Background: an optimization exercise with open tools, aiming at small area. Do not read the settings as production practice.
The RTL was checked by simulation tests, not by an equivalence proof against the original design.
Some runs may be left out. An edit can pass the tests and still lose a function that they never use.

<file path="design/flow/design.v">
`timescale 1ns / 1ps
module speed_select(
	input		clk,
	input		rst_n,
	input		bps_start,
	output reg	clk_bps
	);
	reg[3:0]	cnt;
	always @ (posedge clk)
		if(!bps_start)	cnt <= 4'd0;
		else			cnt <= cnt + 1'b1;
	always @ (posedge clk)
		clk_bps <= (cnt == 4'd7);
endmodule
`timescale 1ns / 1ps
module my_uart_rx #(parameter HOLD = 1) (
	input			clk,
	input			rst_n,
	input			rs232_rx,
	output[7:0]		rx_data,
	output reg		rx_data_valid
	);
	reg		rx0, rx1, rx2, rx3;
	always @ (posedge clk or negedge rst_n)
		if(!rst_n) begin
			rx0 <= 1'b0; rx1 <= 1'b0; rx2 <= 1'b0; rx3 <= 1'b0;
		end else begin
			rx0 <= rs232_rx; rx1 <= rx0; rx2 <= rx1; rx3 <= rx2;
		end
	wire	neg_rx = rx3 & rx2 & ~rx1 & ~rx0;
	reg			rx_int;
	reg[3:0]	num;
	wire		clk_bps;
	speed_select sp(.clk(clk), .rst_n(rst_n), .bps_start(rx_int), .clk_bps(clk_bps));
	always @ (posedge clk or negedge rst_n)
		if(!rst_n) begin
			rx_int <= 1'b0;
			rx_data_valid <= 1'b0;
		end else if(neg_rx) begin
			rx_int <= 1'b1;
			rx_data_valid <= 1'b0;
		end else if(num == 4'd10) begin
			rx_int <= 1'b0;
			rx_data_valid <= 1'b1;
		end else
			rx_data_valid <= 1'b0;
	reg[7:0]	tmp;
	always @ (posedge clk)
		if(rx_int && clk_bps)
			case(num)
			4'd1: tmp[0] <= rs232_rx;
			4'd2: tmp[1] <= rs232_rx;
			4'd3: tmp[2] <= rs232_rx;
			4'd4: tmp[3] <= rs232_rx;
			4'd5: tmp[4] <= rs232_rx;
			4'd6: tmp[5] <= rs232_rx;
			4'd7: tmp[6] <= rs232_rx;
			4'd8: tmp[7] <= rs232_rx;
			default: ;
			endcase
	generate if(HOLD) begin : g_hold
		reg[7:0]	hold;
		always @ (posedge clk)
			if(rx_int && !clk_bps && num == 4'd10)
				hold <= tmp;
		assign rx_data = hold;
	end else begin : g_direct
		assign rx_data = tmp;
	end endgenerate
	always @ (posedge clk or negedge rst_n)
		if(!rst_n)
			num <= 4'd0;
		else if(rx_int) begin
			if(clk_bps)				num <= num + 1'b1;
			else if(num == 4'd10)	num <= 4'd0;
		end
endmodule
`timescale 1ns / 1ps
module my_uart_tx #(parameter LEN = 20, parameter CW = 5, parameter CHK = 0) (
	input				clk,
	input				rst_n,
	input				frame_start,
	input[7:0]			byte_in,
	output reg			busy,
	output reg[CW-1:0]	cnt,
	output				cap,
	output reg			tx_en,
	output				late,
	output reg			tx
	);
	wire		tx_done_w;
	reg			byte_start;
	reg[7:0]	ivl;
	always @ (posedge clk or negedge rst_n)
		if(!rst_n)					busy <= 1'b0;
		else if(frame_start)		busy <= 1'b1;
		else if(cnt == LEN)			busy <= 1'b0;
	always @ (posedge clk or negedge rst_n)
		if(!rst_n)					cnt <= 0;
		else if(tx_done_w)			cnt <= cnt + 1'b1;
		else if(cnt == LEN)			cnt <= 0;
	always @ (posedge clk or negedge rst_n)
		if(!rst_n)					ivl <= 8'd0;
		else if(tx_done_w)			ivl <= 8'd0;
		else if(!byte_start)		ivl <= ivl + 1'b1;
		else						ivl <= 8'd0;
	always @ (posedge clk or negedge rst_n)
		if(!rst_n)					byte_start <= 1'b0;
		else if(tx_done_w)			byte_start <= 1'b0;
		else if((ivl > 8'd5) && busy) byte_start <= 1'b1;
	reg			int1, int2;
	reg[3:0]	num;
	reg			tx_done;
	wire		clk_bps;
	assign		tx_done_w = tx_done;
	assign		cap = int1 & ~int2;
	speed_select sp(.clk(clk), .rst_n(rst_n), .bps_start(tx_en), .clk_bps(clk_bps));
	always @ (posedge clk or negedge rst_n)
		if(!rst_n) begin int1 <= 1'b0; int2 <= 1'b0; end
		else begin int1 <= byte_start; int2 <= int1; end
	always @ (posedge clk or negedge rst_n)
		if(!rst_n)				tx_en <= 1'b0;
		else if(cap)			tx_en <= 1'b1;
		else if(num == 4'd12)	tx_en <= 1'b0;
	assign		late = (tx_en && (num >= 4'd9)) || tx_done;
	wire		dbit = tx_en && clk_bps && (num >= 4'd1) && (num <= 4'd8);
	wire		last = CHK && (cnt == LEN - 1);
	reg[7:0]	acc;
	reg			cy;
	wire		b_in = byte_in[num - 1'b1];
	wire		a0 = (cnt == 0) ? 1'b0 : acc[0];
	wire		ci = (num == 4'd1) ? 1'b0 : cy;
	always @ (posedge clk)
		if(CHK && dbit) begin
			acc <= {last ? acc[0] : (a0 ^ b_in ^ ci), acc[7:1]};
			cy <= (a0 & b_in) | (a0 & ci) | (b_in & ci);
		end
	wire		dout = last ? acc[0] : b_in;
	always @ (posedge clk or negedge rst_n)
		if(!rst_n) begin
			num <= 4'd0;
			tx <= 1'b1;
			tx_done <= 1'b0;
		end else if(tx_en) begin
			if(clk_bps) begin
				num <= num + 1'b1;
				case(num)
				4'd0: tx <= 1'b0;
				4'd1, 4'd2, 4'd3, 4'd4, 4'd5, 4'd6, 4'd7, 4'd8:
					tx <= dout;
				default: tx <= 1'b1;
				endcase
			end else if(num == 4'd12) begin
				num <= 4'd0;
				tx_done <= 1'b1;
			end
		end else
			tx_done <= 1'b0;
endmodule
`timescale 1ns / 1ps
module dline #(parameter N = 54) (
	input			clk,
	input[7:0]		din,
	output[7:0]		tap
	);
	reg[8*N-1:0]	sr;
	always @ (posedge clk)
		sr <= {din, sr[8*N-1:8]};
	assign tap = sr[7:0];
endmodule
`timescale 1ns / 1ps
module can_rw(
	input		clk,
	input 		reset_n,
	input		rd_start,
	input		wr_start,
	input[7:0]	address,
	input[7:0]	tx_data,
	output		en_out,
	output reg[7:0]	can_out,
	output		rd_valid,
	output		convert_dir,
	output 		can_ale,
	output 		can_wr_n,can_rd_n,can_cs_n,
	output		rd_done,wr_done
    );
	reg[3:0] 	op_state;
	always @ (posedge clk or negedge reset_n)
		if(!reset_n)
			op_state <= 4'd0;
		else if(rd_start)
			op_state <= (op_state == 4'd11) ? 4'd0 : op_state + 1'b1;
		else if(wr_start)
			op_state <= (op_state == 4'd10) ? 4'd0 : op_state + 1'b1;
		else
			op_state <= 4'd0;
	always @ (posedge clk or negedge reset_n)
		if(!reset_n)
			can_out <= 8'd0;
		else if(!rd_start && !wr_start)
			can_out <= 8'd0;
		else if(op_state == 4'd2)
			can_out <= address;
		else if(!rd_start && (op_state == 4'd6))
			can_out <= tx_data;
	wire	wr = wr_start;
	wire	rd = !wr_start;
	assign	can_ale		= (op_state == 4'd3);
	assign	en_out		= (rd && (op_state >= 4'd3) && (op_state <= 4'd4)) ||
						  (wr && (op_state >= 4'd3) && (op_state <= 4'd9));
	assign	can_cs_n	= !((rd && (op_state >= 4'd5) && (op_state <= 4'd10)) ||
						    (wr && (op_state >= 4'd5) && (op_state <= 4'd9)));
	assign	can_rd_n	= !(rd && (op_state >= 4'd6) && (op_state <= 4'd9));
	assign	can_wr_n	= !(wr && (op_state >= 4'd6) && (op_state <= 4'd8));
	assign	convert_dir	= !((rd && (op_state >= 4'd1) && (op_state <= 4'd4)) ||
						    (wr && (op_state >= 4'd1) && (op_state <= 4'd9)));
	assign	rd_valid	= rd && (op_state == 4'd8);
	assign	rd_done		= (op_state == 4'd11);
	assign	wr_done		= wr && (op_state == 4'd10);
endmodule
`timescale 1ns / 1ps
module SJA1000(
	input clk,
	input reset_n,
	output			can_rx_done,
	output[47:0]	can_rx_data,
	input[39:0]		can_tx_data,
	output			can_tx_done,
	output			can_error,
	output		convert_dir,
	input[7:0] 	can_in,
	output[7:0] can_out,
	output		en_out,
	output		rd_valid,
	output can_ale,
	output can_wr_n,can_rd_n,can_cs_n,
	output can_rst
    );
	assign	can_rst		= 1'b1;
	assign	can_error	= 1'b0;
	assign	can_rx_done	= 1'b0;
	assign	can_rx_data	= 48'd0;
	assign	can_tx_done	= 1'b0;
	reg[5:0]	pc;
	reg			rs, ws;		 
	reg[1:0]	g;			 
	reg			spur;		 
	reg[6:0]	cr;			 
	wire[7:0]	rx_data = can_in;
	wire		rd_done, wr_done;
	reg			op_wr;
	reg[7:0]	op_addr, op_data;
	always @ (*) begin
		op_wr = 1'b1; op_data = 8'h00;
		case(pc)
		6'd0:	begin op_addr = 8'h00; op_data = 8'h09; end
		6'd1:	begin op_addr = 8'h00; op_wr = 1'b0; end
		6'd2:	begin op_addr = 8'h1F; op_data = 8'hC8; end
		6'd3:	begin op_addr = 8'h1F; op_wr = 1'b0; end
		6'd4:	begin op_addr = 8'h14; op_data = 8'hFF; end
		6'd5:	begin op_addr = 8'h15; op_data = 8'hFF; end
		6'd6:	begin op_addr = 8'h16; op_data = 8'hFF; end
		6'd7:	begin op_addr = 8'h17; op_data = 8'hFF; end
		6'd8:	begin op_addr = 8'h06; op_data = 8'h01; end
		6'd9:	begin op_addr = 8'h07; op_data = 8'h1C; end
		6'd10:	begin op_addr = 8'h08; op_data = 8'h1A; end
		6'd11:	begin op_addr = 8'h00; op_wr = 1'b0; end
		6'd12:	begin op_addr = 8'h00; op_data = {cr, 1'b0}; end
		6'd13:	begin op_addr = 8'h02; op_wr = 1'b0; end
		6'd14:	begin op_addr = 8'h11; op_wr = 1'b0; end
		6'd15:	begin op_addr = 8'h12; op_wr = 1'b0; end
		6'd16:	begin op_addr = 8'h13; op_wr = 1'b0; end
		6'd17:	begin op_addr = 8'h14; op_wr = 1'b0; end
		6'd18:	begin op_addr = 8'h15; op_wr = 1'b0; end
		6'd19:	begin op_addr = 8'h16; op_wr = 1'b0; end
		6'd20:	begin op_addr = 8'h17; op_wr = 1'b0; end
		6'd21:	begin op_addr = 8'h18; op_wr = 1'b0; end
		6'd22:	begin op_addr = 8'h19; op_wr = 1'b0; end
		6'd23:	begin op_addr = 8'h1A; op_wr = 1'b0; end
		6'd24:	begin op_addr = 8'h01; op_data = 8'h04; end
		6'd25:	begin op_addr = 8'h02; op_wr = 1'b0; end
		6'd26:	begin op_addr = 8'h10; op_data = 8'h85; end
		6'd27:	begin op_addr = 8'h11; op_data = 8'h06; end
		6'd28:	begin op_addr = 8'h12; op_data = 8'h04; end
		6'd29:	begin op_addr = 8'h13; op_data = 8'h10; end
		6'd30:	begin op_addr = 8'h14; end
		6'd31:	begin op_addr = 8'h15; end
		6'd32:	begin op_addr = 8'h16; end
		6'd33:	begin op_addr = 8'h17; end
		6'd34:	begin op_addr = 8'h18; end
		6'd35:	begin op_addr = 8'h19; end
		default:begin op_addr = 8'h01; op_data = 8'h04; end	 
		endcase
	end
	wire		done = (rs && rd_done) || (ws && wr_done);
	reg			retry;		 
	reg[5:0]	nxt;
	reg[1:0]	gap;		 
	always @ (*) begin
		retry = 1'b0; nxt = pc + 1'b1; gap = 2'd0;
		case(pc)
		6'd1:	if(!rx_data[0]) nxt = 6'd0;
		6'd3:	if(rx_data != 8'hC8) nxt = 6'd2;
		6'd12, 6'd13, 6'd23, 6'd35:	gap = 2'd2;
		6'd24:	gap = 2'd1;
		6'd36:	begin nxt = 6'd13; gap = 2'd2; end
		default: ;
		endcase
		case(pc)
		6'd13:	retry = !rx_data[0];
		6'd14:	retry = (rx_data != 8'h06);
		6'd15:	retry = (rx_data != 8'h02);
		6'd16:	retry = (rx_data != 8'h04);
		6'd17:	retry = (rx_data != 8'h00);
		6'd25:	retry = !rx_data[2];
		default: ;
		endcase
	end
	always @ (posedge clk or negedge reset_n)
		if(!reset_n) begin
			pc <= 6'd0;
			rs <= 1'b0;
			ws <= 1'b0;
			g <= 2'd1;
			spur <= 1'b0;
		end else if(spur) begin
			rs <= 1'b0;
			spur <= 1'b0;
			g <= 2'd1;
		end else if(rs || ws) begin
			if(done && !retry) begin
				pc <= nxt;
				g <= gap;
				if(pc == 6'd25)
					spur <= 1'b1;		 
				else
					rs <= 1'b0;
				ws <= 1'b0;
			end
		end else if(g != 2'd0)
			g <= g - 1'b1;
		else begin
			rs <= !op_wr;
			ws <= op_wr;
		end
	always @ (posedge clk)
		if(done && (pc == 6'd11))	cr <= rx_data[7:1];
can_rw can_rw_inst (
    .clk(clk),
    .reset_n(reset_n),
    .rd_start(rs),
    .wr_start(ws),
    .address(op_addr),
    .tx_data(op_data),
    .en_out(en_out),
    .can_out(can_out),
    .rd_valid(rd_valid),
    .convert_dir(convert_dir),
    .can_ale(can_ale),
    .can_wr_n(can_wr_n),
    .can_rd_n(can_rd_n),
    .can_cs_n(can_cs_n),
    .rd_done(rd_done),
    .wr_done(wr_done)
    );
endmodule
`timescale 1ns / 1ps
module rx_frame #(
	parameter		CW		= 6,
	parameter[7:0]	LEN		= 8'd57,
	parameter[7:0]	SOF_L	= 8'h9F,
	parameter[7:0]	SOF_H	= 8'hE4,
	parameter		HOLD	= 1
	)(
	input				clk,
	input				reset_n,
	input				rx,
	output[7:0]			rx_byte,
	output				rx_valid,
	output reg[1:0]		state,
	output reg[CW-1:0]	cnt,
	output				wr,
	output				wr_last,
	output reg			done,
	output				done_first
	);
	my_uart_rx #(.HOLD(HOLD)) u_rx(.clk(clk), .rst_n(reset_n), .rs232_rx(rx),
					.rx_data(rx_byte), .rx_data_valid(rx_valid));
	reg		lastL, sof;
	always @ (posedge clk or negedge reset_n)
		if(!reset_n) begin
			lastL <= 1'b0;
			sof <= 1'b0;
		end else begin
			if(rx_valid) lastL <= (rx_byte == SOF_L);
			sof <= rx_valid && (rx_byte == SOF_H) && lastL;
		end
	reg			cerr;
	reg[12:0]	t1;
	wire		tmo = (t1 == 13'h08AF);
	always @ (posedge clk or negedge reset_n)
		if(!reset_n)						state <= 2'd0;
		else if(sof && (cnt < 3))			state <= 2'd1;
		else if(cnt == LEN - 1)				state <= 2'd2;
		else if(done)						state <= 2'd0;
		else if(cerr || tmo)				state <= 2'd0;
	reg[7:0]	sum;
	always @ (posedge clk or negedge reset_n)
		if(!reset_n)
			cnt <= 0;
		else case(state)
			2'd0: cnt <= 2;
			2'd1, 2'd2: if(rx_valid) cnt <= cnt + 1'b1;
			default: ;
		endcase
	always @ (posedge clk)
		case(state)
		2'd0: sum <= SOF_H + SOF_L;
		2'd1: if(rx_valid) sum <= sum + rx_byte;
		default: ;
		endcase
	always @ (posedge clk or negedge reset_n)
		if(!reset_n) begin
			done <= 1'b0;
			cerr <= 1'b0;
		end else begin
			done <= (cnt == LEN) && (sum == rx_byte);
			cerr <= (cnt == LEN) && (sum != rx_byte);
		end
	always @ (posedge clk or negedge reset_n)
		if(!reset_n)						t1 <= 13'd0;
		else if(done || tmo || rx_valid)	t1 <= 13'd0;
		else								t1 <= {t1[11:0], ~(t1[12] ^ t1[3] ^ t1[2] ^ t1[0])};
	assign	wr			= rx_valid && (state == 2'd1);
	assign	wr_last		= rx_valid && (state == 2'd2);
	assign	done_first	= done && (state == 2'd2);
endmodule
`timescale 1ns / 1ps
module dataControl(
	input			clk,
	input			reset_n,
	output			period_start,
	output			smp,
	output[6:0]		idx,
	output			adt_start
	);
	reg[14:0]	timerCnt;
	reg			started;
	always @ (posedge clk or negedge reset_n)
		if(!reset_n)					timerCnt <= 15'd0;
		else if(timerCnt == 15'd24999)	timerCnt <= 15'd0;
		else							timerCnt <= timerCnt + 1'b1;
	always @ (posedge clk or negedge reset_n)
		if(!reset_n)			started <= 1'b0;
		else if(period_start)	started <= 1'b1;
	assign	period_start = (timerCnt == 15'd24998);
	wire	low = (timerCnt[14:9] == 6'd0);		 
	assign	smp = started && low && (timerCnt[1:0] == 2'd0) &&
				  (timerCnt[8:2] >= 7'd1) && (timerCnt[8:2] <= 7'd66);
	assign	idx = timerCnt[8:2];
	assign	adt_start = started && low && (timerCnt[8:0] >= 9'd267) && (timerCnt[8:0] <= 9'd270);
endmodule
`timescale 1ns / 1ps
module cpmTop(
	input clk,
	input reset_n,
	input rx_wenmiao,
	input rx_fakong,
	input rx_adt,
	output tx_wenmiao,
	output tx_fakong,
	output tx_adt,
	input[7:0]  SJA1000_add_data_i,
	output[7:0] SJA1000_add_data_o,
	output      SJA1000_add_data_oe,
	output can_ale,can_cs_n,can_rd_n,can_wr_n,can_rst,
	output convert_dir
    );
	wire		rd_valid;
	reg[7:0]	can_in;		 
	always @ (posedge clk)
		if(rd_valid)	can_in <= SJA1000_add_data_i;
SJA1000 SJA1000_inst (
    .clk(clk),
    .reset_n(reset_n),
    .can_rx_done(),
    .can_rx_data(),
    .can_tx_data(40'd0),
    .can_tx_done(),
    .can_error(),
    .convert_dir(convert_dir),
    .can_in(can_in),
    .can_out(SJA1000_add_data_o),
    .en_out(SJA1000_add_data_oe),
    .rd_valid(rd_valid),
    .can_ale(can_ale),
    .can_wr_n(can_wr_n),
    .can_rd_n(can_rd_n),
    .can_cs_n(can_cs_n),
    .can_rst(can_rst)
    );
	wire		period_start, smp, adt_start;
	wire[6:0]	idx;
	dataControl dc (.clk(clk), .reset_n(reset_n), .period_start(period_start),
					.smp(smp), .idx(idx), .adt_start(adt_start));
	wire[7:0]	w_byte;
	wire		w_valid, w_wr, w_wrl, w_done, w_df;
	wire[1:0]	w_state;
	wire[5:0]	w_cnt;
	rx_frame #(.CW(6), .LEN(8'd57), .SOF_L(8'h9F), .SOF_H(8'hE4)) w_rx (
		.clk(clk), .reset_n(reset_n), .rx(rx_wenmiao), .rx_byte(w_byte), .rx_valid(w_valid),
		.state(w_state), .cnt(w_cnt), .wr(w_wr), .wr_last(w_wrl), .done(w_done), .done_first(w_df));
	reg[5:0]	wcol;
	always @ (posedge clk or negedge reset_n)
		if(!reset_n)			wcol <= 6'd3;
		else if(wcol == 6'd56)	wcol <= 6'd3;
		else					wcol <= wcol + 1'b1;
	reg			wptr;		 
	reg			wv;			 
	reg[7:0]	wlg56;		 
	reg			wpend;		 
	always @ (posedge clk or negedge reset_n)
		if(!reset_n) begin
			wptr <= 1'b0;
			wv <= 1'b0;
			wpend <= 1'b0;
		end else begin
			if(w_df) begin
				wptr <= ~wptr;
				wv <= 1'b1;
			end
			if(w_wr && (w_cnt <= 6'd55))		wpend <= 1'b1;
			else if(wpend && (wcol == w_cnt))	wpend <= 1'b0;
		end
	always @ (posedge clk)
		if(w_df) wlg56 <= w_byte;
	wire		wput = wpend && (wcol == w_cnt);
	wire[7:0]	wa_tap, wb_tap, ws_tap;
	dline #(.N(54)) wl_a (.clk(clk), .din((wput &&  wptr) ? w_byte : wa_tap), .tap(wa_tap));
	dline #(.N(54)) wl_b (.clk(clk), .din((wput && !wptr) ? w_byte : wb_tap), .tap(wb_tap));
	wire[7:0]	f_byte;
	wire		f_valid, f_wr, f_wrl, f_done, f_df;
	wire[1:0]	f_state;
	wire[3:0]	f_cnt;
	rx_frame #(.CW(4), .LEN(8'd9), .SOF_L(8'h8E), .SOF_H(8'hAA), .HOLD(0)) f_rx (
		.clk(clk), .reset_n(reset_n), .rx(rx_fakong), .rx_byte(f_byte), .rx_valid(f_valid),
		.state(f_state), .cnt(f_cnt), .wr(f_wr), .wr_last(f_wrl), .done(f_done), .done_first(f_df));
	reg[3:0]	fcol;
	always @ (posedge clk or negedge reset_n)
		if(!reset_n)			fcol <= 4'd3;
		else if(fcol == 4'd8)	fcol <= 4'd3;
		else					fcol <= fcol + 1'b1;
	reg			fptr, fv, fpend;
	reg[7:0]	flg8;
	always @ (posedge clk or negedge reset_n)
		if(!reset_n) begin
			fptr <= 1'b0;
			fv <= 1'b0;
			fpend <= 1'b0;
		end else begin
			if(f_df) begin
				fptr <= ~fptr;
				fv <= 1'b1;
			end
			if(f_wr && (f_cnt <= 4'd7))			fpend <= 1'b1;
			else if(fpend && (fcol == f_cnt))	fpend <= 1'b0;
		end
	always @ (posedge clk)
		if(f_df) flg8 <= f_byte;
	wire		fput = fpend && (fcol == f_cnt);
	wire[7:0]	fa_tap, fb_tap, fs_tap;
	dline #(.N(6)) fl_a (.clk(clk), .din((fput &&  fptr) ? f_byte : fa_tap), .tap(fa_tap));
	dline #(.N(6)) fl_b (.clk(clk), .din((fput && !fptr) ? f_byte : fb_tap), .tap(fb_tap));
	wire[7:0]	a_byte;
	wire		a_valid, a_wr, a_wrl, a_done, a_df;
	wire[1:0]	a_state;
	wire[4:0]	a_cnt;
	rx_frame #(.CW(5), .LEN(8'd25), .SOF_L(8'h64), .SOF_H(8'h00), .HOLD(0)) a_rx (
		.clk(clk), .reset_n(reset_n), .rx(rx_adt), .rx_byte(a_byte), .rx_valid(a_valid),
		.state(a_state), .cnt(a_cnt), .wr(a_wr), .wr_last(a_wrl), .done(a_done), .done_first(a_df));
	reg[4:0]	acol;
	always @ (posedge clk or negedge reset_n)
		if(!reset_n)			acol <= 5'd3;
		else if(acol == 5'd19)	acol <= 5'd3;
		else					acol <= acol + 1'b1;
	reg			aptr, av, apend;
	reg[7:0]	aip20, aip21, alg20, alg21;
	always @ (posedge clk or negedge reset_n)
		if(!reset_n) begin
			aptr <= 1'b0;
			av <= 1'b0;
			apend <= 1'b0;
		end else begin
			if(a_df) begin
				aptr <= ~aptr;
				av <= 1'b1;
			end
			if(a_wr && (a_cnt <= 5'd18))		apend <= 1'b1;
			else if(apend && (acol == a_cnt))	apend <= 1'b0;
		end
	always @ (posedge clk) begin
		if(a_wr && (a_cnt == 5'd20)) aip20 <= a_byte;
		if(a_wr && (a_cnt == 5'd21)) aip21 <= a_byte;
		if(a_df) begin
			alg20 <= aip20;
			alg21 <= aip21;
		end
	end
	wire		aput = apend && (acol == a_cnt);
	wire[7:0]	aa_tap, ab_tap, wt_tap;
	dline #(.N(17)) al_a (.clk(clk), .din((aput &&  aptr) ? a_byte : aa_tap), .tap(aa_tap));
	dline #(.N(17)) al_b (.clk(clk), .din((aput && !aptr) ? a_byte : ab_tap), .tap(ab_tap));
	wire		wt_busy, wt_cap, wt_en, wt_late;
	wire[4:0]	wt_cnt;
	reg[7:0]	wt_byte;
	my_uart_tx #(.LEN(20), .CW(5), .CHK(1)) wt (.clk(clk), .rst_n(reset_n), .frame_start(period_start),
		.byte_in(wt_byte), .busy(wt_busy), .cnt(wt_cnt), .cap(wt_cap), .tx_en(wt_en), .late(wt_late), .tx(tx_wenmiao));
	reg[1:0]	wbr;
	reg			wbuilt, wp, wpv;
	reg			warm, wact;
	always @ (posedge clk or negedge reset_n)
		if(!reset_n) begin
			wbr <= 2'd0;
			wbuilt <= 1'b0;
			warm <= 1'b0;
			wact <= 1'b0;
		end else begin
			wbr <= {wbr[0], wt_busy};
			if(wbr[1] & ~wbr[0]) begin
				wbuilt <= 1'b1;
				warm <= 1'b1;
			end else if(acol == 5'd3)
				warm <= 1'b0;
			if(warm && (acol == 5'd3))	wact <= 1'b1;
			else if(acol == 5'd19)		wact <= 1'b0;
		end
	always @ (posedge clk)
		if(wbr[1] & ~wbr[0]) begin
			wp <= aptr;
			wpv <= av;
		end
	wire[7:0]	wt_src = wpv ? (wp ? ab_tap : aa_tap) : 8'd0;
	dline #(.N(17)) wtl (.clk(clk), .din((warm | wact) ? wt_src : wt_tap), .tap(wt_tap));
	reg[7:0]	pfw;
	always @ (posedge clk) begin
		if({1'b0, acol} == {1'b0, wt_cnt} + (wt_late ? 6'd2 : 6'd1)) pfw <= wt_tap;
	end
	always @ (*)
		if(!wbuilt)				wt_byte = 8'd0;
		else if(wt_cnt == 5'd0)	wt_byte = 8'h64;
		else if(wt_cnt == 5'd1)	wt_byte = 8'h00;
		else					wt_byte = pfw;
	wire		ft_busy, ft_cap, ft_en, ft_late;
	wire[5:0]	ft_cnt;
	reg[7:0]	ft_byte;
	my_uart_tx #(.LEN(32), .CW(6), .CHK(1)) ft (.clk(clk), .rst_n(reset_n), .frame_start(period_start),
		.byte_in(ft_byte), .busy(ft_busy), .cnt(ft_cnt), .cap(ft_cap), .tx_en(ft_en), .late(ft_late), .tx(tx_fakong));
	reg[1:0]	fbr;
	reg			fbuilt, fp, fpv;
	reg[7:0]	fw4, fw5, fw6, fw7, fw14, fw15, fa20, fa21;
	always @ (posedge clk or negedge reset_n)
		if(!reset_n) begin
			fbr <= 2'd0;
			fbuilt <= 1'b0;
		end else begin
			fbr <= {fbr[0], ft_busy};
			if(fbr[1] & ~fbr[0])
				fbuilt <= 1'b1;
		end
	reg			marm, mact, mmode;
	wire		mwin = marm | mact;
	always @ (posedge clk or negedge reset_n)
		if(!reset_n) begin
			marm <= 1'b0;
			mact <= 1'b0;
			mmode <= 1'b0;
		end else begin
			if(fbr[1] & ~fbr[0]) begin
				marm <= 1'b1;
				mmode <= 1'b1;
			end else if(smp && (idx == 7'd56)) begin
				marm <= 1'b1;
				mmode <= 1'b0;
			end else if(wcol == 6'd3)
				marm <= 1'b0;
			if(marm && (wcol == 6'd3))	mact <= 1'b1;
			else if(wcol == 6'd56)		mact <= 1'b0;
		end
	wire[7:0]	fw_src = fpv ? (fp ? wb_tap : wa_tap) : 8'd0;
	always @ (posedge clk) begin
		if(fbr[1] & ~fbr[0]) begin
			fp <= wptr;
			fpv <= wv;
			fa20 <= av ? alg20 : 8'd0;
			fa21 <= av ? alg21 : 8'd0;
		end
		if(mwin && mmode)
			case(wcol)
			6'd5:  fw4  <= fw_src;
			6'd6:  fw5  <= fw_src;
			6'd7:  fw6  <= fw_src;
			6'd8:  fw7  <= fw_src;
			6'd15: fw14 <= fw_src;
			6'd16: fw15 <= fw_src;
			default: ;
			endcase
	end
	always @ (*)
		if(!fbuilt)				ft_byte = 8'd0;
		else case(ft_cnt)
			6'd0:			ft_byte = 8'hAA;
			6'd1:			ft_byte = 8'h8E;
			6'd10, 6'd11:	ft_byte = 8'h55;
			6'd14:			ft_byte = fw4;
			6'd15:			ft_byte = fw5;
			6'd16:			ft_byte = fw6;
			6'd17:			ft_byte = fw7;
			6'd18:			ft_byte = fw14;
			6'd19:			ft_byte = fw15;
			6'd20, 6'd21:	ft_byte = 8'hAA;
			6'd22:			ft_byte = fa20;
			6'd23:			ft_byte = fa21;
			default:		ft_byte = 8'd0;
		endcase
	reg			s0, s1, s57, s58, p0, v0, fp0, fv0;
	reg[5:0]	jf;
	reg[3:0]	fjf;
	reg[7:0]	s56, sf65;
	always @ (posedge clk)
		if(smp) begin
			case(idx)
			7'd1: begin s0 <= wv; p0 <= wptr; v0 <= wv; end
			7'd2: s1 <= wv;
			7'd57: s56 <= wv ? wlg56 : 8'd0;
			7'd58: s57 <= fv;
			7'd59: s58 <= fv;
			7'd60: begin fp0 <= fptr; fv0 <= fv; end
			7'd66: sf65 <= fv ? flg8 : 8'd0;
			default: ;
			endcase
			if(idx == 7'd1)
				jf <= 6'd63;
			else if((idx <= 7'd56) && (wptr != p0) && (jf == 6'd63))
				jf <= idx[5:0];				 
			if(idx == 7'd60)
				fjf <= 4'd15;
			else if((idx >= 7'd61) && (idx <= 7'd65) && (fptr != fp0) && (fjf == 4'd15))
				fjf <= idx[3:0] + 4'd7;		 
		end
	wire[7:0]	s_old = v0 ? (p0 ? wb_tap : wa_tap) : 8'd0;
	wire[7:0]	s_new = p0 ? wa_tap : wb_tap;
	wire[7:0]	s_src = (wcol < jf) ? s_old : s_new;
	dline #(.N(54)) wl_s (.clk(clk), .din((mwin && !mmode) ? s_src : ws_tap), .tap(ws_tap));
	reg			farm, fact;
	always @ (posedge clk or negedge reset_n)
		if(!reset_n) begin
			farm <= 1'b0;
			fact <= 1'b0;
		end else begin
			if(smp && (idx == 7'd65))	farm <= 1'b1;
			else if(fcol == 4'd3)		farm <= 1'b0;
			if(farm && (fcol == 4'd3))	fact <= 1'b1;
			else if(fcol == 4'd8)		fact <= 1'b0;
		end
	wire[7:0]	f_old = fv0 ? (fp0 ? fb_tap : fa_tap) : 8'd0;
	wire[7:0]	f_new = fp0 ? fa_tap : fb_tap;
	wire[7:0]	f_src = (fcol < fjf) ? f_old : f_new;
	dline #(.N(6)) fl_s (.clk(clk), .din((farm | fact) ? f_src : fs_tap), .tap(fs_tap));
	wire		at_busy, at_cap, at_en, at_late;
	wire[6:0]	at_cnt;
	reg[7:0]	at_byte, pfa;
	my_uart_tx #(.LEN(66), .CW(7)) at (.clk(clk), .rst_n(reset_n), .frame_start(adt_start),
		.byte_in(at_byte), .busy(at_busy), .cnt(at_cnt), .cap(at_cap), .tx_en(at_en), .late(at_late), .tx(tx_adt));
	wire[6:0]	atg = at_cnt + at_late;
	always @ (posedge clk)
		if({1'b0, wcol} == atg + 7'd1)			pfa <= ws_tap;
		else if({3'b0, fcol} == atg - 7'd56)	pfa <= fs_tap;
	always @ (*)
		case(at_cnt)
		7'd0:	at_byte = s0 ? 8'h9F : 8'h00;
		7'd1:	at_byte = s1 ? 8'hE4 : 8'h00;
		7'd56:	at_byte = s56;
		7'd57:	at_byte = s57 ? 8'h8E : 8'h00;
		7'd58:	at_byte = s58 ? 8'hAA : 8'h00;
		7'd65:	at_byte = sf65;
		default: at_byte = pfa;
		endcase
endmodule
</file>
<file path="design/flow/run.sh">
#!/bin/bash
# synth_recipe.tcl (not shown) runs the flow's synth.tcl, then flattens the netlist and writes it again
# the make line also repeats each setting of config.mk as NAME=value (left out here)
make -C /OpenROAD-flow-scripts/flow DESIGN_CONFIG=/design/flow/config.mk WORK_HOME=/design/flow/orfs CLKGATE_MAP_FILE= SYNTH_SCRIPT=/design/flow/synth_recipe.tcl finish
</file>
<file path="design/flow/constraint.sdc">
create_clock -name core_clock -period 20.0 [get_ports {clk}]
set_input_delay 4.0000 -clock core_clock [delete_from_list [all_inputs] [get_ports {clk}]]
set_output_delay 4.0000 -clock core_clock [all_outputs]
set_load 0.01 [all_outputs]
</file>
<file path="design/flow/config.mk">
export PLATFORM = sky130hd
export DESIGN_NAME = cpmTop
export DESIGN_NICKNAME = cpmTop
export VERILOG_FILES = /design/flow/design.v
export SDC_FILE = /design/flow/constraint.sdc
export NUM_CORES = 4
export LEC_CHECK = 0
export ABC_AREA = 1
export CAP_MARGIN = 20
export CORE_MARGIN = 2
export CORE_UTILIZATION = 65
export CTS_BUF_LIST = sky130_fd_sc_hd__clkbuf_16
export CTS_CLUSTER_DIAMETER = 100
export CTS_CLUSTER_SIZE = 30
export SLEW_MARGIN = 20
</file>
==> run_1/cell_density.png <==
Scale bar: 100 um. The die is cut into 32 by 32 equal tiles; black is low, pale yellow is high, 0 to 100% covered.
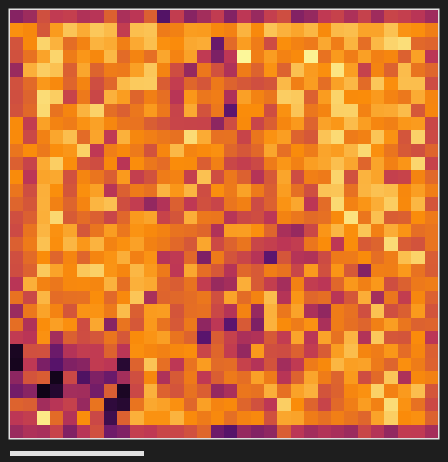
31% of the tiles are over 75% full. The fullest tile reaches 98%. The emptiest ninth of the die: bottom left. The mean over all tiles is 66%.

==> run_1/by_instance.png <==
Other sequential cells in the stronger gray, the rest of the logic in the fainter gray.
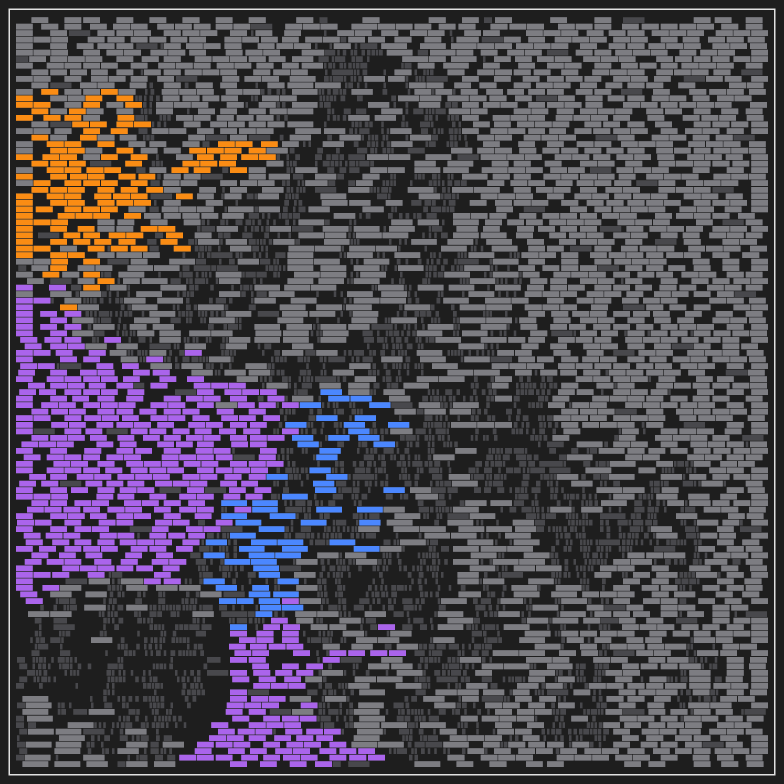
Key: purple = wl_a [sequential cells 432]; blue = w_rx [sequential cells 64]; orange = al_a [sequential cells 136, where top left]
Another 1753 sequential cells are not colored.
final cell count without fillers: 6287
Final Util: 70.0%

==> summary.txt, run 1 <==
- Die H: 318 um
- Highest metal layer with signal wires: met4
- Tapcells: 1287
- Cell Area, Synth: 64200 sq um
- Synth area leaders: dfxtp_1 (59%), edfxtp_1 (12%), dfrtp_1 (9.5%)
- Post-Route WL: 95.1 mm
- Seq/total area: 75.1%
- Critical path startpoint: SJA1000_inst.can_rw_inst.op_state[1]$_DFF_PN0_
- Multi-input combinational cell area: 10700 sq um
- Fin crit share: 32.9%
- Status: timing/DRC/antenna clean
- Synth Area in Compound Gates: 4.01%
- Placed insts: 6144
- Core area: 98100 sq um
- Period minus WS final: 6.58 ns
- Routability-driven placement congestion ratio: 0.894
- Area growth syn-to-layout: 6.90%
- Net Count, Synth: 5020
- R2R Path Start: at.num[0]$_DFFE_PN0P_
- Clock network share of area: 3.86%
- Main combinational cell family by area after synthesis: simple AND/OR/NAND/NOR gates
- Type of origin of the critical path: flip-flop
- Yosys top cell area share: 58.5%
- R2R depth: 15
- Non-clk buf share: 0.554%
- Metal2 WL: 41.5 mm
- CTS clk-pin slew, worst paths: 0.11 ns
- Wl on met1: 47.6 mm
- Hold_buf cts: 0
- Via density: 4.93
- Via count: 31000
- Drt drc: 0
==> run_1/io_placement.png <==
Scale bar: 100 um. Pins as bars across the die edge, other pins in gray.
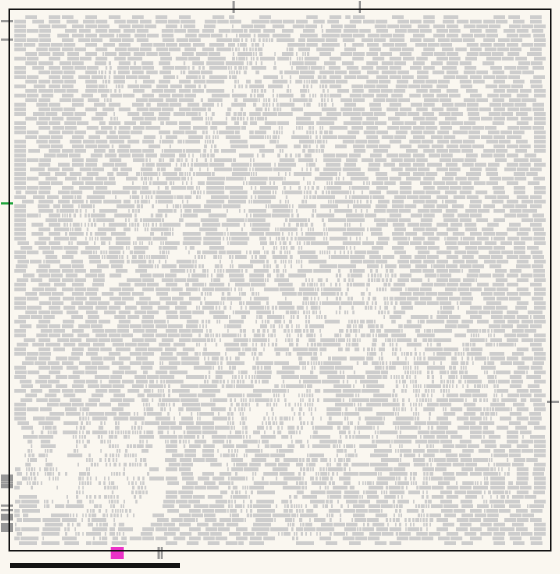
Key: magenta = SJA1000_add_data_o [pins 8, direction output, edge bottom]; green = rx_adt [pins 1, direction input, edge left]

run 1: kinds of logic (layout without fill, tap and decap cells):
kind of cell | count (synthesis) | count (layout)
other | 1 | 1
and+or+nand+nor | 1311 | 1311
buffers and inverters | 506 | 633
adders and majority gates | 134 | 134
AOI/OAI and AO/OA | 450 | 450
muxes | 9 | 9
xor gates and xnor gates | 77 | 77
DFF | 2385 | 2385
run 1: registers in the layout, summed over array words and instances (netlist names), 13 cells and up:
| signal | flops |
|---|---|
| fl_b.sr | 48 |
| wl_a.sr | 432 |
| wtl.sr | 136 |
| fl_a.sr | 48 |
| wl_s.sr | 432 |
| f_rx.t1 | 13 |
| wl_b.sr | 432 |
| dc.timerCnt | 15 |
| w_rx.t1 | 13 |
| fl_s.sr | 48 |
| a_rx.t1 | 13 |
| al_a.sr | 136 |
| al_b.sr | 136 |
run 1: critical path, cell delays in order, from the launching register on:
cell             delay, ns
dfrtp_1               0.44
inv_1                 0.10
ha_1                  0.23
o21ai_0               0.17
nand2_1               0.08
nor2_1                0.13
inv_1                 0.08
o211ai_1              0.09
clkdlybuf4s50_1       0.56
run 1: cell usage in the layout (no fill, tap or decap), types with 10 or more instances in the layout:
| master | instances |
|---|---|
| nor3_1 | 86 |
| clkbuf_16 | 92 |
| dfstp_2 | 10 |
| edfxtp_1 | 254 |
| a21oi_1 | 102 |
| clkdlybuf4s50_1 | 28 |
| or2_2 | 16 |
| nand2_1 | 566 |
| nor2_1 | 349 |
| dfrtp_1 | 243 |
| xor2_1 | 52 |
| o22ai_1 | 31 |
| xnor2_1 | 24 |
| inv_1 | 479 |
| ha_1 | 128 |
| nand3_1 | 192 |
| nand4_1 | 37 |
| dfxtp_1 | 1878 |
| o21ai_0 | 216 |
| nor4_1 | 25 |
| nor3b_1 | 15 |
| o211ai_1 | 26 |
run 1: through the flow:
stage	cell area, sq um	util, %	hold slack, ns
2_1_floorplan	64200	-	0.310
3_3_place_gp	66000	67.2	0.310
3_5_place_dp	66000	67.2	0.312
4_1_cts	68600	69.9	0.325
5_1_grt	68700	70.0	0.328
6_report	68700	70.0	0.323
==> run_1/layout.png <==
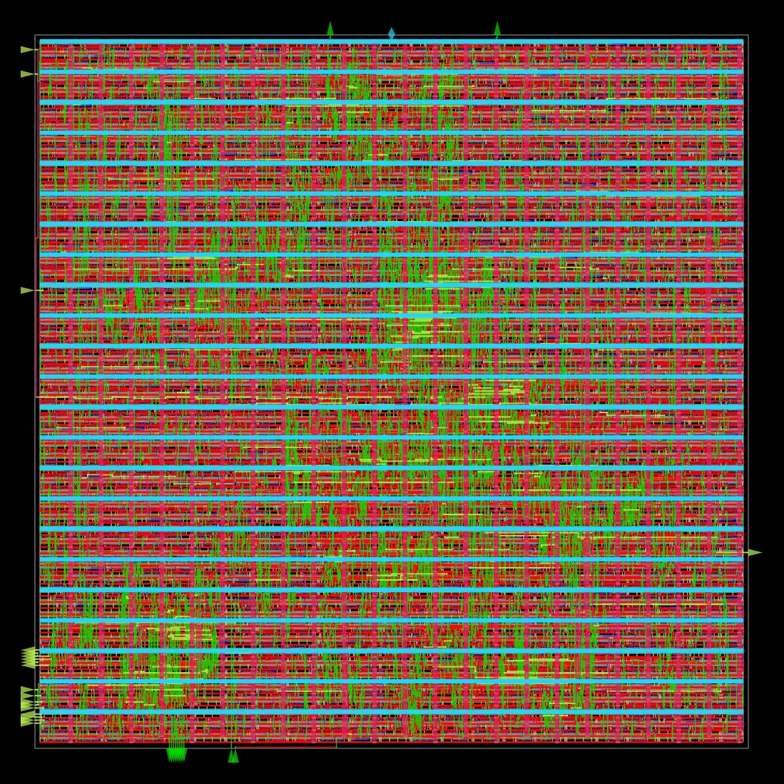

==> run 2, diff against run 1 <==
--- a/design/flow/design.v
+++ b/design/flow/design.v
@@ -242,5 +242,5 @@
 	assign	can_rx_data	= 48'd0;
 	assign	can_tx_done	= 1'b0;
-	reg[5:0]	pc;
+	reg[6:0]	pc;
 	reg			rs, ws;		 
 	reg[1:0]	g;			 
@@ -249,75 +249,79 @@
 	wire[7:0]	rx_data = can_in;
 	wire		rd_done, wr_done;
-	reg			op_wr;
-	reg[7:0]	op_addr, op_data;
-	always @ (*) begin
-		op_wr = 1'b1; op_data = 8'h00;
+	localparam[6:0]
+		I0  = {2'd2, 5'h00},	 
+		I1  = {2'd3, 5'h00},	 
+		I2  = {2'd2, 5'h1F},	 
+		I3  = {2'd3, 5'h1F},	 
+		I4  = {2'd2, 5'h14},	 
+		I7  = {2'd2, 5'h17},
+		I8  = {2'd2, 5'h06},	 
+		I10 = {2'd2, 5'h08},
+		I11 = {2'd0, 5'h00},	 
+		I12 = {2'd1, 5'h00},	 
+		L0  = {2'd0, 5'h02},	 
+		L1  = {2'd0, 5'h11},	 
+		L10 = {2'd0, 5'h1A},
+		L11 = {2'd1, 5'h01},	 
+		L12 = {2'd3, 5'h02},	 
+		L13 = {2'd1, 5'h10},	 
+		L22 = {2'd1, 5'h19},
+		L23 = {2'd3, 5'h01};	 
+	wire[4:0]	op_addr = pc[4:0];
+	wire		op_wr = (pc[6:5] == 2'd1) || (pc[6:5] == 2'd2) || (pc == L23);
+	reg[7:0]	op_data;
+	always @ (*)
 		case(pc)
-		6'd0:	begin op_addr = 8'h00; op_data = 8'h09; end
-		6'd1:	begin op_addr = 8'h00; op_wr = 1'b0; end
-		6'd2:	begin op_addr = 8'h1F; op_data = 8'hC8; end
-		6'd3:	begin op_addr = 8'h1F; op_wr = 1'b0; end
-		6'd4:	begin op_addr = 8'h14; op_data = 8'hFF; end
-		6'd5:	begin op_addr = 8'h15; op_data = 8'hFF; end
-		6'd6:	begin op_addr = 8'h16; op_data = 8'hFF; end
-		6'd7:	begin op_addr = 8'h17; op_data = 8'hFF; end
-		6'd8:	begin op_addr = 8'h06; op_data = 8'h01; end
-		6'd9:	begin op_addr = 8'h07; op_data = 8'h1C; end
-		6'd10:	begin op_addr = 8'h08; op_data = 8'h1A; end
-		6'd11:	begin op_addr = 8'h00; op_wr = 1'b0; end
-		6'd12:	begin op_addr = 8'h00; op_data = {cr, 1'b0}; end
-		6'd13:	begin op_addr = 8'h02; op_wr = 1'b0; end
-		6'd14:	begin op_addr = 8'h11; op_wr = 1'b0; end
-		6'd15:	begin op_addr = 8'h12; op_wr = 1'b0; end
-		6'd16:	begin op_addr = 8'h13; op_wr = 1'b0; end
-		6'd17:	begin op_addr = 8'h14; op_wr = 1'b0; end
-		6'd18:	begin op_addr = 8'h15; op_wr = 1'b0; end
-		6'd19:	begin op_addr = 8'h16; op_wr = 1'b0; end
-		6'd20:	begin op_addr = 8'h17; op_wr = 1'b0; end
-		6'd21:	begin op_addr = 8'h18; op_wr = 1'b0; end
-		6'd22:	begin op_addr = 8'h19; op_wr = 1'b0; end
-		6'd23:	begin op_addr = 8'h1A; op_wr = 1'b0; end
-		6'd24:	begin op_addr = 8'h01; op_data = 8'h04; end
-		6'd25:	begin op_addr = 8'h02; op_wr = 1'b0; end
-		6'd26:	begin op_addr = 8'h10; op_data = 8'h85; end
-		6'd27:	begin op_addr = 8'h11; op_data = 8'h06; end
-		6'd28:	begin op_addr = 8'h12; op_data = 8'h04; end
-		6'd29:	begin op_addr = 8'h13; op_data = 8'h10; end
-		6'd30:	begin op_addr = 8'h14; end
-		6'd31:	begin op_addr = 8'h15; end
-		6'd32:	begin op_addr = 8'h16; end
-		6'd33:	begin op_addr = 8'h17; end
-		6'd34:	begin op_addr = 8'h18; end
-		6'd35:	begin op_addr = 8'h19; end
-		default:begin op_addr = 8'h01; op_data = 8'h04; end	 
+		I0:					op_data = 8'h09;
+		I2:					op_data = 8'hC8;
+		{2'd2, 5'h14}, {2'd2, 5'h15}, {2'd2, 5'h16}, I7:
+							op_data = 8'hFF;
+		I8:					op_data = 8'h01;
+		{2'd2, 5'h07}:		op_data = 8'h1C;
+		I10:				op_data = 8'h1A;
+		I12:				op_data = {cr, 1'b0};
+		L11, L23:			op_data = 8'h04;
+		L13:				op_data = 8'h85;
+		{2'd1, 5'h11}:		op_data = 8'h06;
+		{2'd1, 5'h12}:		op_data = 8'h04;
+		{2'd1, 5'h13}:		op_data = 8'h10;
+		default:			op_data = 8'h00;
 		endcase
-	end
 	wire		done = (rs && rd_done) || (ws && wr_done);
 	reg			retry;		 
-	reg[5:0]	nxt;
+	reg[6:0]	nxt;
 	reg[1:0]	gap;		 
 	always @ (*) begin
-		retry = 1'b0; nxt = pc + 1'b1; gap = 2'd0;
+		nxt = {pc[6:5], pc[4:0] + 1'b1}; gap = 2'd0;
 		case(pc)
-		6'd1:	if(!rx_data[0]) nxt = 6'd0;
-		6'd3:	if(rx_data != 8'hC8) nxt = 6'd2;
-		6'd12, 6'd13, 6'd23, 6'd35:	gap = 2'd2;
-		6'd24:	gap = 2'd1;
-		6'd36:	begin nxt = 6'd13; gap = 2'd2; end
+		I0:		nxt = I1;
+		I1:		nxt = rx_data[0] ? I2 : I0;
+		I2:		nxt = I3;
+		I3:		nxt = (rx_data == 8'hC8) ? I4 : I2;
+		I7:		nxt = I8;
+		I10:	nxt = I11;
+		I11:	nxt = I12;
+		I12:	begin nxt = L0; gap = 2'd2; end
+		L0:		begin nxt = L1; gap = 2'd2; end
+		L10:	begin nxt = L11; gap = 2'd2; end
+		L11:	begin nxt = L12; gap = 2'd1; end
+		L12:	nxt = L13;
+		L22:	begin nxt = L23; gap = 2'd2; end
+		L23:	begin nxt = L0; gap = 2'd2; end
 		default: ;
 		endcase
 		case(pc)
-		6'd13:	retry = !rx_data[0];
-		6'd14:	retry = (rx_data != 8'h06);
-		6'd15:	retry = (rx_data != 8'h02);
-		6'd16:	retry = (rx_data != 8'h04);
-		6'd17:	retry = (rx_data != 8'h00);
-		6'd25:	retry = !rx_data[2];
-		default: ;
+		L0:				retry = !rx_data[0];
+		L1:				retry = (rx_data != 8'h06);
+		{2'd0, 5'h12}:	retry = (rx_data != 8'h02);
+		{2'd0, 5'h13}:	retry = (rx_data != 8'h04);
+		{2'd0, 5'h14}:	retry = (rx_data != 8'h00);
+		L12:			retry = !rx_data[2];
+		default:		retry = 1'b0;
 		endcase
 	end
 	always @ (posedge clk or negedge reset_n)
 		if(!reset_n) begin
-			pc <= 6'd0;
+			pc <= I0;
 			rs <= 1'b0;
 			ws <= 1'b0;
@@ -332,5 +336,5 @@
 				pc <= nxt;
 				g <= gap;
-				if(pc == 6'd25)
+				if(pc == L12)
 					spur <= 1'b1;		 
 				else
@@ -345,5 +349,5 @@
 		end
 	always @ (posedge clk)
-		if(done && (pc == 6'd11))	cr <= rx_data[7:1];
+		if(done && (pc == I11))	cr <= rx_data[7:1];
 can_rw can_rw_inst (
     .clk(clk),
@@ -351,5 +355,5 @@
     .rd_start(rs),
     .wr_start(ws),
-    .address(op_addr),
+    .address({3'b000, op_addr}),
     .tx_data(op_data),
     .en_out(en_out),
--- a/design/flow/config.mk
+++ b/design/flow/config.mk
@@ -11,5 +11,5 @@
 export CORE_UTILIZATION = 65
 export CTS_BUF_LIST = sky130_fd_sc_hd__clkbuf_16
-export CTS_CLUSTER_DIAMETER = 100
-export CTS_CLUSTER_SIZE = 30
+export CTS_CLUSTER_DIAMETER = 90
+export CTS_CLUSTER_SIZE = 26
 export SLEW_MARGIN = 20
==> run_2/layout.png <==
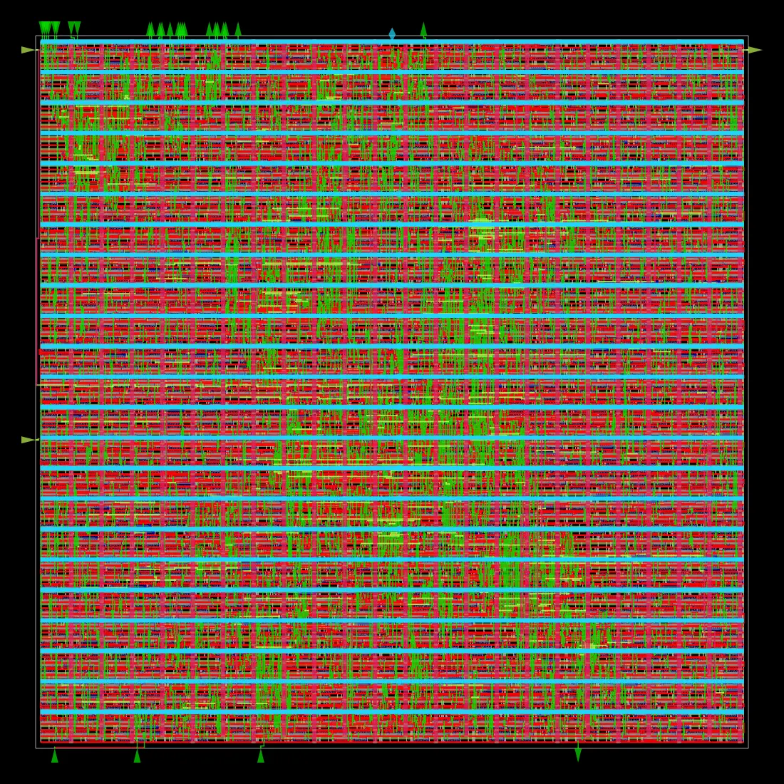
Post-Route WL: 95.7 mm
Die H: 318 um
Ports: 31

==> run_2/cell_density.png <==
Scale bar: 100 um. The die is cut into 32 by 32 equal tiles; black is low, pale yellow is high, 0 to 100% covered.
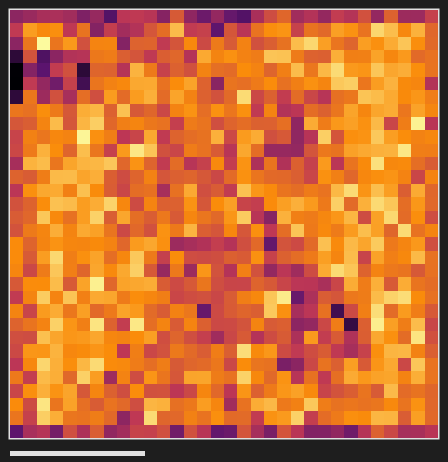
The fullest tile reaches 99%. 0.20% of the tiles are nearly empty. 30% of the tiles are over 75% full. The mean over all tiles is 67%.
Initial Utilization: 65.4%
Final Util: 70.2%

==> summary.txt, run 2 <==
- DP Area: 65900 sq um
- R2R depth: 18
- Via density: 4.88
- Number of distinct library cells after synthesis: 66
- Drt drc: 0
- Delay-heaviest family, CP: buffers and inverters
- Iter 0 DRT Violations: 2030
- Post-CTS setup buffer count: 0
- Top flop regs: wl_a.sr x432, wl_b.sr x432, wl_s.sr x432
- Cell Area, Synth: 64200 sq um
- Placed insts: 6140
- Type of origin of the critical path: flip-flop
- Commonest non-fill, non-tap cells in the layout: dfxtp_1 (1878), nand2_1 (570), inv_1 (500), nor2_1 (344), edfxtp_1 (254)
- Routability-driven placement congestion ratio: 0.890
- CP max FO: 7
- Area growth syn-to-layout: 7.38%
- Number of stages on the worst setup path: 9
- Yosys top cell area share: 58.6%
- Core area: 98100 sq um
- Status: timing/DRC/antenna clean
- Total gr overflow: 0
- CTS clk-pin slew, worst paths: 0.10 ns
- Final cell count without fillers: 6296
- Fin crit share: 33.3%
- Hold Vio Cnt, Final: 0
- Design area: 68900 sq um
- Synth area leaders: dfxtp_1 (59%), edfxtp_1 (12%), dfrtp_1 (9.5%)
- Period minus WS final: 6.66 ns
- WP data arrival: 2.66 ns
- Clock latency (worst-skew pair): 0.72 ns
- RSZ-0062 raised after global routing: no
- Hold_buf cts: 0
- CTS max path bufs: 3
- Critical path buffers and inverters: 3
- Net Count, Synth: 5008
- Antenna violations before repair: 1
- Count leader, synth: dfxtp_1
- First-pass GRT wire length: 156 mm
- Post-CTS sizing: 0
- Most common cell after layout, fill and taps aside: dfxtp_1
- Via count: 30700
- R2R Path Start: at.num[0]$_DFFE_PN0P_
- Slowest stage delay, CP: 0.52 ns
- Avg WL per Cell: 15.2 um
- Flop2flop setup slack: 15.60 ns
- Slowest CP cell: clkdlybuf4s50_1
- Cell Chain, Critical Path: inv_1, ha_1, o21ai_0, nand2_1, nor2_1, inv_1, o21ai_0, a21o_1, clkdlybuf4s50_1
- HP Start: wl_a.sr[71]$_DFF_P_
==> run_2/io_placement.png <==
Scale bar: 100 um. Pins as bars across the die edge, other pins in gray.
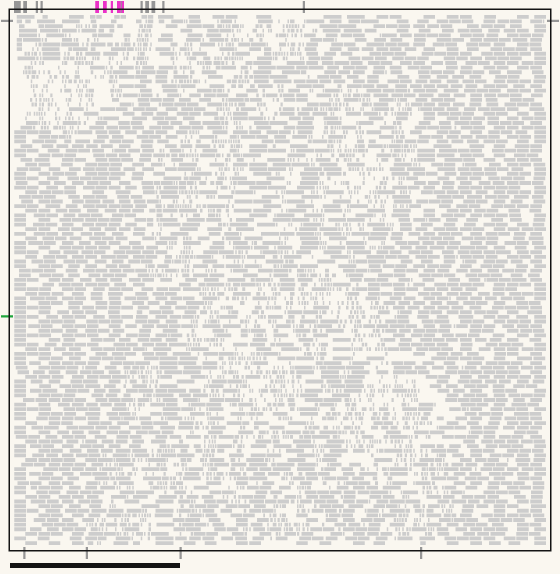
Die Wd: 318 um
Buffers on Ports: 29

==> run_2/by_instance.png <==
Other sequential cells in the stronger gray, the rest of the logic in the fainter gray.
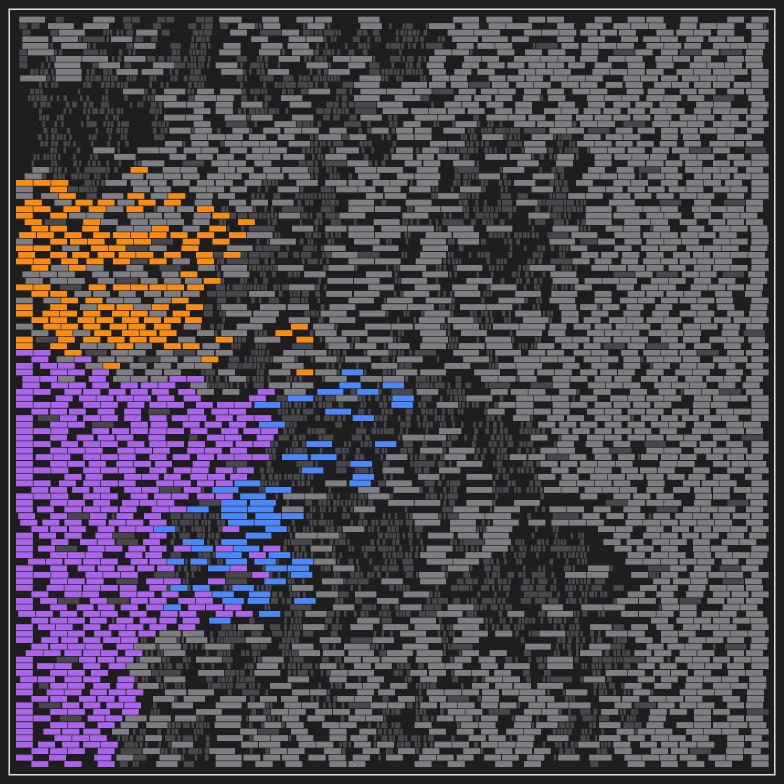
Key: purple = wl_a [sequential cells 432]; orange = al_a [sequential cells 136]; blue = w_rx [sequential cells 64]
Another 1754 sequential cells are not colored.

## run 2: cells by family (layout without fill, tap and decap cells)
kind of cell	count (synthesis)	in the layout	share of synthesized area, %
buffers and inverters	526	672	3.14
adder cells (fa/ha/maj)	134	134	2.68
AO/OA/AOI/OAI	452	452	4.03
flip-flops	2386	2386	80.4
multiplexers	9	9	0.156
other	1	3	0.00584
XOR/XNOR	76	76	1.07
AND/OR/NAND/NOR	1277	1277	8.50
## run 2: cell type report
cell class	instances	area, sq um
multi-input cells	1949	10600
clock inverters	50	337
repair buffers	41	385
well taps	1287	1610
inverters	477	1790
diodes	2	5.00
flip-flops and latches	2386	51600
clock buffers	104	2600
fillers	6818	29200
## run 2: routing by layer
metal  share of wire, %  track usage, %  wire, um
met4                2.4            5.35      2280
met2                 43            29.1     41200
met5                  0               0         0
met3                3.5            2.75      3340
met1                 51            28.9     48800
## run 2: how the worst max path moves through the flow
stage | startpoint | to | slack (ns)
floorplan | SJA1000_inst.can_rw_inst.op_state[0]$_DFF_PN0_ | convert_dir | 14.73
global placement | reset_n | SJA1000_inst.pc[0]$_DFFE_PN0P_ | 13.85
detailed placement | reset_n | SJA1000_inst.pc[0]$_DFFE_PN0P_ | 13.81
CTS | SJA1000_inst.can_rw_inst.op_state[0]$_DFF_PN0_ | convert_dir | 13.27
global route | SJA1000_inst.can_rw_inst.op_state[0]$_DFF_PN0_ | convert_dir | 13.14
finish | SJA1000_inst.can_rw_inst.op_state[0]$_DFF_PN0_ | convert_dir | 13.34
## run 2: metrics by stage
step           hold slack [ns]
6_report                 0.306
5_1_grt                  0.318
4_1_cts                  0.310
2_1_floorplan            0.310
3_3_place_gp             0.310
3_5_place_dp             0.312
==> run_2/io_fan.png <==
Scale bar: 100 um.
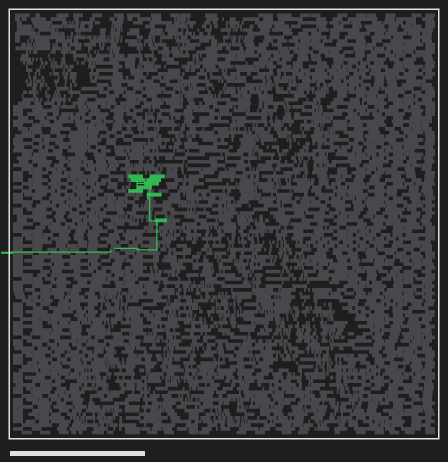

==> run 3, diff against run 2 <==
--- a/design/flow/config.mk
+++ b/design/flow/config.mk
@@ -11,5 +11,5 @@
 export CORE_UTILIZATION = 65
 export CTS_BUF_LIST = sky130_fd_sc_hd__clkbuf_16
-export CTS_CLUSTER_DIAMETER = 90
-export CTS_CLUSTER_SIZE = 26
+export CTS_CLUSTER_DIAMETER = 100
+export CTS_CLUSTER_SIZE = 30
 export SLEW_MARGIN = 20
==> run_3/io_fan.png <==
Scale bar: 100 um.
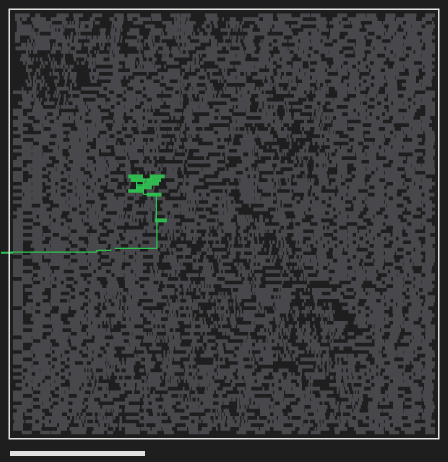
Key: green = rx_adt [bits 1, direction input, edge left, end cells 9, buffers 1, wire 207 um]

==> run_3/by_instance.png <==
Other sequential cells in the stronger gray, the rest of the logic in the fainter gray.
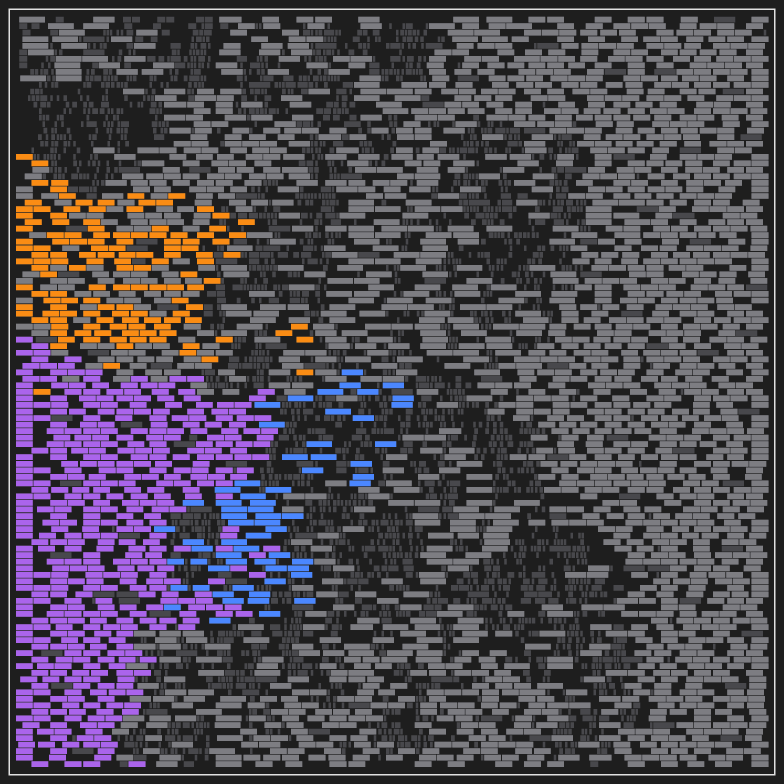
Key: purple = wl_a [sequential cells 432]; blue = w_rx [sequential cells 64]; orange = al_a [sequential cells 136]

==> summary.txt, run 3 <==
- Status: timing/DRC/antenna clean
- Fill cells: 6892
- Hold Vio Cnt, Final: 0
- Iter 0 DRT Violations: 2043
- Commonest non-fill, non-tap cells in the layout: dfxtp_1 (1878), nand2_1 (570), inv_1 (499), nor2_1 (344), edfxtp_1 (254)
- Most common cell after layout, fill and taps aside: dfxtp_1
- WP data arrival: 2.64 ns
- Antenna violations before repair: 1
- R2R Path Start: at.num[0]$_DFFE_PN0P_
- Cell Chain, Critical Path: inv_1, ha_1, o21ai_0, nand2_1, nor2_1, inv_1, o21ai_0, a21o_1, clkdlybuf4s50_1
- Post-synthesis adder-cell area fraction: 2.68%
- Die Wd: 318 um
- Cell Area, Synth: 64200 sq um
- Area growth syn-to-layout: 6.70%
- Buffers on Ports: 29
- Flop2flop setup slack: 15.59 ns
- Mux share of post-synthesis cell area: 0.156%
- R2R depth: 18
- Post-CTS setup buffer count: 0
- Via count: 30600
- Fin crit share: 33.2%
- Post-CTS sizing: 0
- Multi-input combinational cell area: 10600 sq um
- Number of distinct library cells after synthesis: 66
- Main combinational cell family by area after synthesis: simple AND/OR/NAND/NOR gates
==> run_3/cell_density.png <==
Scale bar: 100 um. The die is cut into 32 by 32 equal tiles; black is low, pale yellow is high, 0 to 100% covered.
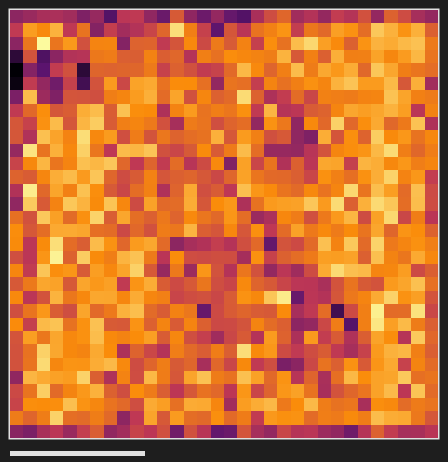
The mean over all tiles is 66%. 30% of the tiles are over 75% full. 0.10% of the tiles are nearly empty. The fullest tile reaches 99%.
Final Util: 69.8%
core area: 98100 sq um

==> run_3/layout.png <==
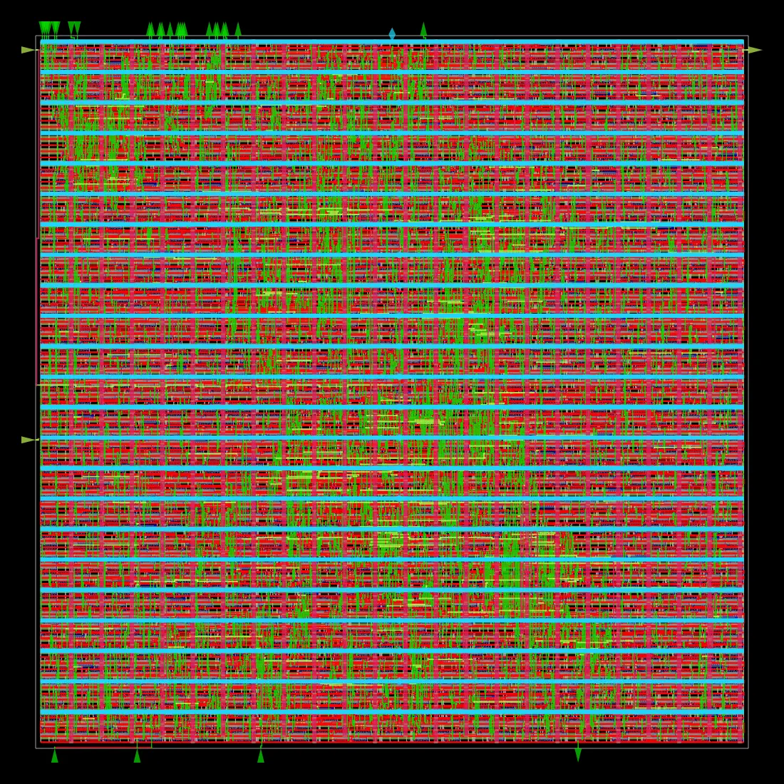
row cnt: 115
design area: 68500 sq um
die area: 101000 sq um
final cell count without fillers: 6276
Post-Route WL: 95.7 mm

## run 3: cell type report
type,count,share of cell area (%)
inverters,477,2.62
repair buffers,41,0.563
well taps,1287,2.35
multi-input cells,1949,15.4
clock buffers,91,3.33
flip-flops and latches,2386,75.4
diodes,1,0.00366
clock inverters,44,0.336
## run 3: worst max path at each step
stage                                                   start                              to  slack (ns)  cells past startpoint
6_report       SJA1000_inst.can_rw_inst.op_state[0]$_DFF_PN0_                     convert_dir       13.36                      9
4_1_cts        SJA1000_inst.can_rw_inst.op_state[0]$_DFF_PN0_                     convert_dir       13.29                      9
5_1_grt        SJA1000_inst.can_rw_inst.op_state[0]$_DFF_PN0_                     convert_dir       13.16                      9
3_5_place_dp                                          reset_n  SJA1000_inst.pc[0]$_DFFE_PN0P_       13.81                      3
2_1_floorplan  SJA1000_inst.can_rw_inst.op_state[0]$_DFF_PN0_                     convert_dir       14.73                      8
3_3_place_gp                                          reset_n  SJA1000_inst.pc[0]$_DFFE_PN0P_       13.85                      3
## run 3: worst max-delay path, delay by kind of cell (launching register included)
| kind | cells | cell delay (ns) |
|---|---|---|
| compound gates | 3 | 0.35 |
| fa+ha+maj | 1 | 0.22 |
| buf+inv | 3 | 0.70 |
| flops | 1 | 0.48 |
| simple gates | 2 | 0.19 |
## run 3: metrics by stage
step / utilization, %
after detailed placement: 67.2
after global routing: 69.8
after CTS: 69.7
final: 69.8
after floorplan: -
after global placement: 67.2
## run 3: kinds of logic (layout without fill, tap and decap cells)
group / after synthesis / in the layout
adders and majority gates: 134 / 134
DFF: 2386 / 2386
buffers and inverters: 526 / 653
muxes: 9 / 9
other: 1 / 2
and+or+nand+nor: 1277 / 1277
xor gates and xnor gates: 76 / 76
AOI/OAI and AO/OA: 452 / 452
## run 3: per-layer routing
metal  GRT usage (%)  vias up  part of all wire (%)
met2            28.8      388                    43
met5               0        -                     0
li1                -    15700                     -
met4            5.09        0                   2.3
met1            29.1    14400                    51
met3            2.97      140                   3.5
==> run_3/io_placement.png <==
Scale bar: 100 um. Pins as bars across the die edge, other pins in gray.
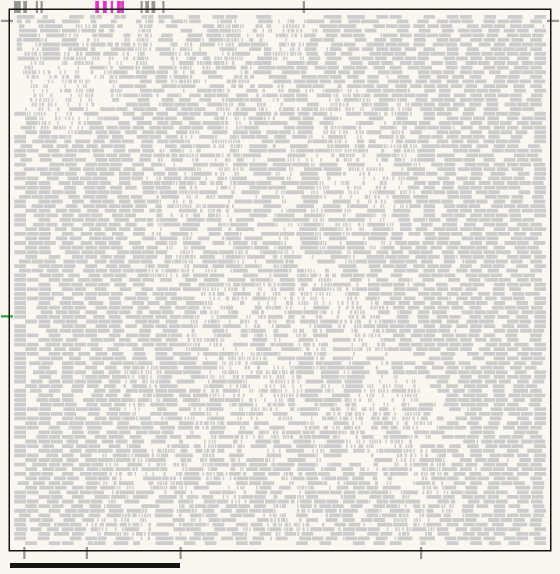

==> run 4, diff against run 3 <==
--- a/design/flow/config.mk
+++ b/design/flow/config.mk
@@ -9,7 +9,7 @@
 export CAP_MARGIN = 20
 export CORE_MARGIN = 2
-export CORE_UTILIZATION = 65
+export CORE_UTILIZATION = 70
 export CTS_BUF_LIST = sky130_fd_sc_hd__clkbuf_16
-export CTS_CLUSTER_DIAMETER = 100
-export CTS_CLUSTER_SIZE = 30
+export CTS_CLUSTER_DIAMETER = 80
+export CTS_CLUSTER_SIZE = 28
 export SLEW_MARGIN = 20
==> run_4/io_placement.png <==
Scale bar: 100 um. Pins as bars across the die edge, other pins in gray.
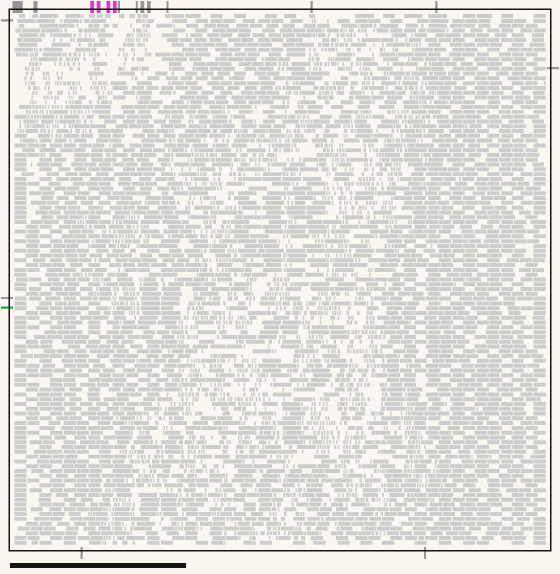
Key: magenta = SJA1000_add_data_o [pins 8, direction output, edge top]; green = rx_adt [pins 1, direction input, edge left]
Die H: 307 um
Die Wd: 307 um

==> run_4/io_fan.png <==
Scale bar: 100 um.
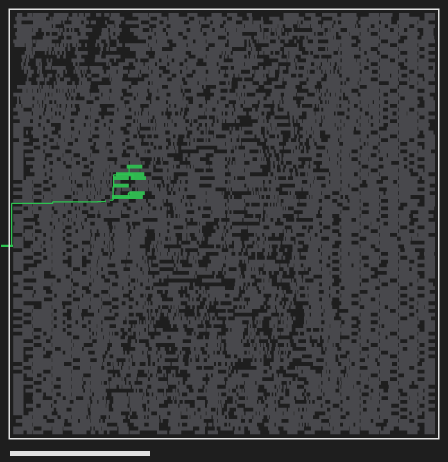
Key: green = rx_adt [bits 1, direction input, edge left, end cells 9, buffers 1, wire 166 um]

==> summary.txt, run 4 <==
- Status: timing/DRC/antenna clean
- Type of origin of the critical path: flip-flop
- R2R Path Start: at.num[0]$_DFFE_PN0P_
- WP data arrival: 2.69 ns
- Via count: 31400
- Most common cell after layout, fill and taps aside: dfxtp_1
- Register Area: 51600 sq um
- WHS: 0.316 ns
- Number of distinct library cells after synthesis: 66
- Drt drc: 0
- RSZ-0062 raised after global routing: no
- HP Start: wtl.sr[9]$_DFF_P_
- Iter 0 DRT Violations: 2422
- Commonest non-fill, non-tap cells in the layout: dfxtp_1 (1878), nand2_1 (570), inv_1 (498), nor2_1 (344), edfxtp_1 (254)
- DP Area: 65800 sq um
- CTS clk-pin slew, worst paths: 0.10 ns
- Post-CTS setup buffer count: 0
- Fin crit share: 33.4%
- Hold_buf cts: 0
- Post-CTS sizing: 0
- Initial Utilization: 70.3%
==> run_4/by_instance.png <==
Other sequential cells in the stronger gray, the rest of the logic in the fainter gray.
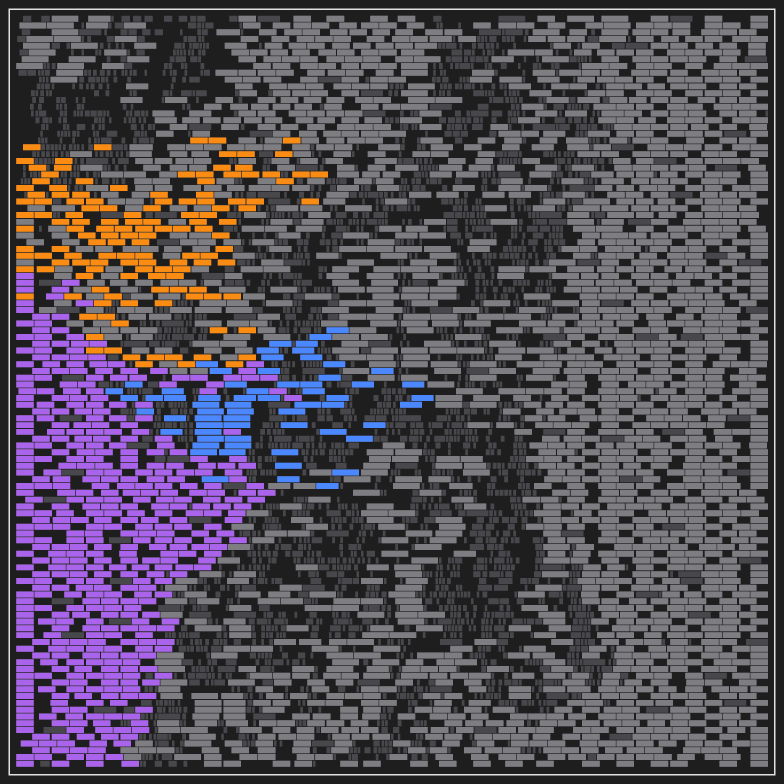
Key: purple = wl_a [sequential cells 432]; orange = al_a [sequential cells 136]; blue = w_rx [sequential cells 64]
Another 1754 sequential cells are not colored.

==> run_4/layout.png <==
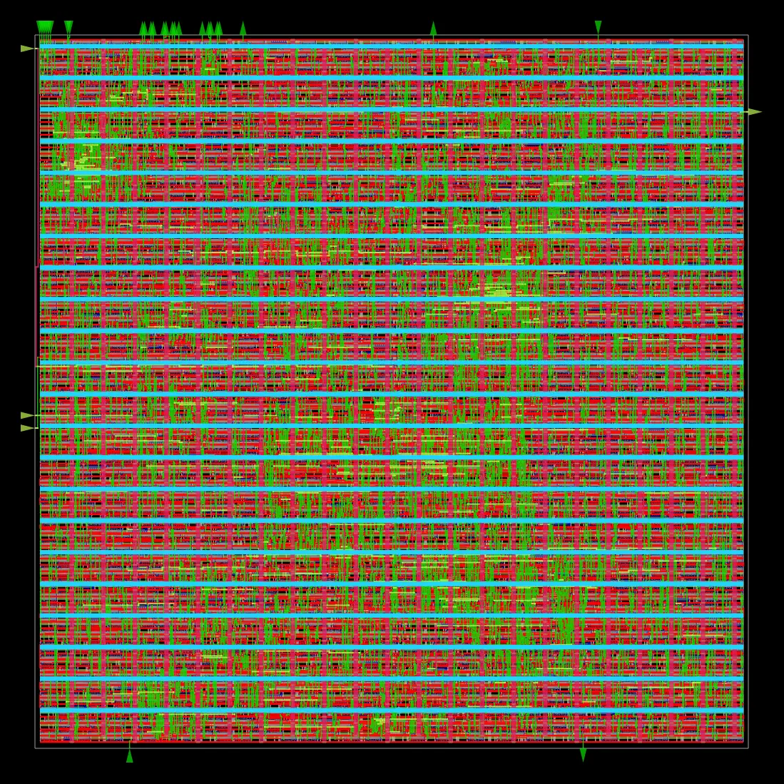
die area: 94100 sq um
final cell count without fillers: 6191
design area: 68700 sq um
row cnt: 111
Final Util: 75.2%

[run 4: cell counts after synthesis]
Identical to the previous run, type by type.
[run 4: how the worst max path moves through the flow]
stage / startpoint / endpoint / slack [ns] / depth (start not counted)
finish: SJA1000_inst.can_rw_inst.op_state[0]$_DFF_PN0_ / convert_dir / 13.31 / 9
global route: SJA1000_inst.can_rw_inst.op_state[0]$_DFF_PN0_ / convert_dir / 13.08 / 9
global placement: reset_n / w_rx.cnt[0]$_DFFE_PN0P_ / 13.43 / 3
CTS: SJA1000_inst.can_rw_inst.op_state[0]$_DFF_PN0_ / convert_dir / 13.25 / 9
floorplan: SJA1000_inst.can_rw_inst.op_state[0]$_DFF_PN0_ / convert_dir / 14.73 / 8
detailed placement: reset_n / dc.timerCnt[6]$_DFF_PN0_ / 13.39 / 3
[run 4: kinds of logic after synthesis]
kind of cell	synth area share, %
flip-flops	80.4
AND/OR/NAND/NOR	8.50
buffers and inverters	3.14
AO/OA/AOI/OAI	4.03
adder cells (fa/ha/maj)	2.68
XOR/XNOR	1.07
multiplexers	0.156
other	0.00584
[run 4: area by class of cell]
type,count,share of cell area [%]
Timing Repair Buffer,42,0.603
Clock inverter,52,0.521
Sequential cell,2386,75.1
Tap cell,1186,2.16
Multi-Input combinational cell,1949,15.4
Antenna cell,1,0.00364
Inverter,477,2.61
Clock buffer,98,3.57
[run 4: metal layers]
layer  GRT usage [%]  routed length [um]  vias to the layer above
met5               0                   0                        -
met4            4.88                1670                        0
met3            3.06                3890                      138
met2            36.4               48400                      476
met1            32.7               49200                    15100
li1                -                   -                    15700
[run 4: worst max-delay path: stages, from the launching register on]
cell             delay (ns)
dfrtp_1                0.48
inv_1                  0.12
ha_1                   0.23
o21ai_0                0.15
nand2_1                0.08
nor2_1                 0.11
inv_1                  0.06
o21ai_0                0.12
a21o_1                 0.12
clkdlybuf4s50_1        0.52
==> run_4/cell_density.png <==
Scale bar: 100 um. The die is cut into 31 by 31 equal tiles; black is low, pale yellow is high, 0 to 100% covered.
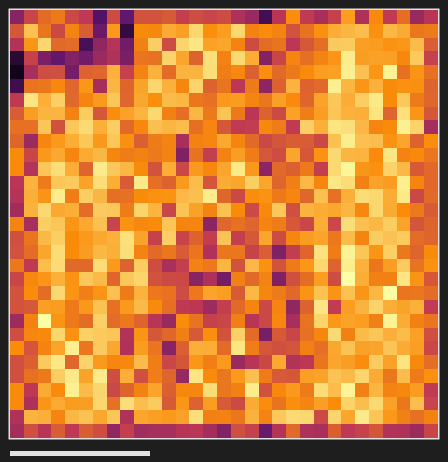

==> run 5, diff against run 4 <==
--- a/design/flow/design.v
+++ b/design/flow/design.v
@@ -656,4 +656,5 @@
 		else					wt_byte = pfw;
 	wire		ft_busy, ft_cap, ft_en, ft_late;
+	wire[7:0]	ftl_tap;
 	wire[5:0]	ft_cnt;
 	reg[7:0]	ft_byte;
@@ -662,5 +663,5 @@
 	reg[1:0]	fbr;
 	reg			fbuilt, fp, fpv;
-	reg[7:0]	fw4, fw5, fw6, fw7, fw14, fw15, fa20, fa21;
+	reg[7:0]	fa20, fa21, pff;
 	always @ (posedge clk or negedge reset_n)
 		if(!reset_n) begin
@@ -692,4 +693,20 @@
 		end
 	wire[7:0]	fw_src = fpv ? (fp ? wb_tap : wa_tap) : 8'd0;
+	wire		ftl_put = mwin && mmode &&
+						  ((wcol == 6'd5) || (wcol == 6'd6) || (wcol == 6'd7) ||
+						   (wcol == 6'd8) || (wcol == 6'd15) || (wcol == 6'd16));
+	dline #(.N(6)) ftl (.clk(clk), .din(ftl_put ? fw_src : ftl_tap), .tap(ftl_tap));
+	wire[5:0]	ftg = ft_cnt + ft_late;
+	reg[3:0]	ftl_lab;
+	always @ (*)
+		case(ftg)
+		6'd14:	ftl_lab = 4'd5;
+		6'd15:	ftl_lab = 4'd6;
+		6'd16:	ftl_lab = 4'd7;
+		6'd17:	ftl_lab = 4'd8;
+		6'd18:	ftl_lab = 4'd3;
+		6'd19:	ftl_lab = 4'd4;
+		default: ftl_lab = 4'd0;		 
+		endcase
 	always @ (posedge clk) begin
 		if(fbr[1] & ~fbr[0]) begin
@@ -699,14 +716,5 @@
 			fa21 <= av ? alg21 : 8'd0;
 		end
-		if(mwin && mmode)
-			case(wcol)
-			6'd5:  fw4  <= fw_src;
-			6'd6:  fw5  <= fw_src;
-			6'd7:  fw6  <= fw_src;
-			6'd8:  fw7  <= fw_src;
-			6'd15: fw14 <= fw_src;
-			6'd16: fw15 <= fw_src;
-			default: ;
-			endcase
+		if(fcol == ftl_lab) pff <= ftl_tap;
 	end
 	always @ (*)
@@ -716,10 +724,6 @@
 			6'd1:			ft_byte = 8'h8E;
 			6'd10, 6'd11:	ft_byte = 8'h55;
-			6'd14:			ft_byte = fw4;
-			6'd15:			ft_byte = fw5;
-			6'd16:			ft_byte = fw6;
-			6'd17:			ft_byte = fw7;
-			6'd18:			ft_byte = fw14;
-			6'd19:			ft_byte = fw15;
+			6'd14, 6'd15, 6'd16, 6'd17, 6'd18, 6'd19:
+							ft_byte = pff;
 			6'd20, 6'd21:	ft_byte = 8'hAA;
 			6'd22:			ft_byte = fa20;
--- a/design/flow/config.mk
+++ b/design/flow/config.mk
@@ -9,7 +9,7 @@
 export CAP_MARGIN = 20
 export CORE_MARGIN = 2
-export CORE_UTILIZATION = 70
+export CORE_UTILIZATION = 65
 export CTS_BUF_LIST = sky130_fd_sc_hd__clkbuf_16
-export CTS_CLUSTER_DIAMETER = 80
-export CTS_CLUSTER_SIZE = 28
+export CTS_CLUSTER_DIAMETER = 100
+export CTS_CLUSTER_SIZE = 30
 export SLEW_MARGIN = 20
==> run_5/cell_density.png <==
Scale bar: 100 um. The die is cut into 32 by 32 equal tiles; black is low, pale yellow is high, 0 to 100% covered.
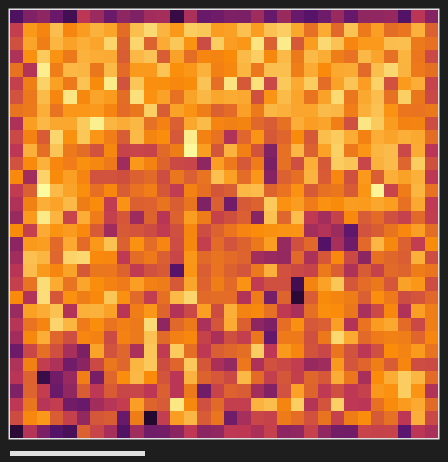
The fullest tile reaches 99%. 33% of the tiles are over 75% full. The mean over all tiles is 66%.

==> run_5/layout.png <==
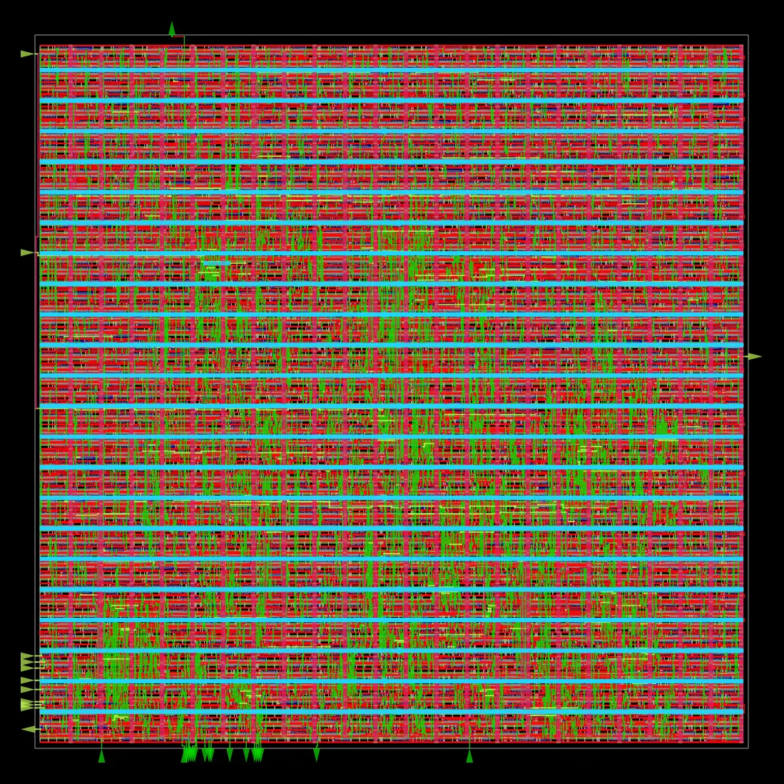
Die H: 318 um
row cnt: 114
Post-Route WL: 91.5 mm

==> summary.txt, run 5 <==
- Clock latency (worst-skew pair): 0.71 ns
- Antenna violations before repair: 1
- CP max FO: 6
- Hold Vio Cnt, Final: 0
- Total gr overflow: 0
- Count leader, synth: dfxtp_1
- Fill cells: 6743
- Cell Area, Synth: 63900 sq um
- Net Count, Synth: 4972
- Fin crit share: 33.6%
- Layer with the highest usage: met2
- Cell Chain, Critical Path: inv_1, ha_1, o21ai_0, nand2_1, nor2_1, inv_1, o21ai_0, a31o_2, clkdlybuf4s50_1
- Main combinational cell family by area after synthesis: simple AND/OR/NAND/NOR gates
- Top flop regs: wl_a.sr x432, wl_b.sr x432, wl_s.sr x432
- Status: timing/DRC/antenna clean
- Period minus WS final: 6.72 ns
- DP Area: 65700 sq um
- Synth Area in Compound Gates: 4.13%
- Avg WL per Cell: 14.7 um
- Type of origin of the critical path: flip-flop
- Commonest non-fill, non-tap cells in the layout: dfxtp_1 (1926), nand2_1 (535), inv_1 (475), nor2_1 (317), dfrtp_1 (243)
- Buffers on Ports: 29
- Drt drc: 0
- Ports: 31
- Core area: 97000 sq um
- XOR/XNOR Fraction of Synth Area: 1.21%
- Mux share of post-synthesis cell area: 0.155%
- Post-CTS sizing: 0
- Slowest stage delay, CP: 0.53 ns
- Slowest CP cell: clkdlybuf4s50_1
- Met1 GRT Util: 26.7%
- Grt met3 use: 2.61%
- Via density: 4.84
- Via count: 30100
- Placed insts: 6090
- Hold_buf cts: 0
- RSZ-0062 raised after global routing: no
- Design area: 68200 sq um
- WP data arrival: 2.72 ns
- CTS clk-pin slew, worst paths: 0.11 ns
- Synth area leaders: dfxtp_1 (60%), edfxtp_1 (10%), dfrtp_1 (9.5%)
- Met2 Track Usage GR: 29.3%
- Routability-driven placement congestion ratio: 0.867
- Antenna Cells: 0
- Post-synthesis simple-gate area fraction: 8.33%
- Number of distinct library cells after synthesis: 67
- First-pass GRT wire length: 150 mm
==> run_5/by_instance.png <==
Other sequential cells in the stronger gray, the rest of the logic in the fainter gray.
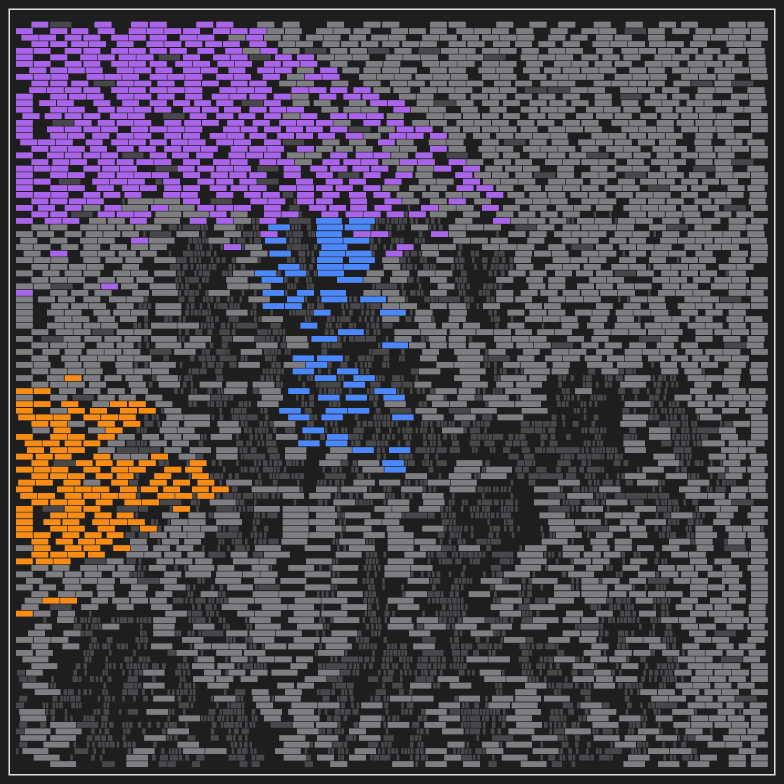
Key: blue = w_rx [sequential cells 64, where middle]; purple = wl_a [sequential cells 432]; orange = al_a [sequential cells 136]
Another 1762 sequential cells are not colored.
die area: 101000 sq um
final cell count without fillers: 6220
Final Util: 70.3%

==> run_5/io_placement.png <==
Scale bar: 100 um. Pins as bars across the die edge, other pins in gray.
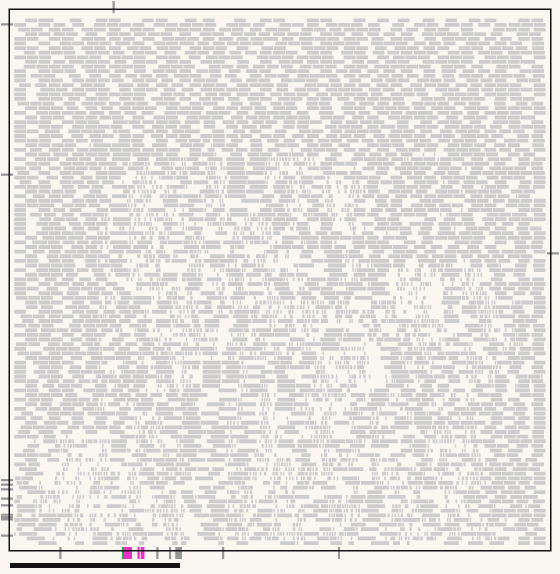
Die Wd: 318 um

[run 5: cell types whose count changed in the layout (fill, tap and decap cells not counted), moves of 8 or more]
cell | previous run | this run
dfxtp_1 | 1878 | 1926
nor2_1 | 344 | 317
edfxtp_1 | 254 | 214
nor3_1 | 89 | 81
nand2_1 | 570 | 535
nand4_1 | 33 | 45
inv_1 | 498 | 475
[run 5: final timing paths]
kind / slack [ns] / depth (start not counted) / from / end
min in group asynchronous: 3.20 / 1 / reset_n / SJA1000_inst.can_rw_inst.can_out[2]$_DFFE_PN0P_
max in group asynchronous: 14.88 / 3 / reset_n / aptr$_DFFE_PN0P_
setup / recovery: 13.28 / 9 / SJA1000_inst.can_rw_inst.op_state[0]$_DFF_PN0_ / convert_dir
setup reg to reg: 15.82 / 16 / at.num[0]$_DFFE_PN0P_ / pfa[6]$_DFFE_PP_
hold reg to reg: 0.32 / 0 / wl_a.sr[255]$_DFF_P_ / wl_a.sr[247]$_DFF_P_
hold / removal: 0.32 / 0 / wl_a.sr[255]$_DFF_P_ / wl_a.sr[247]$_DFF_P_
[run 5: per-stage QoR]
stage / utilization [%] / hold slack, ns / setup slack [ns]
floorplan: - / 0.310 / 14.70
global placement: 67.7 / 0.309 / 14.00
detailed placement: 67.7 / 0.312 / 13.99
CTS: 70.3 / 0.319 / 13.23
global route: 70.3 / 0.325 / 13.07
finish: 70.3 / 0.319 / 13.28
[run 5: cell families (layout without fill, tap and decap cells)]
group,after synthesis,count (layout)
and+or+nand+nor,1228,1228
AOI/OAI and AO/OA,462,462
adders and majority gates,137,137
muxes,9,9
xor gates and xnor gates,82,82
DFF,2394,2394
buffers and inverters,509,631
other,1,1
[run 5: layer usage]
layer  wire length (um)  vias to the layer above  share of wire [%]
met5                 10                        -              0.011
met4               2130                        2                2.3
met3               2350                      129                2.6
met2              41100                      314                 45
met1              45900                    14100                 50
li1                   -                    15600                  -
[run 5: final cells by class]
cell class	count	area, sq um	area share [%]
Clock buffer	92	2300	3.38
Tap cell	1276	1600	2.34
Inverter	461	1730	2.54
Clock inverter	38	226	0.332
Multi-Input combinational cell	1919	10600	15.5
Sequential cell	2394	51400	75.3
Timing Repair Buffer	40	378	0.554
[run 5: worst max-delay path, delay by kind of cell, from the launching register on]
kind	cells	cell delay [ns]
AOI/OAI and AO/OA	3	0.43
adders and majority gates	1	0.25
buffers and inverters	3	0.70
DFF	1	0.46
and+or+nand+nor	2	0.17

[what the ideal ports hide]
How much do the figures lean on ideal ports? The routed layouts below were timed once more, with nothing changed but the port constraints.
Step 1, drivers: a clkbuf_16 drives clk and a buf_2 each remaining input, both assumed.
Step 2 adds t to the input delays and takes it off the output delays; t is the mean of the earliest and latest rising clock arrival at the registers after step 1. Input paths then give back, and output paths get back, about the clock's delay inside the block.
Slacks: ideal / step 1 / step 2; pairs: ideal / step 1.
| run | t, ns | slack for setup (ns) | latest minus earliest clock arrival (ns) | worst slew at a driven data input, ns |
|---|---|---|---|---|
| run 1 | 0.769 | 13.417 / 13.350 / 14.119 | 0.032 / 0.032 | 0.06 |
| run 2 | 0.772 | 13.344 / 13.280 / 13.895 | 0.035 / 0.034 | 0.10 |
| run 3 | 0.771 | 13.359 / 13.295 / 13.913 | 0.042 / 0.042 | 0.09 |
| run 4 | 0.774 | 13.311 / 13.242 / 13.871 | 0.033 / 0.033 | 0.09 |
| run 5 | 0.758 | 13.278 / 13.211 / 13.969 | 0.032 / 0.033 | 0.10 |
After both steps setup and hold are still met in every run listed. Setup slack includes reset recovery checks.
